Context: an optimization exercise on an open-source flow, tuned for small area and a short achievable clock period. The choices shown serve that exercise and are no tape-out recipe.
Only simulation tests tie the RTL to the original design; equivalence was not proved.
The series may have gaps, and a smaller design here may also do less where the tests do not look.

## flow/design.v in outline (module list and top-level ports)
// module STACK_BASED_ALU: 2620 lines
module STACK_BASED_ALU #(parameter n = 32) (input signed [n-1:0] input_data,input clk,input rst,input [2:0] opcode,output reg signed [n-1:0] output_data,output reg overflow,output reg [4:0] sp);
  // ...
==> flow/flow/run.sh <==
#!/bin/bash
# Layout flow: the standard synthesis and layout (standard.sh), with
# the ORFS timing repair asked to keep a larger setup margin so that it
# works on the design's critical paths; the clock period and constraints
# are the design's, unchanged.
set -euo pipefail
cd "$(dirname "$0")/.."
bash standard.sh synth > synth.log 2>&1
bash standard.sh SETUP_SLACK_MARGIN=9 finish > layout.log 2>&1
==> flow/standard.sh <==
#!/bin/bash
# synth_recipe.tcl (not shown) runs the flow's synth.tcl, then flattens the netlist and writes it again
# the make line also repeats each setting of config.mk as NAME=value (left out here)
make -C /OpenROAD-flow-scripts/flow DESIGN_CONFIG=/design/flow/config.mk WORK_HOME=/design/flow/orfs CLKGATE_MAP_FILE= SYNTH_SCRIPT=/design/flow/synth_recipe.tcl "${@:-finish}"
==> flow/config.mk <==
export PLATFORM = sky130hd
export DESIGN_NAME = STACK_BASED_ALU
export DESIGN_NICKNAME = STACK_BASED_ALU
export VERILOG_FILES = /design/flow/design.v
export SDC_FILE = /design/flow/constraint.sdc
export NUM_CORES = 4
export LEC_CHECK = 0
export CAP_MARGIN = 20
export CORE_MARGIN = 2
export CORE_UTILIZATION = 40
export SLEW_MARGIN = 20
==> flow/constraint.sdc <==
create_clock -name core_clock -period 14.0 [get_ports {clk}]
set_input_delay 2.8000 -clock core_clock [delete_from_list [all_inputs] [get_ports {clk}]]
set_output_delay 2.8000 -clock core_clock [all_outputs]
set_load 0.01 [all_outputs]
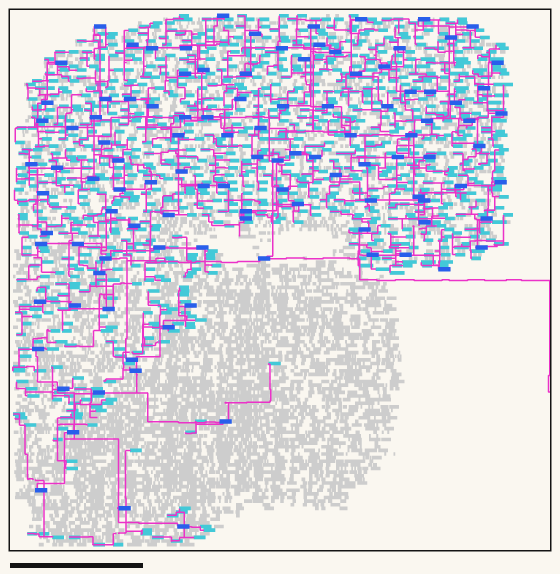
run_1/clock_wires.png
The bar under the picture is 100 um long.
flip-flops -> cyan  # count 1061
clock wires -> magenta  # length 13600 um
clock-net drivers -> blue  # count 110
routed clock nets = 111
source-to-sink clock delay at the later pin of the worst-skew pair: 740 ps
clock skew: 86.3 ps

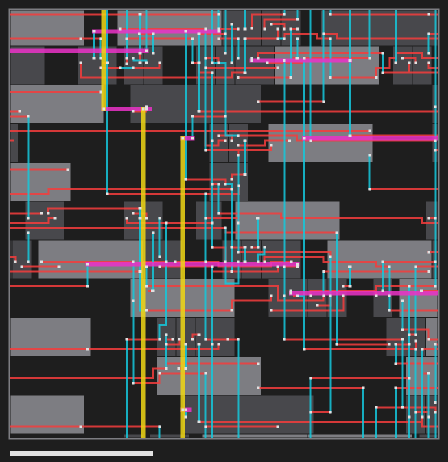
run_1/closeup.png
The bar under the picture is 10 um long. Region (188, 269) to (218, 299) um. Cells in gray, sequential cells in the stronger gray; small squares are vias.
M3 -> magenta
M2 -> cyan
M4 -> yellow
M1 -> red
most frequent = nand2_1 (23), dfxtp_1 (13), a22oi_1 (10)
sequential cells in the window = 13
cells with their middle in the window = 50

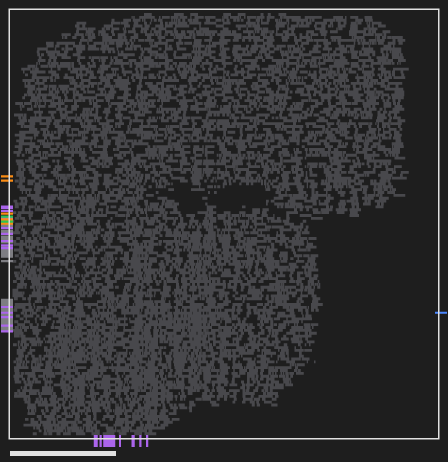
run_1/pinout.png
The bar under the picture is 100 um long. Pins as bars across the die edge, other pins in gray.
`clk` -> blue  # pins 1, direction input, edge east
`opcode` -> green  # pins 3, direction input, edge west
`input_data` -> purple  # pins 32, direction input, edge 18 south, 14 west
`sp` -> orange  # pins 5, direction output, edge west
all pins by edge = 56 west, 18 south, 1 east

==> notes.md, run 1 <==
result of the run timing/DRC/antenna clean; Max Slew Vio Count 0; number of register bits inferred by synthesis 1061; Placer Congestion 0.919; Remaining DRCs 0; fin nets 8070; critical path start-end classification flip-flop to flip-flop; remaining global-route overflow 0; Slew headroom 0.252; maximum level of the CTS H-tree 3; core footprint 0.160 sq mm; largest family of logic cells by synthesized area compound AO/OA/AOI/OAI gates; post-synthesis cell type count 76; overall fraction of global-route tracks in use 0.290; Pre-Repair DR Iteration Count 7; fraction of the yosys area taken by sequential cells 0.337; count of filler cells inserted in the layout 15100; Final Hold Fails 0; CTS tree yes; time the final worst path needs with I/O delays and setup 5610 ps; Placed Instances 9287; Final setup viols 0
## run 1: final cells by class
class | count | area [sq um] | area share
Antenna cell | 7 | 17.5 | 0.000230
Multi-Input combinational cell | 5329 | 40400 | 0.530
Inverter | 504 | 1920 | 0.0251
Tap cell | 2160 | 2700 | 0.0354
Clock inverter | 38 | 492 | 0.00645
Timing Repair inverter | 1 | 8.76 | 0.000115
Sequential cell | 1061 | 22000 | 0.288
Clock buffer | 160 | 3230 | 0.0424
Timing Repair Buffer | 433 | 5570 | 0.0730
## run 1: worst max-delay path, cell delays in order, from the launching register on
cell     delay (ps)
dfxtp_1         350
buf_12          240
a22oi_1         180
xor2_1          190
fa_1            480
fa_2            590
fa_1            440
fa_2            370
fa_2            590
fa_2            460
ha_4            290
xor2_2          160
nand4_1         160
nor4_2          290
nand3_1         110
nor4_2          380
a21oi_1         120
## run 1: cell families (layout without fill, tap and decap cells)
| group | count (synthesis) | after routing |
|---|---|---|
| AND/OR/NAND/NOR | 2242 | 2251 |
| adder cells (fa/ha/maj) | 593 | 593 |
| buffers and inverters | 1119 | 1136 |
| XOR/XNOR | 628 | 628 |
| other | 0 | 7 |
| AO/OA/AOI/OAI | 1787 | 1787 |
| multiplexers | 70 | 70 |
| flip-flops | 1061 | 1061 |
## run 1: repair_timing
| item | in CTS | in global routing |
|---|---|---|
| pin swaps | 107 | 112 |
| buffers inserted | 127 | 25 |
| gates cloned | 43 | 6 |
| setup endpoints to repair | 793 | 537 |
| resized for setup | 403 | 148 |
## run 1: stage by stage
stage                     worst slack (ps)  cell area [sq um]   util  hold slack (ps)
after floorplan                       8760              65600      -              431
after global placement                7510              67500  0.421              437
after detailed placement              7450              67500  0.421              447
after CTS                             8520              75200  0.469              443
after global routing                  8290              76300  0.476              469
final                                 8390              76300  0.476              449
## run 1: metal layers
metal | GRT usage | vias up | wire, um | share of wire
met4 | 0.141 | 12 | 14000 | 0.057
met2 | 0.425 | 3262 | 103000 | 0.42
met1 | 0.385 | 27800 | 100000 | 0.41
li1 | - | 25300 | - | -
met5 | 0 | - | 147 | 0.00060
met3 | 0.0896 | 850 | 27800 | 0.11
## run 1: cell usage in the layout, fill, tap and decap left out, types with 14 or more instances in the layout
cell type	n
mux2i_1	70
clkdlybuf4s50_1	71
clkbuf_16	119
clkinv_2	20
a22oi_1	1311
xnor2_2	17
buf_4	204
dfrtp_1	35
fa_2	41
a22oi_2	84
a21oi_1	92
o21ai_0	107
clkbuf_8	23
bufbuf_16	25
nand3_1	16
ha_1	130
nor2_2	59
nor2_4	25
edfxtp_1	32
nand4_1	14
ha_4	24
nor2_1	92
fa_1	393
inv_1	486
buf_6	21
nand2_1	1955
clkbuf_1	24
o21ai_1	28
buf_12	84
xor2_1	229
a21oi_2	16
a21o_1	28
dfxtp_4	48
dfxtp_1	930
xnor2_1	367
run_1/ff_map.png
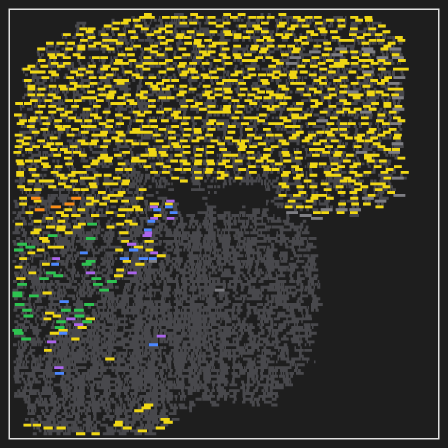

==> run 2: too many edits to list; what changed since run 1 <==
flow/design.v: 2620 -> 1866 lines; modules unchanged: 0
  STACK_BASED_ALU: edited, 2620 -> 1866 lines
==> flow/flow/run.sh (replaced) <==
#!/bin/bash
# Layout flow: the standard synthesis and layout (standard.sh), with
# - the ORFS timing repair asked to keep a larger setup margin, so that it
#   works on the design's critical paths, and
# - the port buffers made with sky130_fd_sc_hd__buf_4 cells (every input
#   and output port is still buffered).
# The clock period and constraints are the design's, unchanged.
set -euo pipefail
cd "$(dirname "$0")/.."
bash standard.sh synth > synth.log 2>&1
bash standard.sh SETUP_SLACK_MARGIN=9 "BUFFER_PORTS_ARGS=-buffer_cell sky130_fd_sc_hd__buf_4" finish > layout.log 2>&1
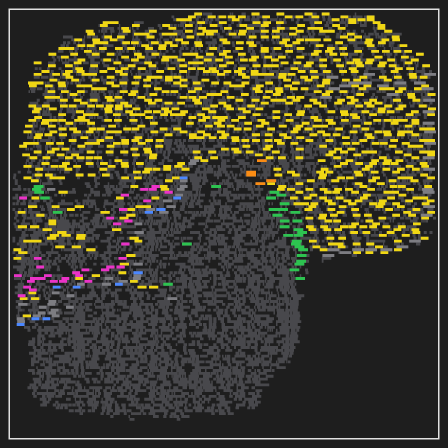
run_2/ff_map.png
`output_data` -> green  # sequential cells 32
`t3` -> magenta  # sequential cells 33, where west
`st` -> yellow  # sequential cells 958
`sp` -> orange  # sequential cells 5, where center
`b_s4` -> blue  # sequential cells 11
fraction of area in registers: 0.302

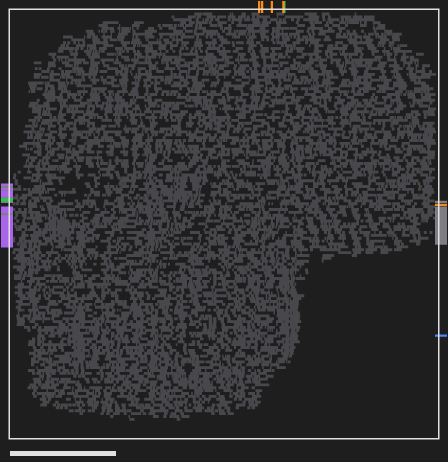
run_2/pinout.png
The bar under the picture is 100 um long. Pins as bars across the die edge, other pins in gray.
`sp` -> orange  # pins 5, direction output, edge 4 north, 1 east
`clk` -> blue  # pins 1, direction input, edge east
`opcode` -> green  # pins 3, direction input, edge 2 west, 1 north
`input_data` -> purple  # pins 32, direction input, edge west
all pins by edge = 41 west, 29 east, 5 north
Die X: 405 um
floorplan die height: 405 um

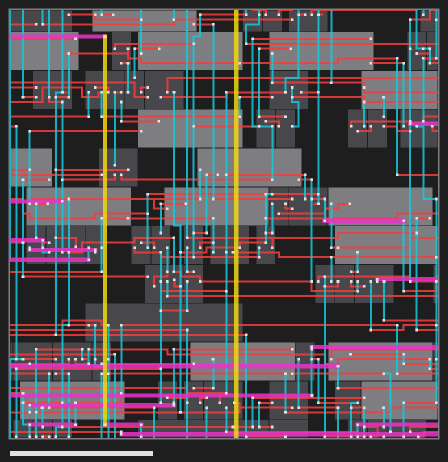
run_2/closeup.png
The bar under the picture is 10 um long. Region (187, 268) to (217, 298) um. Cells in gray, sequential cells in the stronger gray; small squares are vias.
M4 -> yellow
M2 -> cyan
M3 -> magenta
M1 -> red
sequential cells in the window = 15
cells with their middle in the window = 58
most frequent = nand2_1 (26), dfxtp_1 (15), a22oi_1 (13)

==> run 2 against run 1 <==
Sequential share of layout area rose by 1.4 points. Critical path type unchanged. Clock skew down 59 ps. Die area down 0.26%. Global-route usage rose by 0.39 points.
==> notes.md, run 2 <==
core footprint 0.160 sq mm (-0.11%); via count of the first global-routing pass 55000; Final Hold Fails 0 (unchanged); setup repair after global routing missed its margin yes; clock skew 27.5 ps (-58.9 ps); global-route wire length before repair 367000 um; most frequent cells in the layout 1987 x nand2_1, 976 x dfxtp_1, 921 x a22oi_1; number of register bits inferred by synthesis 1106 (+4.2%); Placer Congestion 0.918 (about the same); source-to-sink clock delay at the later pin of the worst-skew pair 740 ps (about the same); overall fraction of global-route tracks in use 0.293 (+0.00393); most frequent standard cell in the layout excluding fill and tap cells nand2_1; fraction of the yosys area taken by sequential cells 0.352 (+0.0149); count of filler cells inserted in the layout 15100 (-0.11%); logic depth of the worst register-to-register path 16; Slew headroom 0.258 (+0.00609); dpl ws 6470 ps (-982 ps); time the final worst path needs with I/O delays and setup 5590 ps (-19.6 ps); CTS tree yes; result of the run timing/DRC/antenna clean; Placed Instances 9257 (-0.32%); setup ws final 8410 ps (+19.6 ps); flop2flop setup slack 8410 ps; Final setup viols 0 (unchanged); critical path start-end classification flip-flop to flip-flop; maximum level of the CTS H-tree 3 (unchanged); clock root buffer clkbuf_16; post-synthesis cell type count 80 (+5.3%); P&R area growth vs syn 17.6%; area occupied by registers 0.0228 sq mm (+4.0%); Max Slew Vio Count 0 (unchanged); biggest area consumer among synthesized cells dfxtp_1; Pre-Repair DR Iteration Count 10 (+3); Multi-input gate area 0.0402 sq mm (-0.48%); remaining global-route overflow 0 (unchanged); Worst Path Max Fanout 5; fin nets 7892 (-2.2%); max capacitance violation total 0; flip-flop count of the largest register after layout 958; Remaining DRCs 0 (unchanged)
==> run 2: cells by family (layout without fill, tap and decap cells) <==
logic type,count (synthesis),count (layout),synth area share
fa+ha+maj,469,469,0.124
compound gates,2061,2061,0.245
buf+inv,1023,966,0.0599
flops,1106,1106,0.352
xor+xnor,503,503,0.0685
other cells,1,7,0.0000583
simple gates,2300,2305,0.140
mux,66,66,0.0103
==> run 2: cell type report <==
| type | count | area share |
|---|---|---|
| Antenna cell | 5 | 0.000165 |
| Clock buffer | 170 | 0.0427 |
| Clock inverter | 32 | 0.00577 |
| Tap cell | 2160 | 0.0357 |
| Multi-Input combinational cell | 5406 | 0.531 |
| Inverter | 343 | 0.0171 |
| Sequential cell | 1106 | 0.302 |
| Timing Repair Buffer | 421 | 0.0655 |
==> run 2: worst max-delay path, stage by stage (launching register included) <==
cell,delay [ps]
dfxtp_4,360
buf_6,140
bufbuf_16,280
a22o_1,230
a221oi_2,200
xor2_1,250
fa_1,490
fa_1,530
fa_1,450
fa_1,480
fa_1,570
ha_4,230
xnor2_2,140
nor4_1,330
nand4_1,240
nor4_4,320
a31oi_2,180
==> run 2: metrics by stage <==
step / instance area, sq um / util / hold slack, ps
3_5_place_dp: 66900 / 0.418 / 441
2_1_floorplan: 64800 / - / 430
6_report: 75700 / 0.472 / 459
3_3_place_gp: 66900 / 0.418 / 443
4_1_cts: 74600 / 0.466 / 453
5_1_grt: 75600 / 0.472 / 465
==> run 2: what timing repair did <==
item	in CTS	in global routing
setup buffers	94	44
gates cloned	37	4
pin swaps	167	113
gates resized for setup	441	133
setup endpoints to repair	109	366
==> run 2: routing by layer <==
metal | wire length (um) | share of wire | global-route usage | vias up
li1 | - | - | - | 26200
met5 | 86 | 0.00035 | 0 | -
met2 | 102000 | 0.41 | 0.421 | 3325
met1 | 105000 | 0.42 | 0.403 | 28300
met3 | 29000 | 0.12 | 0.0981 | 883
met4 | 12700 | 0.051 | 0.117 | 10
run_2/clock_wires.png
The bar under the picture is 100 um long.
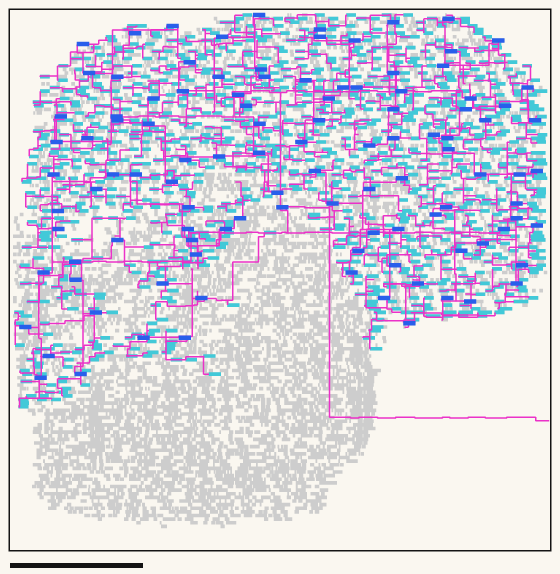

## Run 3: what changed since run 2
--- a/flow/design.v
+++ b/flow/design.v
@@ -41,7 +41,101 @@
         end
     end
     wire [31:0] T_next = ({32{op_hold}} & st[0]) | ({32{op_push}} & input_data) | ({32{op_pop}} & st[1]);
-    wire [33:0] T3_next = {{2{T_next[31]}}, T_next} + {T_next[31], T_next, 1'b0};
+    wire [33:0] T3_next_g = {{2{T_next[31]}}, T_next} & {T_next[31], T_next, 1'b0};
+    wire [33:0] T3_next_p = {{2{T_next[31]}}, T_next} ^ {T_next[31], T_next, 1'b0};
+    wire T3_next_G1 = T3_next_g[1] | (T3_next_p[1] & T3_next_g[0]);
+    wire T3_next_P1 = T3_next_p[1] & T3_next_p[0];
+    wire T3_next_G2 = T3_next_g[3] | (T3_next_p[3] & T3_next_g[2]);
+    wire T3_next_P2 = T3_next_p[3] & T3_next_p[2];
+    wire T3_next_G3 = T3_next_g[5] | (T3_next_p[5] & T3_next_g[4]);
+    wire T3_next_P3 = T3_next_p[5] & T3_next_p[4];
+    wire T3_next_G4 = T3_next_g[7] | (T3_next_p[7] & T3_next_g[6]);
+    wire T3_next_P4 = T3_next_p[7] & T3_next_p[6];
+    wire T3_next_G5 = T3_next_g[9] | (T3_next_p[9] & T3_next_g[8]);
+    wire T3_next_P5 = T3_next_p[9] & T3_next_p[8];
+    wire T3_next_G6 = T3_next_g[11] | (T3_next_p[11] & T3_next_g[10]);
+    wire T3_next_P6 = T3_next_p[11] & T3_next_p[10];
+    wire T3_next_G7 = T3_next_g[13] | (T3_next_p[13] & T3_next_g[12]);
+    wire T3_next_P7 = T3_next_p[13] & T3_next_p[12];
+    wire T3_next_G8 = T3_next_g[15] | (T3_next_p[15] & T3_next_g[14]);
+    wire T3_next_P8 = T3_next_p[15] & T3_next_p[14];
+    wire T3_next_G9 = T3_next_g[17] | (T3_next_p[17] & T3_next_g[16]);
+    wire T3_next_P9 = T3_next_p[17] & T3_next_p[16];
+    wire T3_next_G10 = T3_next_g[19] | (T3_next_p[19] & T3_next_g[18]);
+    wire T3_next_P10 = T3_next_p[19] & T3_next_p[18];
+    wire T3_next_G11 = T3_next_g[21] | (T3_next_p[21] & T3_next_g[20]);
+    wire T3_next_P11 = T3_next_p[21] & T3_next_p[20];
+    wire T3_next_G12 = T3_next_g[23] | (T3_next_p[23] & T3_next_g[22]);
+    wire T3_next_P12 = T3_next_p[23] & T3_next_p[22];
+    wire T3_next_G13 = T3_next_g[25] | (T3_next_p[25] & T3_next_g[24]);
+    wire T3_next_P13 = T3_next_p[25] & T3_next_p[24];
+    wire T3_next_G14 = T3_next_g[27] | (T3_next_p[27] & T3_next_g[26]);
+    wire T3_next_P14 = T3_next_p[27] & T3_next_p[26];
+    wire T3_next_G15 = T3_next_g[29] | (T3_next_p[29] & T3_next_g[28]);
+    wire T3_next_P15 = T3_next_p[29] & T3_next_p[28];
+    wire T3_next_G16 = T3_next_g[31] | (T3_next_p[31] & T3_next_g[30]);
+    wire T3_next_P16 = T3_next_p[31] & T3_next_p[30];
+    wire T3_next_G17 = T3_next_g[33] | (T3_next_p[33] & T3_next_g[32]);
+    wire T3_next_P17 = T3_next_p[33] & T3_next_p[32];
+    wire T3_next_G18 = T3_next_G2 | (T3_next_P2 & T3_next_G1);
+    wire T3_next_P18 = T3_next_P2 & T3_next_P1;
+    wire T3_next_G19 = T3_next_G4 | (T3_next_P4 & T3_next_G3);
+    wire T3_next_P19 = T3_next_P4 & T3_next_P3;
+    wire T3_next_G20 = T3_next_G6 | (T3_next_P6 & T3_next_G5);
+    wire T3_next_P20 = T3_next_P6 & T3_next_P5;
+    wire T3_next_G21 = T3_next_G8 | (T3_next_P8 & T3_next_G7);
+    wire T3_next_P21 = T3_next_P8 & T3_next_P7;
+    wire T3_next_G22 = T3_next_G10 | (T3_next_P10 & T3_next_G9);
+    wire T3_next_P22 = T3_next_P10 & T3_next_P9;
+    wire T3_next_G23 = T3_next_G12 | (T3_next_P12 & T3_next_G11);
+    wire T3_next_P23 = T3_next_P12 & T3_next_P11;
+    wire T3_next_G24 = T3_next_G14 | (T3_next_P14 & T3_next_G13);
+    wire T3_next_P24 = T3_next_P14 & T3_next_P13;
+    wire T3_next_G25 = T3_next_G16 | (T3_next_P16 & T3_next_G15);
+    wire T3_next_P25 = T3_next_P16 & T3_next_P15;
+    wire T3_next_G26 = T3_next_G19 | (T3_next_P19 & T3_next_G18);
+    wire T3_next_P26 = T3_next_P19 & T3_next_P18;
+    wire T3_next_G27 = T3_next_G21 | (T3_next_P21 & T3_next_G20);
+    wire T3_next_P27 = T3_next_P21 & T3_next_P20;
+    wire T3_next_G28 = T3_next_G23 | (T3_next_P23 & T3_next_G22);
+    wire T3_next_P28 = T3_next_P23 & T3_next_P22;
+    wire T3_next_G29 = T3_next_G25 | (T3_next_P25 & T3_next_G24);
+    wire T3_next_P29 = T3_next_P25 & T3_next_P24;
+    wire T3_next_G30 = T3_next_G27 | (T3_next_P27 & T3_next_G26);
+    wire T3_next_P30 = T3_next_P27 & T3_next_P26;
+    wire T3_next_G31 = T3_next_G29 | (T3_next_P29 & T3_next_G28);
+    wire T3_next_P31 = T3_next_P29 & T3_next_P28;
+    wire T3_next_G32 = T3_next_G31 | (T3_next_P31 & T3_next_G30);
+    wire T3_next_P32 = T3_next_P31 & T3_next_P30;
+    wire T3_next_G33 = T3_next_G28 | (T3_next_P28 & T3_next_G30);
+    wire T3_next_G34 = T3_next_G20 | (T3_next_P20 & T3_next_G26);
+    wire T3_next_G35 = T3_next_G22 | (T3_next_P22 & T3_next_G30);
+    wire T3_next_G36 = T3_next_G24 | (T3_next_P24 & T3_next_G33);
+    wire T3_next_G37 = T3_next_G3 | (T3_next_P3 & T3_next_G18);
+    wire T3_next_G38 = T3_next_G5 | (T3_next_P5 & T3_next_G26);
+    wire T3_next_G39 = T3_next_G7 | (T3_next_P7 & T3_next_G34);
+    wire T3_next_G40 = T3_next_G9 | (T3_next_P9 & T3_next_G30);
+    wire T3_next_G41 = T3_next_G11 | (T3_next_P11 & T3_next_G35);
+    wire T3_next_G42 = T3_next_G13 | (T3_next_P13 & T3_next_G33);
+    wire T3_next_G43 = T3_next_G15 | (T3_next_P15 & T3_next_G36);
+    wire T3_next_G44 = T3_next_G17 | (T3_next_P17 & T3_next_G32);
+    wire T3_next_G45 = T3_next_g[2] | (T3_next_p[2] & T3_next_G1);
+    wire T3_next_G46 = T3_next_g[4] | (T3_next_p[4] & T3_next_G18);
+    wire T3_next_G47 = T3_next_g[6] | (T3_next_p[6] & T3_next_G37);
+    wire T3_next_G48 = T3_next_g[8] | (T3_next_p[8] & T3_next_G26);
+    wire T3_next_G49 = T3_next_g[10] | (T3_next_p[10] & T3_next_G38);
+    wire T3_next_G50 = T3_next_g[12] | (T3_next_p[12] & T3_next_G34);
+    wire T3_next_G51 = T3_next_g[14] | (T3_next_p[14] & T3_next_G39);
+    wire T3_next_G52 = T3_next_g[16] | (T3_next_p[16] & T3_next_G30);
+    wire T3_next_G53 = T3_next_g[18] | (T3_next_p[18] & T3_next_G40);
+    wire T3_next_G54 = T3_next_g[20] | (T3_next_p[20] & T3_next_G35);
+    wire T3_next_G55 = T3_next_g[22] | (T3_next_p[22] & T3_next_G41);
+    wire T3_next_G56 = T3_next_g[24] | (T3_next_p[24] & T3_next_G33);
+    wire T3_next_G57 = T3_next_g[26] | (T3_next_p[26] & T3_next_G42);
+    wire T3_next_G58 = T3_next_g[28] | (T3_next_p[28] & T3_next_G36);
+    wire T3_next_G59 = T3_next_g[30] | (T3_next_p[30] & T3_next_G43);
+    wire T3_next_G60 = T3_next_g[32] | (T3_next_p[32] & T3_next_G32);
+    wire [33:0] T3_next = T3_next_p ^ {T3_next_G60, T3_next_G32, T3_next_G59, T3_next_G43, T3_next_G58, T3_next_G36, T3_next_G57, T3_next_G42, T3_next_G56, T3_next_G33, T3_next_G55, T3_next_G41, T3_next_G54, T3_next_G35, T3_next_G53, T3_next_G40, T3_next_G52, T3_next_G30, T3_next_G51, T3_next_G39, T3_next_G50, T3_next_G34, T3_next_G49, T3_next_G38, T3_next_G48, T3_next_G26, T3_next_G47, T3_next_G37, T3_next_G46, T3_next_G18, T3_next_G45, T3_next_G1, T3_next_g[0], 1'b0};
     always @(posedge clk) begin
         b_s1 <= n_s1;
         b_s2 <= n_s2;
@@ -1840,7 +1934,97 @@
     wire [31:0] ho = hA | hB;
     wire z_rest = &(hx[31:1] ~^ ho[30:0]);
     wire mul_ov = ~z_rest | (cy32 ^ hx[0]);
-    wire [31:0] sum = T + U;
+    wire [31:0] sum_g = T & U;
+    wire [31:0] sum_p = T ^ U;
+    wire sum_G1 = sum_g[1] | (sum_p[1] & sum_g[0]);
+    wire sum_P1 = sum_p[1] & sum_p[0];
+    wire sum_G2 = sum_g[3] | (sum_p[3] & sum_g[2]);
+    wire sum_P2 = sum_p[3] & sum_p[2];
+    wire sum_G3 = sum_g[5] | (sum_p[5] & sum_g[4]);
+    wire sum_P3 = sum_p[5] & sum_p[4];
+    wire sum_G4 = sum_g[7] | (sum_p[7] & sum_g[6]);
+    wire sum_P4 = sum_p[7] & sum_p[6];
+    wire sum_G5 = sum_g[9] | (sum_p[9] & sum_g[8]);
+    wire sum_P5 = sum_p[9] & sum_p[8];
+    wire sum_G6 = sum_g[11] | (sum_p[11] & sum_g[10]);
+    wire sum_P6 = sum_p[11] & sum_p[10];
+    wire sum_G7 = sum_g[13] | (sum_p[13] & sum_g[12]);
+    wire sum_P7 = sum_p[13] & sum_p[12];
+    wire sum_G8 = sum_g[15] | (sum_p[15] & sum_g[14]);
+    wire sum_P8 = sum_p[15] & sum_p[14];
+    wire sum_G9 = sum_g[17] | (sum_p[17] & sum_g[16]);
+    wire sum_P9 = sum_p[17] & sum_p[16];
+    wire sum_G10 = sum_g[19] | (sum_p[19] & sum_g[18]);
+    wire sum_P10 = sum_p[19] & sum_p[18];
+    wire sum_G11 = sum_g[21] | (sum_p[21] & sum_g[20]);
+    wire sum_P11 = sum_p[21] & sum_p[20];
+    wire sum_G12 = sum_g[23] | (sum_p[23] & sum_g[22]);
+    wire sum_P12 = sum_p[23] & sum_p[22];
+    wire sum_G13 = sum_g[25] | (sum_p[25] & sum_g[24]);
+    wire sum_P13 = sum_p[25] & sum_p[24];
+    wire sum_G14 = sum_g[27] | (sum_p[27] & sum_g[26]);
+    wire sum_P14 = sum_p[27] & sum_p[26];
+    wire sum_G15 = sum_g[29] | (sum_p[29] & sum_g[28]);
+    wire sum_P15 = sum_p[29] & sum_p[28];
+    wire sum_G16 = sum_g[31] | (sum_p[31] & sum_g[30]);
+    wire sum_P16 = sum_p[31] & sum_p[30];
+    wire sum_G17 = sum_G2 | (sum_P2 & sum_G1);
+    wire sum_P17 = sum_P2 & sum_P1;
+    wire sum_G18 = sum_G4 | (sum_P4 & sum_G3);
+    wire sum_P18 = sum_P4 & sum_P3;
+    wire sum_G19 = sum_G6 | (sum_P6 & sum_G5);
+    wire sum_P19 = sum_P6 & sum_P5;
+    wire sum_G20 = sum_G8 | (sum_P8 & sum_G7);
+    wire sum_P20 = sum_P8 & sum_P7;
+    wire sum_G21 = sum_G10 | (sum_P10 & sum_G9);
+    wire sum_P21 = sum_P10 & sum_P9;
+    wire sum_G22 = sum_G12 | (sum_P12 & sum_G11);
+    wire sum_P22 = sum_P12 & sum_P11;
+    wire sum_G23 = sum_G14 | (sum_P14 & sum_G13);
+    wire sum_P23 = sum_P14 & sum_P13;
+    wire sum_G24 = sum_G16 | (sum_P16 & sum_G15);
+    wire sum_P24 = sum_P16 & sum_P15;
+    wire sum_G25 = sum_G18 | (sum_P18 & sum_G17);
+    wire sum_P25 = sum_P18 & sum_P17;
+    wire sum_G26 = sum_G20 | (sum_P20 & sum_G19);
+    wire sum_P26 = sum_P20 & sum_P19;
+    wire sum_G27 = sum_G22 | (sum_P22 & sum_G21);
+    wire sum_P27 = sum_P22 & sum_P21;
+    wire sum_G28 = sum_G24 | (sum_P24 & sum_G23);
+    wire sum_P28 = sum_P24 & sum_P23;
+    wire sum_G29 = sum_G26 | (sum_P26 & sum_G25);
+    wire sum_P29 = sum_P26 & sum_P25;
+    wire sum_G30 = sum_G28 | (sum_P28 & sum_G27);
+    wire sum_P30 = sum_P28 & sum_P27;
+    wire sum_G31 = sum_G30 | (sum_P30 & sum_G29);
+    wire sum_P31 = sum_P30 & sum_P29;
+    wire sum_G32 = sum_G27 | (sum_P27 & sum_G29);
+    wire sum_G33 = sum_G19 | (sum_P19 & sum_G25);
+    wire sum_G34 = sum_G21 | (sum_P21 & sum_G29);
+    wire sum_G35 = sum_G23 | (sum_P23 & sum_G32);
+    wire sum_G36 = sum_G3 | (sum_P3 & sum_G17);
+    wire sum_G37 = sum_G5 | (sum_P5 & sum_G25);
+    wire sum_G38 = sum_G7 | (sum_P7 & sum_G33);
+    wire sum_G39 = sum_G9 | (sum_P9 & sum_G29);
+    wire sum_G40 = sum_G11 | (sum_P11 & sum_G34);
+    wire sum_G41 = sum_G13 | (sum_P13 & sum_G32);
+    wire sum_G42 = sum_G15 | (sum_P15 & sum_G35);
+    wire sum_G43 = sum_g[2] | (sum_p[2] & sum_G1);
+    wire sum_G44 = sum_g[4] | (sum_p[4] & sum_G17);
+    wire sum_G45 = sum_g[6] | (sum_p[6] & sum_G36);
+    wire sum_G46 = sum_g[8] | (sum_p[8] & sum_G25);
+    wire sum_G47 = sum_g[10] | (sum_p[10] & sum_G37);
+    wire sum_G48 = sum_g[12] | (sum_p[12] & sum_G33);
+    wire sum_G49 = sum_g[14] | (sum_p[14] & sum_G38);
+    wire sum_G50 = sum_g[16] | (sum_p[16] & sum_G29);
+    wire sum_G51 = sum_g[18] | (sum_p[18] & sum_G39);
+    wire sum_G52 = sum_g[20] | (sum_p[20] & sum_G34);
+    wire sum_G53 = sum_g[22] | (sum_p[22] & sum_G40);
+    wire sum_G54 = sum_g[24] | (sum_p[24] & sum_G32);
+    wire sum_G55 = sum_g[26] | (sum_p[26] & sum_G41);
+    wire sum_G56 = sum_g[28] | (sum_p[28] & sum_G35);
+    wire sum_G57 = sum_g[30] | (sum_p[30] & sum_G42);
+    wire [31:0] sum = sum_p ^ {sum_G57, sum_G42, sum_G56, sum_G35, sum_G55, sum_G41, sum_G54, sum_G32, sum_G53, sum_G40, sum_G52, sum_G34, sum_G51, sum_G39, sum_G50, sum_G29, sum_G49, sum_G38, sum_G48, sum_G33, sum_G47, sum_G37, sum_G46, sum_G25, sum_G45, sum_G36, sum_G44, sum_G17, sum_G43, sum_G1, sum_g[0], 1'b0};
     wire add_ov = (T[31] == U[31]) && (sum[31] != T[31]);
     always @(posedge clk or posedge rst) begin
         if (rst) begin
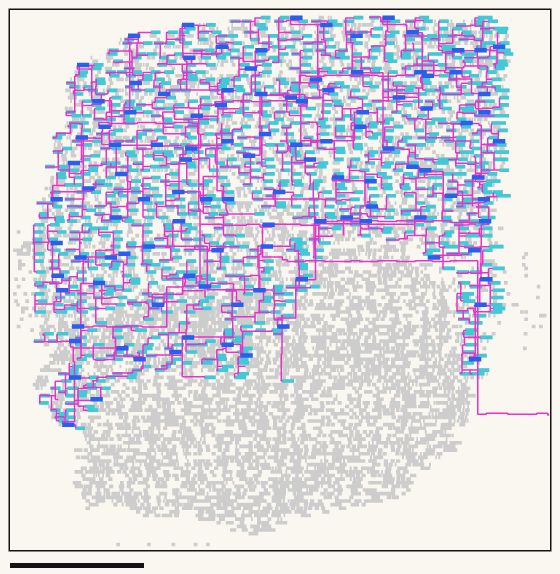
run_3/clock_wires.png
The bar under the picture is 100 um long.
source-to-sink clock delay at the later pin of the worst-skew pair: 730 ps
clock skew: 29.3 ps

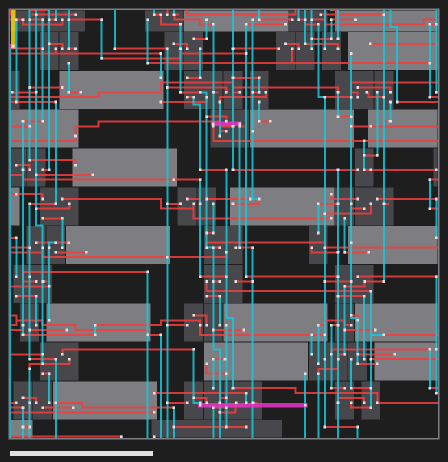
run_3/closeup.png
The bar under the picture is 10 um long. Region (187, 268) to (217, 298) um. Cells in gray, sequential cells in the stronger gray; small squares are vias.
M4 -> yellow
M1 -> red
M3 -> magenta
M2 -> cyan
most frequent = nand2_1 (30), dfxtp_1 (17), a22oi_1 (16)
sequential cells in the window = 17
cells with their middle in the window = 63

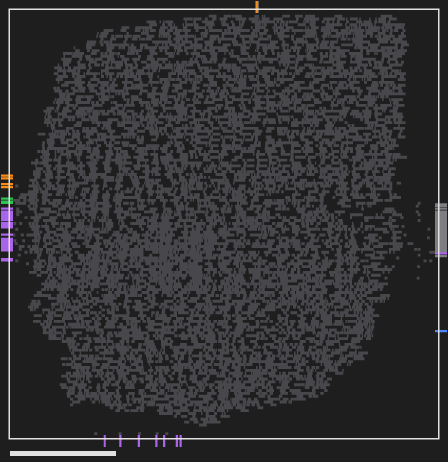
run_3/pinout.png
The bar under the picture is 100 um long. Pins as bars across the die edge, other pins in gray.
`opcode` -> green  # pins 3, direction input, edge west
`sp` -> orange  # pins 5, direction output, edge 4 west, 1 north
`clk` -> blue  # pins 1, direction input, edge east
`input_data` -> purple  # pins 32, direction input, edge 24 west, 7 south, 1 east

==> run 3 against run 2 <==
Critical path depth shrank 2. Clock-buffer cell count unchanged. Cell count shrank 2.2%. Via count decreased by 1.3%. Register-to-register slack better by 80 ps. Fmax up 1.4%. First-iteration DRC count is 1.5% lower. Global-route usage down 1.4 points.
==> notes.md, run 3 <==
remaining global-route overflow 0 (unchanged); dpl ws 6790 ps (+317 ps); critical path start-end classification flip-flop to flip-flop; CTS tree yes; time the final worst path needs with I/O delays and setup 5520 ps (-75.4 ps); via count of the first global-routing pass 54600 (-0.78%); clock root buffer clkbuf_16; Max Slew Vio Count 0 (unchanged); floorplan die height 404 um (-0.18%); max incr delay on CP 840 ps (+270 ps); biggest area consumer among synthesized cells dfxtp_1; Avg Inst Size Synth 8.63 sq um; cell with the largest stage delay on the worst path dfxtp_1; flop2flop setup slack 8480 ps (+80 ps); Die X 404 um (-0.18%); most frequent cells in the layout 1961 x nand2_1, 981 x dfxtp_1, 922 x a22oi_1; area occupied by registers 0.0228 sq mm (about the same); final core utilization 0.473 (+0.000656); Critical Path Stages 14 (-2); number of register bits inferred by synthesis 1106 (unchanged); worst path bufs/invs 1 (-1); class of the tightest hold or removal check flip-flop to flip-flop; Final Hold Fails 0 (unchanged); most frequent standard cell in the layout excluding fill and tap cells nand2_1; core footprint 0.159 sq mm (-0.91%); max capacitance violation total 0 (unchanged); logic depth of the worst register-to-register path 14 (-2); flip-flop count of the largest register after layout 958 (unchanged); fin area 0.0751 sq mm (-0.77%); Crit path max-delay family adder cells; P&R area growth vs syn 17.2%; setup ws final 8480 ps (+75.4 ps); post-synthesis cell type count 69 (-14%); cell mode on critical path fa_1; fin nets 7792 (-1.3%); count of filler cells inserted in the layout 14700 (-2.7%); result of the run timing/DRC/antenna clean; overall fraction of global-route tracks in use 0.279 (-0.0142); global-route wire length before repair 353000 um (-3.7%); Final setup viols 0 (unchanged); Remaining DRCs 0 (unchanged)
run 3: cell type report:
| type | count | share of cell area |
|---|---|---|
| antenna | 9 | 0.000300 |
| clock buffer | 170 | 0.0444 |
| clock inverter | 35 | 0.00690 |
| inverter | 343 | 0.0172 |
| multi-input combinational | 5301 | 0.533 |
| sequential | 1106 | 0.304 |
| tap | 2072 | 0.0345 |
| timing repair buffer | 397 | 0.0601 |
run 3: cell families after synthesis:
family	synth area share
flip-flops	0.354
AO/OA/AOI/OAI	0.239
XOR/XNOR	0.0649
AND/OR/NAND/NOR	0.137
adder cells (fa/ha/maj)	0.133
other	0.0000585
multiplexers	0.0114
buffers and inverters	0.0603
run 3: stage by stage:
stage	std cells	hold slack [ps]
after CTS	9385	459
after global placement	9083	445
after floorplan	7428	431
after global routing	9427	469
final	9433	460
after detailed placement	9084	442
run 3: metal layers:
metal / track usage / wire [um] / up-vias
met2: 0.386 / 94500 / 3322
met4: 0.109 / 11300 / 6
li1: - / - / 25800
met3: 0.105 / 30500 / 833
met1: 0.389 / 101000 / 28000
met5: 0 / 177 / -
run 3: worst register-to-register path, cell delays in order, from the launching register on:
cell and delay [ps]:
dfxtp_1 840, a221oi_1 240, xnor2_1 740, fa_1 560
fa_1 520, inv_1 60, fa_2 530, fa_1 450
ha_4 330, xor2_4 220, nand4_1 210, nor4_4 230
a31oi_4 200, a21oi_1 160, o21ai_1 70
run 3: what timing repair did:
action                     CTS  global route
gates resized for setup    444           149
setup buffers               68            34
setup endpoints to repair  890           201
hold buffers                 0             0
pin swaps                  152            75
cloned                      28             5
run_3/ff_map.png
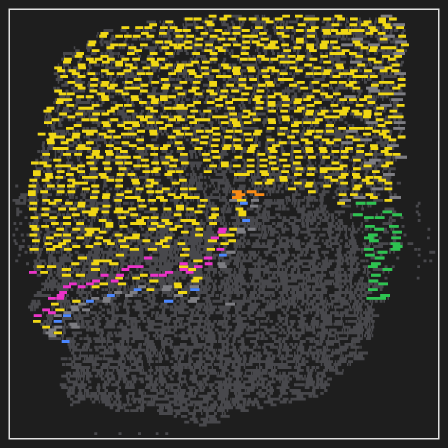

--- run 4: outline of the changes from run 3 ---
flow/design.v: 2050 -> 1933 lines; modules unchanged: 0
  STACK_BASED_ALU: edited, 2050 -> 1933 lines
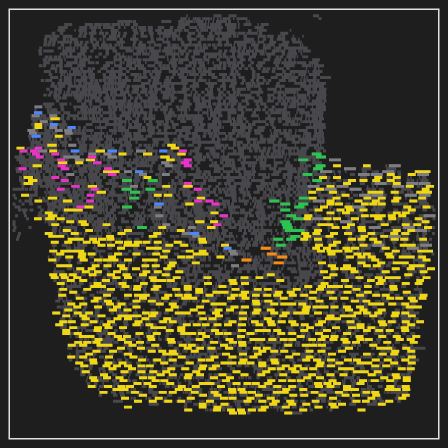
run_4/ff_map.png
`output_data` -> green  # sequential cells 32
`t3` -> magenta  # sequential cells 33
`b_s4` -> blue  # sequential cells 11
`sp` -> orange  # sequential cells 5, where center
`st` -> yellow  # sequential cells 958
not colored = 67
final core utilization: 0.474
fraction of area in registers: 0.316
area occupied by registers: 0.0228 sq mm

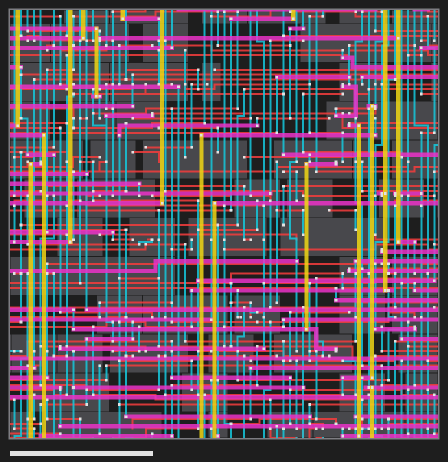
run_4/closeup.png
The bar under the picture is 10 um long. Region (183, 262) to (213, 292) um. Cells in gray, sequential cells in the stronger gray; small squares are vias.

==> run 4 against run 3 <==
Worst setup slack worse by 52 ps. Largest cell class unchanged. Hold slack lost 27 ps. Die area down 4.2%. Sequential share of layout area grew 1.2 points. Cell count down 10%. Utilization is 0.14 points higher. Non-clock buffer count grew 19. Sequential cell count stayed put. Synthesized cell count shrank 12%. Critical path depth grew 4.
==> notes.md, run 4 <==
worst path bufs/invs 3 (+2); Avg Inst Size Synth 9.43 sq um (+9.3%); Crit path max-delay family adder cells; remaining global-route overflow 0 (unchanged); Clock Tree Buf Depth 3; max capacitance violation total 0 (unchanged); most frequent standard cell in the layout excluding fill and tap cells a221oi_1; Final Hold Fails 0 (unchanged); final antenna diode count 0 (-9); max incr delay on CP 570 ps (-270 ps); floorplan die height 396 um (-2.1%); flop2flop setup slack 8430 ps (-50 ps); data arrival time of the critical path 6140 ps; via count of the first global-routing pass 53300 (-2.4%); post-synthesis cell type count 67 (-2.9%); cell mode on critical path fa_1; final hold slack 433 ps (-27.0 ps); number of register bits inferred by synthesis 1106 (unchanged); Post-CTS Hold Fix Bufs 0 (unchanged); largest net degree at the start of global routing 47; Remaining DRCs 0 (unchanged); flip-flop count of the largest register after layout 958 (unchanged); biggest area consumer among synthesized cells dfxtp_1; Max Slew Vio Count 0 (unchanged); most instantiated library cell after synthesis a221oi_1; number of port buffers 74; CTS tree yes; core footprint 0.152 sq mm (-4.2%); critical path start-end classification flip-flop to flip-flop; Multi-input gate area 0.0372 sq mm; most frequent cells in the layout 1117 x a221oi_1, 986 x dfxtp_1, 971 x nor2_1; Min-Delay Path Depth 1; P&R area growth vs syn 17.6%; detailed-route vias per instance 6.59; result of the run timing/DRC/antenna clean; Final setup viols 0 (unchanged); time the final worst path needs with I/O delays and setup 5570 ps (+52.2 ps); overall fraction of global-route tracks in use 0.285 (+0.00560); ys flop type dfxtp_1; Die X 396 um (-2.1%); count of filler cells inserted in the layout 14000 (-4.5%); Critical Path Stages 18 (+4); fin nets 6851 (-12%); clock root buffer clkbuf_16; via count 55700; global-route wire length before repair 346000 um (-2.1%); setup repair after global routing missed its margin yes; logic depth of the worst register-to-register path 18 (+4); class of the tightest hold or removal check flip-flop to flip-flop
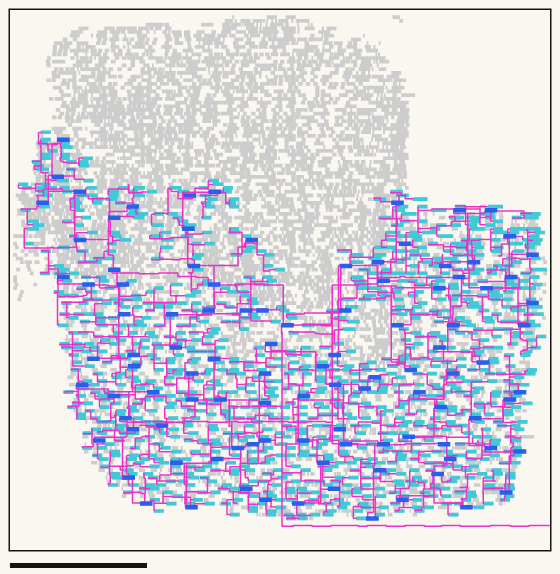
run_4/clock_wires.png
The bar under the picture is 100 um long.
flip-flops -> cyan  # count 1106
clock-net drivers -> blue  # count 104
clock wires -> magenta  # length 13100 um
routed clock nets = 105
source-to-sink clock delay at the later pin of the worst-skew pair: 710 ps
clock skew: 31.5 ps

run 4: timing repair:
action,CTS,global route
pin swaps,94,156
buffers inserted,69,62
endpoints found under the setup margin,934,165
gates resized for setup,324,236
cloned,24,16
run 4: worst register-to-register path, stage by stage (launching register included):
cell	delay (ps)
dfxtp_4	410
buf_12	170
buf_4	150
a22o_1	230
a221oi_2	200
xor2_1	140
fa_1	540
inv_1	50
fa_1	520
fa_1	480
fa_1	570
fa_1	470
ha_4	320
and3_4	190
and3_4	200
a21boi_4	70
a21oi_4	280
xor2_4	310
o21ai_1	110
run 4: logic make-up after synthesis:
family	after synthesis	share of synthesized area
AOI/OAI and AO/OA	2020	0.269
xor gates and xnor gates	473	0.0676
adders and majority gates	467	0.134
buffers and inverters	1057	0.0651
DFF	1106	0.369
muxes	43	0.00702
other	1	0.0000611
and+or+nand+nor	1338	0.0883
run 4: layout make-up:
type | instances | area share
well taps | 2030 | 0.0352
inverters | 372 | 0.0195
repair buffers | 416 | 0.0660
clock buffers | 158 | 0.0424
flip-flops and latches | 1106 | 0.316
multi-input cells | 4347 | 0.515
clock inverters | 30 | 0.00581
run 4: per-stage QoR:
| stage | cell area, sq um | instances | util | worst slack, ps |
|---|---|---|---|---|
| final | 72100 | 8459 | 0.474 | 8430 |
| after global routing | 72100 | 8459 | 0.474 | 8330 |
| after CTS | 70200 | 8381 | 0.462 | 8400 |
| after detailed placement | 64100 | 8100 | 0.421 | 6670 |
| after global placement | 64100 | 8100 | 0.421 | 6730 |
| after floorplan | 62300 | 6506 | - | 7990 |
run 4: layer usage:
metal / global-route usage / share of wire
met5: 0 / 0.00019
met4: 0.113 / 0.048
met3: 0.0943 / 0.13
met2: 0.411 / 0.42
met1: 0.390 / 0.41
run_4/pinout.png
The bar under the picture is 100 um long. Pins as bars across the die edge, other pins in gray.
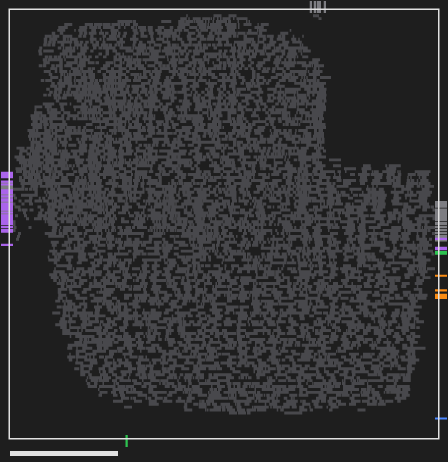

## Run 5: what changed since run 4
--- a/flow/config.mk
+++ b/flow/config.mk
@@ -7,5 +7,5 @@
 export LEC_CHECK = 0
 export CAP_MARGIN = 20
 export CORE_MARGIN = 2
-export CORE_UTILIZATION = 40
+export CORE_UTILIZATION = 50
 export SLEW_MARGIN = 20
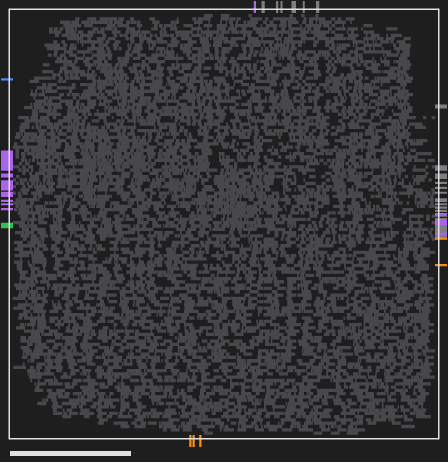
run_5/pinout.png
The bar under the picture is 100 um long. Pins as bars across the die edge, other pins in gray.
`input_data` -> purple  # pins 32, direction input, edge 26 west, 5 east, 1 north
`opcode` -> green  # pins 3, direction input, edge west
`clk` -> blue  # pins 1, direction input, edge west
`sp` -> orange  # pins 5, direction output, edge 3 south, 2 east
floorplan die height: 354 um
Die X: 354 um
number of port buffers: 74

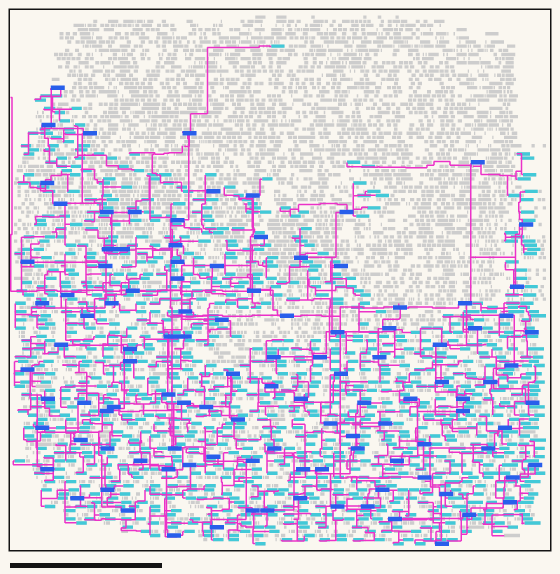
run_5/clock_wires.png
The bar under the picture is 100 um long.
flip-flops -> cyan  # count 1106
clock wires -> magenta  # length 13300 um
clock-net drivers -> blue  # count 112
routed clock nets = 113
source-to-sink clock delay at the later pin of the worst-skew pair: 720 ps
clock skew: 53.0 ps

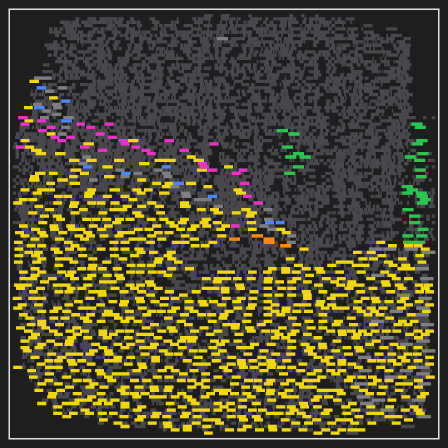
run_5/ff_map.png
`st` -> yellow  # sequential cells 958
`b_s4` -> blue  # sequential cells 11
`t3` -> magenta  # sequential cells 33
`output_data` -> green  # sequential cells 32
`sp` -> orange  # sequential cells 5, where center
not colored = 67

==> run 5 against run 4 <==
Via count is 0.89% higher. Fmax is 1.3% higher. Largest cell class unchanged. Critical path type unchanged. Synthesized cell count stayed put.
==> notes.md, run 5 <==
via count of the first global-routing pass 52900 (-0.62%); Post-CTS Hold Fix Bufs 0 (unchanged); time the final worst path needs with I/O delays and setup 5500 ps (-68.8 ps); flop2flop setup slack 8500 ps (+70 ps); number of register bits inferred by synthesis 1106 (unchanged); Critical Path Stages 19 (+1); fin area 0.0724 sq mm (+0.32%); cell mode on critical path fa_1; ys flop type dfxtp_1; overall fraction of global-route tracks in use 0.360 (+0.0746); Avg Inst Size Synth 9.43 sq um (unchanged); logic depth of the worst register-to-register path 19 (+1); worst path bufs/invs 4 (+1); setup repair after global routing missed its margin yes; class of the tightest hold or removal check flip-flop to flip-flop; final cell count without fillers 8131 (-3.9%); max incr delay on CP 530 ps (-40 ps); Crit path max-delay family adder cells; most frequent standard cell in the layout excluding fill and tap cells a221oi_1; result of the run timing/DRC/antenna clean; biggest area consumer among synthesized cells dfxtp_1; Clock Tree Buf Depth 3 (unchanged); Placed Instances 7708 (-4.8%); remaining global-route overflow 0 (unchanged); largest net degree at the start of global routing 41 (-13%); via count 56200 (+0.89%); fin nets 6904 (+0.77%); clock root buffer clkbuf_16; Min-Delay Path Depth 1 (unchanged); Max Slew Vio Count 0 (unchanged); Final setup viols 0 (unchanged); flip-flop count of the largest register after layout 958 (unchanged); data arrival time of the critical path 6080 ps (-60 ps); most instantiated library cell after synthesis a221oi_1; Final Hold Fails 0 (unchanged); post-synthesis cell type count 67 (unchanged); count of filler cells inserted in the layout 10300 (-27%)
==> run 5: cell count changes in the layout (fill, tap and decap cells not counted), sizes merged, moves of 2 or more <==
cell and delta:
buf +44, clkinv +18, diode +7, clkbuf +4
or2 +3, clkinvlp -2, nor2 +2
==> run 5: cell type report <==
class | instances | area [sq um] | share of cell area
clock inverter | 45 | 477 | 0.00659
sequential | 1106 | 22800 | 0.315
multi-input combinational | 4354 | 37200 | 0.514
clock buffer | 168 | 3380 | 0.0467
inverter | 372 | 1400 | 0.0194
antenna | 7 | 17.5 | 0.000242
timing repair buffer | 454 | 5090 | 0.0703
tap | 1625 | 2030 | 0.0281
==> run 5: kinds of logic after synthesis <==
kind of cell / share of synthesized area
compound gates: 0.269
xor+xnor: 0.0676
fa+ha+maj: 0.134
buf+inv: 0.0651
flops: 0.369
mux: 0.00702
other cells: 0.0000611
simple gates: 0.0883
==> run 5: metal layers <==
metal,up-vias,global-route usage,part of all wire
li1,24000,-,-
met1,27400,0.512,0.42
met2,3820,0.480,0.39
met3,962,0.138,0.14
met4,8,0.151,0.051
met5,-,0.00113,0.00026
==> run 5: through the flow <==
stage | hold slack [ps] | utilization | setup slack (ps)
6_report | 435 | 0.595 | 8500
5_1_grt | 452 | 0.594 | 8370
4_1_cts | 437 | 0.584 | 8580
3_5_place_dp | 429 | 0.523 | 6690
3_3_place_gp | 419 | 0.523 | 6700
2_1_floorplan | 416 | - | 7990
==> run 5: timing repair <==
action                     CTS  global route
setup endpoints to repair  786           353
resized for setup          369           170
buffers inserted           117            40
gates cloned                31            13
pin swaps                  138           129
==> run 5: worst register-to-register path, cell delays in order (launching register included) <==
cell	delay, ps
dfxtp_1	320
buf_4	530
a221oi_2	160
xor2_1	190
fa_1	530
inv_1	60
fa_1	500
fa_2	400
inv_2	70
fa_1	440
fa_1	540
inv_2	50
ha_4	280
xor2_4	230
nand4_1	110
or4_4	440
nor4_4	230
a21oi_2	100
a21oi_1	130
o21ai_1	70
run_5/closeup.png
The bar under the picture is 10 um long. Region (162, 233) to (192, 263) um. Cells in gray, sequential cells in the stronger gray; small squares are vias.
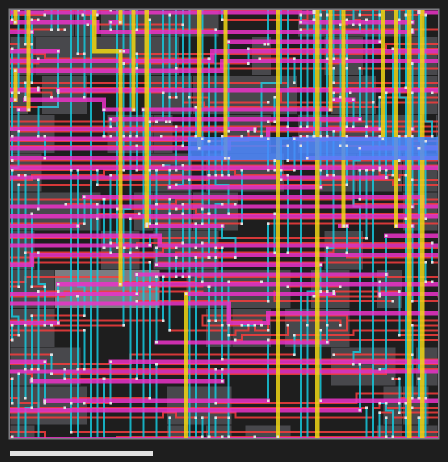

## Run 6: what changed since run 5
--- a/flow/config.mk
+++ b/flow/config.mk
@@ -7,5 +7,5 @@
 export LEC_CHECK = 0
 export CAP_MARGIN = 20
 export CORE_MARGIN = 2
-export CORE_UTILIZATION = 50
+export CORE_UTILIZATION = 30
 export SLEW_MARGIN = 20
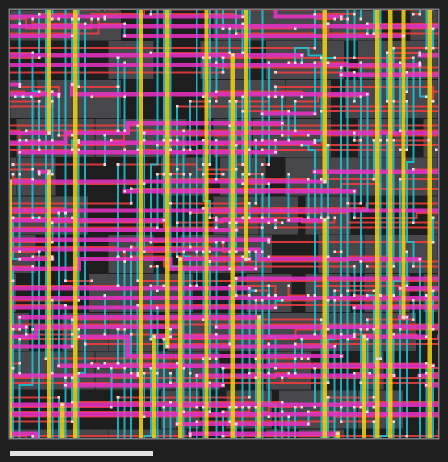
run_6/closeup.png
The bar under the picture is 10 um long. Region (213, 304) to (243, 334) um. Cells in gray, sequential cells in the stronger gray; small squares are vias.

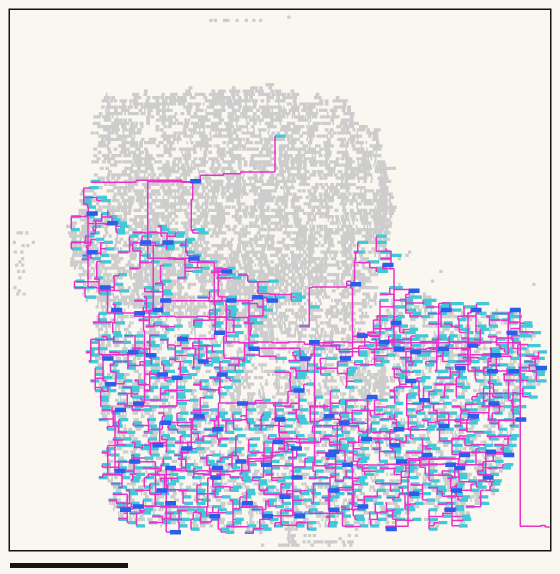
run_6/clock_wires.png
The bar under the picture is 100 um long.
source-to-sink clock delay at the later pin of the worst-skew pair: 790 ps

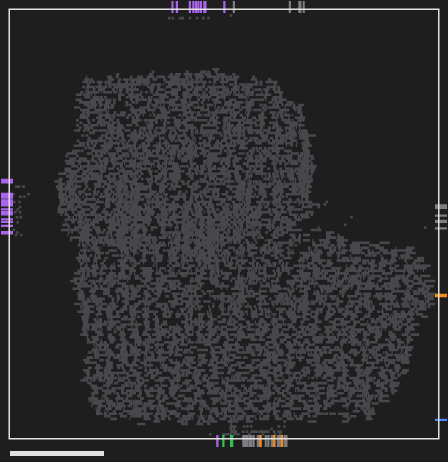
run_6/pinout.png
The bar under the picture is 100 um long. Pins as bars across the die edge, other pins in gray.
floorplan die height: 456 um
Die X: 456 um

==> run 6 against run 5 <==
Still clean. Clock skew increased by 24 ps. Synthesized cell count unchanged. Register-to-register slack improved by 20 ps. Fmax increased by 0.42%. Non-clock buffer count decreased by 31. Wire length increased by 6.0%. Sequential cell count unchanged. Utilization decreased by 23 points. Cell count increased by 12%. Sequential share of layout area decreased by 0.47 points. Critical path type unchanged. Largest cell class unchanged. Highest routed layer unchanged.
==> notes.md, run 6 <==
largest net degree at the start of global routing 43 (+4.9%); via count of the first global-routing pass 55100 (+4.1%); Simple-Gate Fraction of Synth Area 0.0883 (unchanged); overall fraction of global-route tracks in use 0.228 (-0.131); biggest area consumer among synthesized cells dfxtp_1; data required time at the worst endpoint 14590 ps; most instantiated library cell after synthesis a221oi_1; met3 demand-to-capacity share in global routing 0.0682 (-0.0700); clock skew 77.4 ps (+24.4 ps); Final Hold Fails 0 (unchanged); flop2flop setup slack 8520 ps (+20 ps); Clock Tree Buf Depth 3 (unchanged); Min-Delay Path Depth 1 (unchanged); multiplexer fraction of the synthesized cell area 0.00702 (unchanged); Max Slew Vio Count 0 (unchanged); Post-synth top cells 1226 x a221oi_1, 1036 x dfxtp_1, 1019 x nor2_1; warning count from the yosys run 2; largest family of logic cells by synthesized area compound AO/OA/AOI/OAI gates; global-route wire length before repair 366000 um; share of the synthesized area in compound gates (AO/OA/AOI/OAI) 0.269 (unchanged); clock root buffer clkbuf_16; data arrival time of the critical path 6070 ps (about the same); final cell count without fillers 9129 (+12%); number of register bits inferred by synthesis 1106 (unchanged); count of filler cells inserted in the layout 19900 (+93%); Multi-input gate area 0.0373 sq mm (+0.38%); flip-flop count of the largest register after layout 958 (unchanged); area occupied by registers 0.0228 sq mm (about the same); share of the synthesized netlist area taken by xor and xnor gates 0.0676 (unchanged); fraction of the mapped netlist area in adder cells 0.134 (unchanged); post-synthesis cell type count 67 (unchanged); most frequent standard cell in the layout excluding fill and tap cells a221oi_1; Avg Inst Size Synth 9.43 sq um (unchanged); via count 56600 (+0.62%); class of the tightest hold or removal check flip-flop to flip-flop; most crowded layer after global routing met2; ys flop type dfxtp_1; logic depth of the worst register-to-register path 21 (+2); time the final worst path needs with I/O delays and setup 5480 ps (-23.3 ps); setup repair after global routing missed its margin yes; final hold slack 433 ps (-1.18 ps); fin nets 6867 (-0.54%); result of the run timing/DRC/antenna clean; global routing usage on met1 0.292 (-0.220); GR Layer Usage met2 0.344 (-0.136)
==> run 6: through the flow <==
| stage | instance area, sq um | setup WS [ps] |
|---|---|---|
| finish | 73500 | 8520 |
| global route | 73500 | 8380 |
| CTS | 72100 | 8600 |
| detailed placement | 64900 | 6510 |
| floorplan | 62300 | 7990 |
| global placement | 64800 | 6520 |
==> run 6: cell type report <==
cell class,count,area share
antenna,2,0.0000681
clock buffer,171,0.0448
clock inverter,32,0.00529
inverter,372,0.0190
multi-input combinational,4351,0.508
sequential,1106,0.310
tap,2672,0.0455
timing repair buffer,423,0.0673
==> run 6: per-layer routing <==
metal | share of wire | vias up | routed length (um)
li1 | - | 23900 | -
met2 | 0.43 | 3532 | 107000
met5 | 0.00042 | - | 106
met3 | 0.11 | 995 | 27300
met4 | 0.068 | 6 | 17000
met1 | 0.39 | 28100 | 98400
==> run 6: repair_timing <==
action | in CTS | in global routing
endpoints found under the hold margin | 0 | 0
pin swaps | 138 | 107
cloned | 35 | 4
buffers inserted | 96 | 43
endpoints found under the setup margin | 233 | 151
resized for setup | 397 | 170
==> run 6: kinds of logic after synthesis <==
| family | after synthesis |
|---|---|
| xor gates and xnor gates | 473 |
| buffers and inverters | 1057 |
| muxes | 43 |
| DFF | 1106 |
| AOI/OAI and AO/OA | 2020 |
| and+or+nand+nor | 1338 |
| adders and majority gates | 467 |
| other | 1 |
==> run 6: critical path, cell delays in order (launching register included) <==
cell,delay [ps]
dfxtp_4,360
buf_4,160
clkbuf_16,200
a22o_1,240
a221oi_1,410
xnor2_1,160
fa_1,530
inv_1,60
fa_2,390
inv_2,60
fa_1,410
inv_2,80
fa_1,450
inv_2,90
ha_4,210
a21o_1,160
a21o_1,170
a221o_1,340
a31oi_1,170
a21boi_4,300
xor2_2,210
o221ai_1,130
run_6/ff_map.png
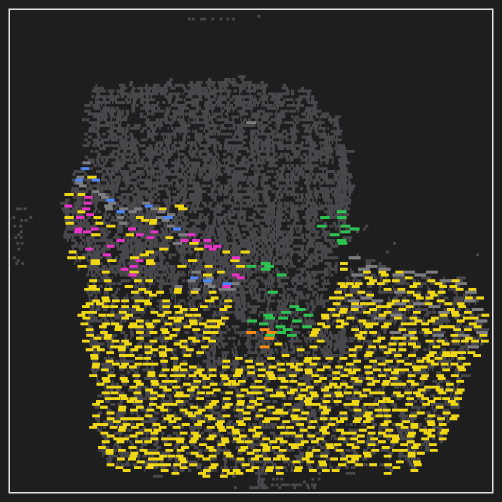

## Run 7: what changed since run 6
==> flow/flow/run.sh (replaced) <==
#!/bin/bash
# Layout flow: the standard synthesis and layout (standard.sh), with
# - the port buffers made with sky130_fd_sc_hd__buf_4 cells (every input
#   and output port is still buffered), and
# - the ORFS timing repair asked, up to and including clock tree synthesis,
#   to keep a larger setup margin so that it works on the design's critical
#   paths; routing and the rest run with the default margin.
# The clock period and constraints are the design's, unchanged.
set -euo pipefail
cd "$(dirname "$0")/.."
PORTS="BUFFER_PORTS_ARGS=-buffer_cell sky130_fd_sc_hd__buf_4"
bash standard.sh synth > synth.log 2>&1
bash standard.sh SETUP_SLACK_MARGIN=9 "$PORTS" cts > layout_to_cts.log 2>&1
bash standard.sh "$PORTS" finish > layout_finish.log 2>&1
--- a/flow/config.mk
+++ b/flow/config.mk
@@ -7,5 +7,5 @@
 export LEC_CHECK = 0
 export CAP_MARGIN = 20
 export CORE_MARGIN = 2
-export CORE_UTILIZATION = 30
+export CORE_UTILIZATION = 40
 export SLEW_MARGIN = 20
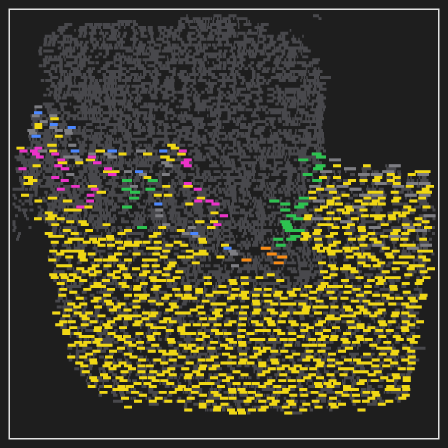
run_7/ff_map.png
`output_data` -> green  # sequential cells 32
`sp` -> orange  # sequential cells 5, where center
`t3` -> magenta  # sequential cells 33
`b_s4` -> blue  # sequential cells 11
`st` -> yellow  # sequential cells 958

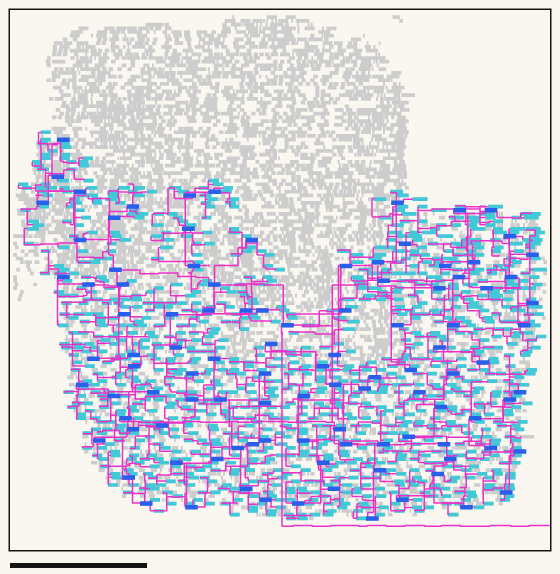
run_7/clock_wires.png
The bar under the picture is 100 um long.
flip-flops -> cyan  # count 1106
clock-net drivers -> blue  # count 104
clock wires -> magenta  # length 13100 um
routed clock nets = 105

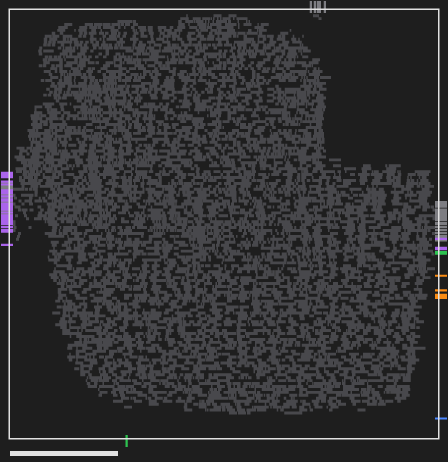
run_7/pinout.png
The bar under the picture is 100 um long. Pins as bars across the die edge, other pins in gray.
`clk` -> blue  # pins 1, direction input, edge east
`opcode` -> green  # pins 3, direction input, edge 2 east, 1 south
`sp` -> orange  # pins 5, direction output, edge east
`input_data` -> purple  # pins 32, direction input, edge 29 west, 3 east

==> run 7 against run 6 <==
Non-clock buffer count is 84 lower. Hold slack worse by 4.7 ps. Global-route usage is 5.6 points higher. Die area is 25% lower. Sequential share of layout area is 1.4 points higher. Highest routed layer unchanged.
==> notes.md, run 7 <==
result of the run timing/DRC/antenna clean; final hold slack 429 ps (-4.73 ps); overall fraction of global-route tracks in use 0.285 (+0.0565); Die X 396 um (-13%); biggest area consumer among synthesized cells dfxtp_1; data required time at the worst endpoint 14570 ps (-20 ps); flop2flop setup slack 8200 ps (-320 ps); Post-synth top cells 1226 x a221oi_1, 1036 x dfxtp_1, 1019 x nor2_1; Final Hold Fails 0 (unchanged); post-synthesis cell type count 67 (unchanged); Min-Delay Path Depth 1 (unchanged); most instantiated library cell after synthesis a221oi_1; ys flop type dfxtp_1; setup repair after global routing missed its margin no; via count 54800 (-3.0%); global-route wire length before repair 346000 um (-5.6%); time the final worst path needs with I/O delays and setup 5800 ps (+320 ps); fin nets 6773 (-1.4%); most frequent standard cell in the layout excluding fill and tap cells a221oi_1; data arrival time of the critical path 6370 ps (+300 ps); number of register bits inferred by synthesis 1106 (unchanged); via count of the first global-routing pass 53300 (-3.3%); final antenna diode count 0 (-2); floorplan die height 396 um (-13%); logic depth of the worst register-to-register path 15 (-29%); clock skew 32.5 ps (-45.0 ps); Clock Tree Buf Depth 3 (unchanged); clock root buffer clkbuf_16; flip-flop count of the largest register after layout 958 (unchanged); largest net degree at the start of global routing 47 (+9.3%)
run 7: repair_timing:
action	4_1_cts	5_1_grt
gates resized for setup	324	0
setup buffers	69	0
hold buffers	0	0
setup endpoints to repair	934	0
run 7: logic make-up (layout without fill, tap and decap cells):
family,after synthesis,in the layout,synth area share
compound gates,2020,2020,0.269
simple gates,1338,1341,0.0883
flops,1106,1106,0.369
buf+inv,1057,899,0.0651
xor+xnor,473,473,0.0676
fa+ha+maj,467,467,0.134
mux,43,43,0.00702
other cells,1,2,0.0000611
run 7: layout make-up:
cell class	count	area (sq um)
Fill cell	14200	81900
Sequential cell	1106	22800
Timing Repair Buffer	339	3680
Multi-Input combinational cell	4346	36300
Clock buffer	158	3060
Tap cell	2030	2540
Clock inverter	30	419
Inverter	372	1400
run 7: per-stage QoR:
step / cells / utilization / instance area [sq um] / setup WS, ps
final: 8381 / 0.462 / 70200 / 8200
after global routing: 8381 / 0.462 / 70200 / 8040
after CTS: 8381 / 0.462 / 70200 / 8400
after detailed placement: 8100 / 0.421 / 64100 / 6670
after global placement: 8100 / 0.421 / 64100 / 6730
after floorplan: 6506 / - / 62300 / 7990
run 7: critical path, stage by stage, from the launching register on:
cell and delay [ps]:
dfxtp_2 840, buf_4 610, xor2_1 270, fa_1 450, fa_1 540, inv_1 70
fa_1 440, fa_1 710, ha_1 300, xnor2_1 160, nor4_1 320, nand4_1 200
nor4_4 380, a21oi_1 130, a21oi_1 130, o21ai_1 80
run 7: per-layer routing:
metal	vias to the layer above	global-route usage	part of all wire
met3	760	0.0943	0.12
met4	10	0.113	0.045
met5	-	0	0.00031
met2	3171	0.411	0.42
met1	27200	0.390	0.42
li1	23700	-	-
run_7/closeup.png
The bar under the picture is 10 um long. Region (183, 262) to (213, 292) um. Cells in gray, sequential cells in the stronger gray; small squares are vias.
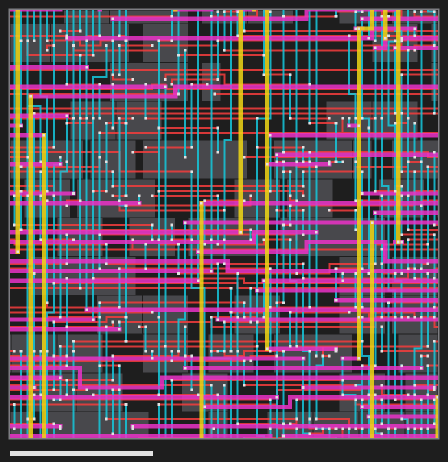

## Run 8: what changed since run 7
--- a/flow/flow/run.sh
+++ b/flow/flow/run.sh
@@ -10,5 +10,5 @@
 cd "$(dirname "$0")/.."
 PORTS="BUFFER_PORTS_ARGS=-buffer_cell sky130_fd_sc_hd__buf_4"
 bash standard.sh synth > synth.log 2>&1
-bash standard.sh SETUP_SLACK_MARGIN=9 "$PORTS" cts > layout_to_cts.log 2>&1
+bash standard.sh SETUP_SLACK_MARGIN=9.5 "$PORTS" cts > layout_to_cts.log 2>&1
 bash standard.sh "$PORTS" finish > layout_finish.log 2>&1
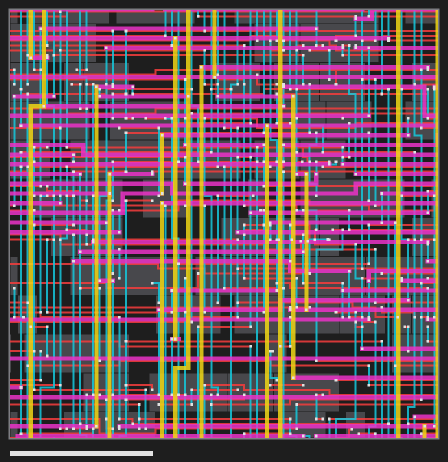
run_8/closeup.png
The bar under the picture is 10 um long. Region (183, 262) to (213, 292) um. Cells in gray, sequential cells in the stronger gray; small squares are vias.

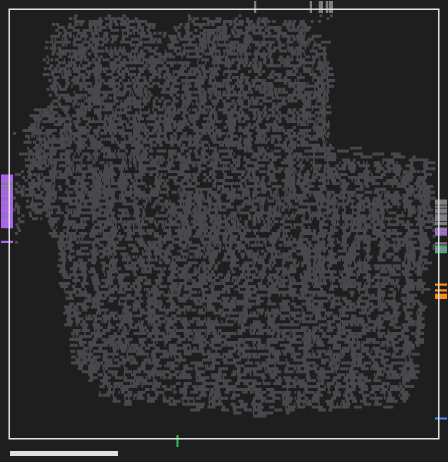
run_8/pinout.png
The bar under the picture is 100 um long. Pins as bars across the die edge, other pins in gray.
`opcode` -> green  # pins 3, direction input, edge 2 east, 1 south
`sp` -> orange  # pins 5, direction output, edge east
`input_data` -> purple  # pins 32, direction input, edge 28 west, 4 east
`clk` -> blue  # pins 1, direction input, edge east

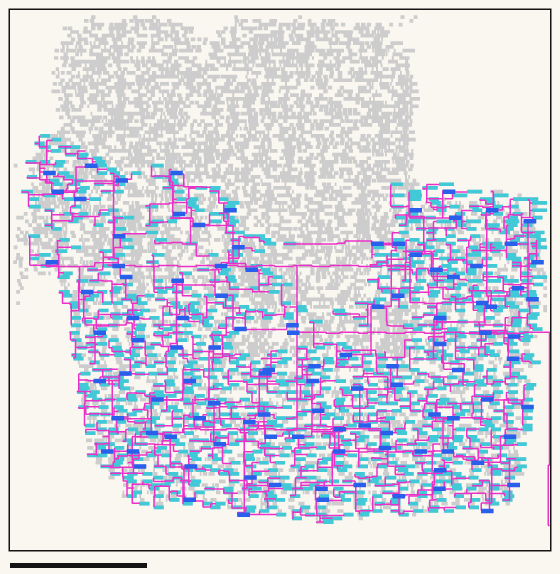
run_8/clock_wires.png
The bar under the picture is 100 um long.
clock-net drivers -> blue  # count 105
clock wires -> magenta  # length 13000 um
flip-flops -> cyan  # count 1106
routed clock nets = 106

==> run 8 against run 7 <==
Still clean on timing, DRC and antenna. Die area unchanged. Sequential cell count stayed put. Worst setup slack better by 280 ps. Largest cell class unchanged.
==> notes.md, run 8 <==
setup ws final 8490 ps (+284 ps); proportion of netlist area held by the largest area contributor 0.338; clock skew 20.1 ps (-12.4 ps); Post-CTS Hold Fix Bufs 0 (unchanged); setup repair after global routing missed its margin no; Simple-Gate Fraction of Synth Area 0.0883 (unchanged); cell with the largest stage delay on the worst path fa_1; multiplexer fraction of the synthesized cell area 0.00702 (unchanged); chain of cells forming the critical path buf_12, a22o_1, a221oi_2, xnor2_1, ha_1, fa_1, fa_2, fa_1, inv_1, fa_1, inv_2, ha_4, and3_4, and2_4, a221o_1, a31oi_1, a21boi_4, a21oi_4, xor2_4, o21ai_1; share of the synthesized area in compound gates (AO/OA/AOI/OAI) 0.269 (unchanged); cell mode on critical path fa_1; result of the run timing/DRC/antenna clean; count of filler cells inserted in the layout 14000 (-1.8%); data required time at the worst endpoint 14570 ps (about the same); most instantiated library cell after synthesis a221oi_1; Reg clk slew, reported paths 70 ps; Final Hold Fails 0 (unchanged); largest family of logic cells by synthesized area compound AO/OA/AOI/OAI gates; flip-flop count of the largest register after layout 958 (unchanged); flop2flop setup slack 8490 ps (+280 ps); most frequent standard cell in the layout excluding fill and tap cells a221oi_1; I/O Pins 75; via count 55900 (+1.8%); global-route wire length before repair 361000 um (+4.2%); via count of the first global-routing pass 54300 (+1.9%); number of register bits inferred by synthesis 1106 (unchanged); overall fraction of global-route tracks in use 0.301 (+0.0157); data arrival time of the critical path 6080 ps (-290 ps); fin nets 6841 (+1.0%); Min-Delay Path Depth 1 (unchanged); Multi-input gate area 0.0374 sq mm (+2.8%); fraction of the yosys area taken by sequential cells 0.369; largest net degree at the start of global routing 46 (-2.1%); startpoint types flip-flop; Die X 396 um (unchanged); biggest area consumer among synthesized cells dfxtp_1; clock root buffer clkbuf_16; max incr delay on CP 540 ps (-300 ps); Clock Tree Buf Depth 3 (unchanged); dpl ws 7050 ps (+379 ps); post-synthesis cell type count 67 (unchanged); fraction of the mapped netlist area in adder cells 0.134 (unchanged); time the final worst path needs with I/O delays and setup 5510 ps (-284 ps); logic depth of the worst register-to-register path 20 (+5); area occupied by registers 0.0228 sq mm (+0.15%); floorplan die height 396 um (unchanged); Post-synth top cells 1226 x a221oi_1, 1036 x dfxtp_1, 1019 x nor2_1; share of the synthesized netlist area taken by xor and xnor gates 0.0676 (unchanged); ys flop type dfxtp_1; CTS tree yes
-- run 8: cell counts after synthesis --
Identical to the previous run, type by type.
-- run 8: cell families (layout without fill, tap and decap cells) --
kind of cell,Yosys count,after routing
adders and majority gates,467,467
and+or+nand+nor,1338,1352
buffers and inverters,1057,958
other,1,5
AOI/OAI and AO/OA,2020,2024
DFF,1106,1106
xor gates and xnor gates,473,473
muxes,43,43
-- run 8: what timing repair did --
| action | 4_1_cts | 5_1_grt |
|---|---|---|
| resized for setup | 422 | 0 |
| endpoints found under the setup margin | 978 | 0 |
| setup buffers | 110 | 0 |
| hold endpoints to repair | 0 | 0 |
-- run 8: final cells by class --
| cell class | count | share of cell area |
|---|---|---|
| multi-input cells | 4361 | 0.517 |
| flip-flops and latches | 1106 | 0.315 |
| repair buffers | 391 | 0.0643 |
| clock buffers | 151 | 0.0426 |
| well taps | 2030 | 0.0351 |
| inverters | 372 | 0.0194 |
| clock inverters | 44 | 0.00661 |
| diodes | 3 | 0.000104 |
-- run 8: critical path: cells and delay by family, from the launching register on --
kind | cells | cell delay, ps
buffers and inverters | 3 | 300
DFF | 1 | 330
adders and majority gates | 6 | 2480
and+or+nand+nor | 2 | 300
xor gates and xnor gates | 2 | 420
AOI/OAI and AO/OA | 7 | 1490
-- run 8: per-layer routing --
| layer | share of wire | vias to the layer above | GRT usage |
|---|---|---|---|
| li1 | - | 23900 | - |
| met1 | 0.40 | 27600 | 0.401 |
| met2 | 0.42 | 3480 | 0.435 |
| met3 | 0.13 | 869 | 0.105 |
| met4 | 0.054 | 14 | 0.136 |
| met5 | 0.00032 | - | 0 |
-- run 8: per-stage QoR --
stage	utilization	area, sq um	std cells	hold slack (ps)
6_report	0.475	72300	8458	426
5_1_grt	0.475	72300	8455	436
4_1_cts	0.475	72200	8452	432
3_5_place_dp	0.425	64700	8097	428
3_3_place_gp	0.425	64600	8097	423
2_1_floorplan	-	63300	6506	416

==> re-timing with driven ports <==
Ports are ideal in the flow. The routed layouts listed here were re-timed in OpenROAD. Step 1, drivers: a clkbuf_16 drives clk and a buf_2 each remaining input, both assumed. Step 2 times the ports against the registers' clock, not the clock port: input delays grow and output delays shrink by t, the midpoint of the rising clock arrivals with the driver on. Slacks: ideal / step 1 / step 2; pairs: ideal / step 1.
| run | t (ns) | slack for setup (ns) | worst hold slack (ns) |
|---|---|---|---|
| run 1 | 0.777 | 8.388 / 8.388 / 8.304 | 0.449 / 0.449 / 0.449 |
| run 2 | 0.807 | 8.408 / 8.408 / 7.730 | 0.459 / 0.459 / 0.459 |
| run 3 | 0.792 | 8.483 / 8.483 / 7.892 | 0.460 / 0.460 / 0.460 |
| run 4 | 0.770 | 8.431 / 8.431 / 7.843 | 0.433 / 0.433 / 0.433 |
| run 5 | 0.762 | 8.500 / 8.500 / 7.786 | 0.435 / 0.435 / 0.435 |
| run 6 | 0.827 | 8.523 / 8.523 / 7.830 | 0.433 / 0.433 / 0.433 |
| run 7 | 0.770 | 8.204 / 8.204 / 7.827 | 0.429 / 0.429 / 0.429 |
| run 8 | 0.778 | 8.488 / 8.488 / 7.799 | 0.426 / 0.426 / 0.426 |
After both steps setup and hold are still met in every run listed. The setup slack of run 5, which loses most, moves by 0.000 ns with the drivers and by -0.714 ns with both steps.
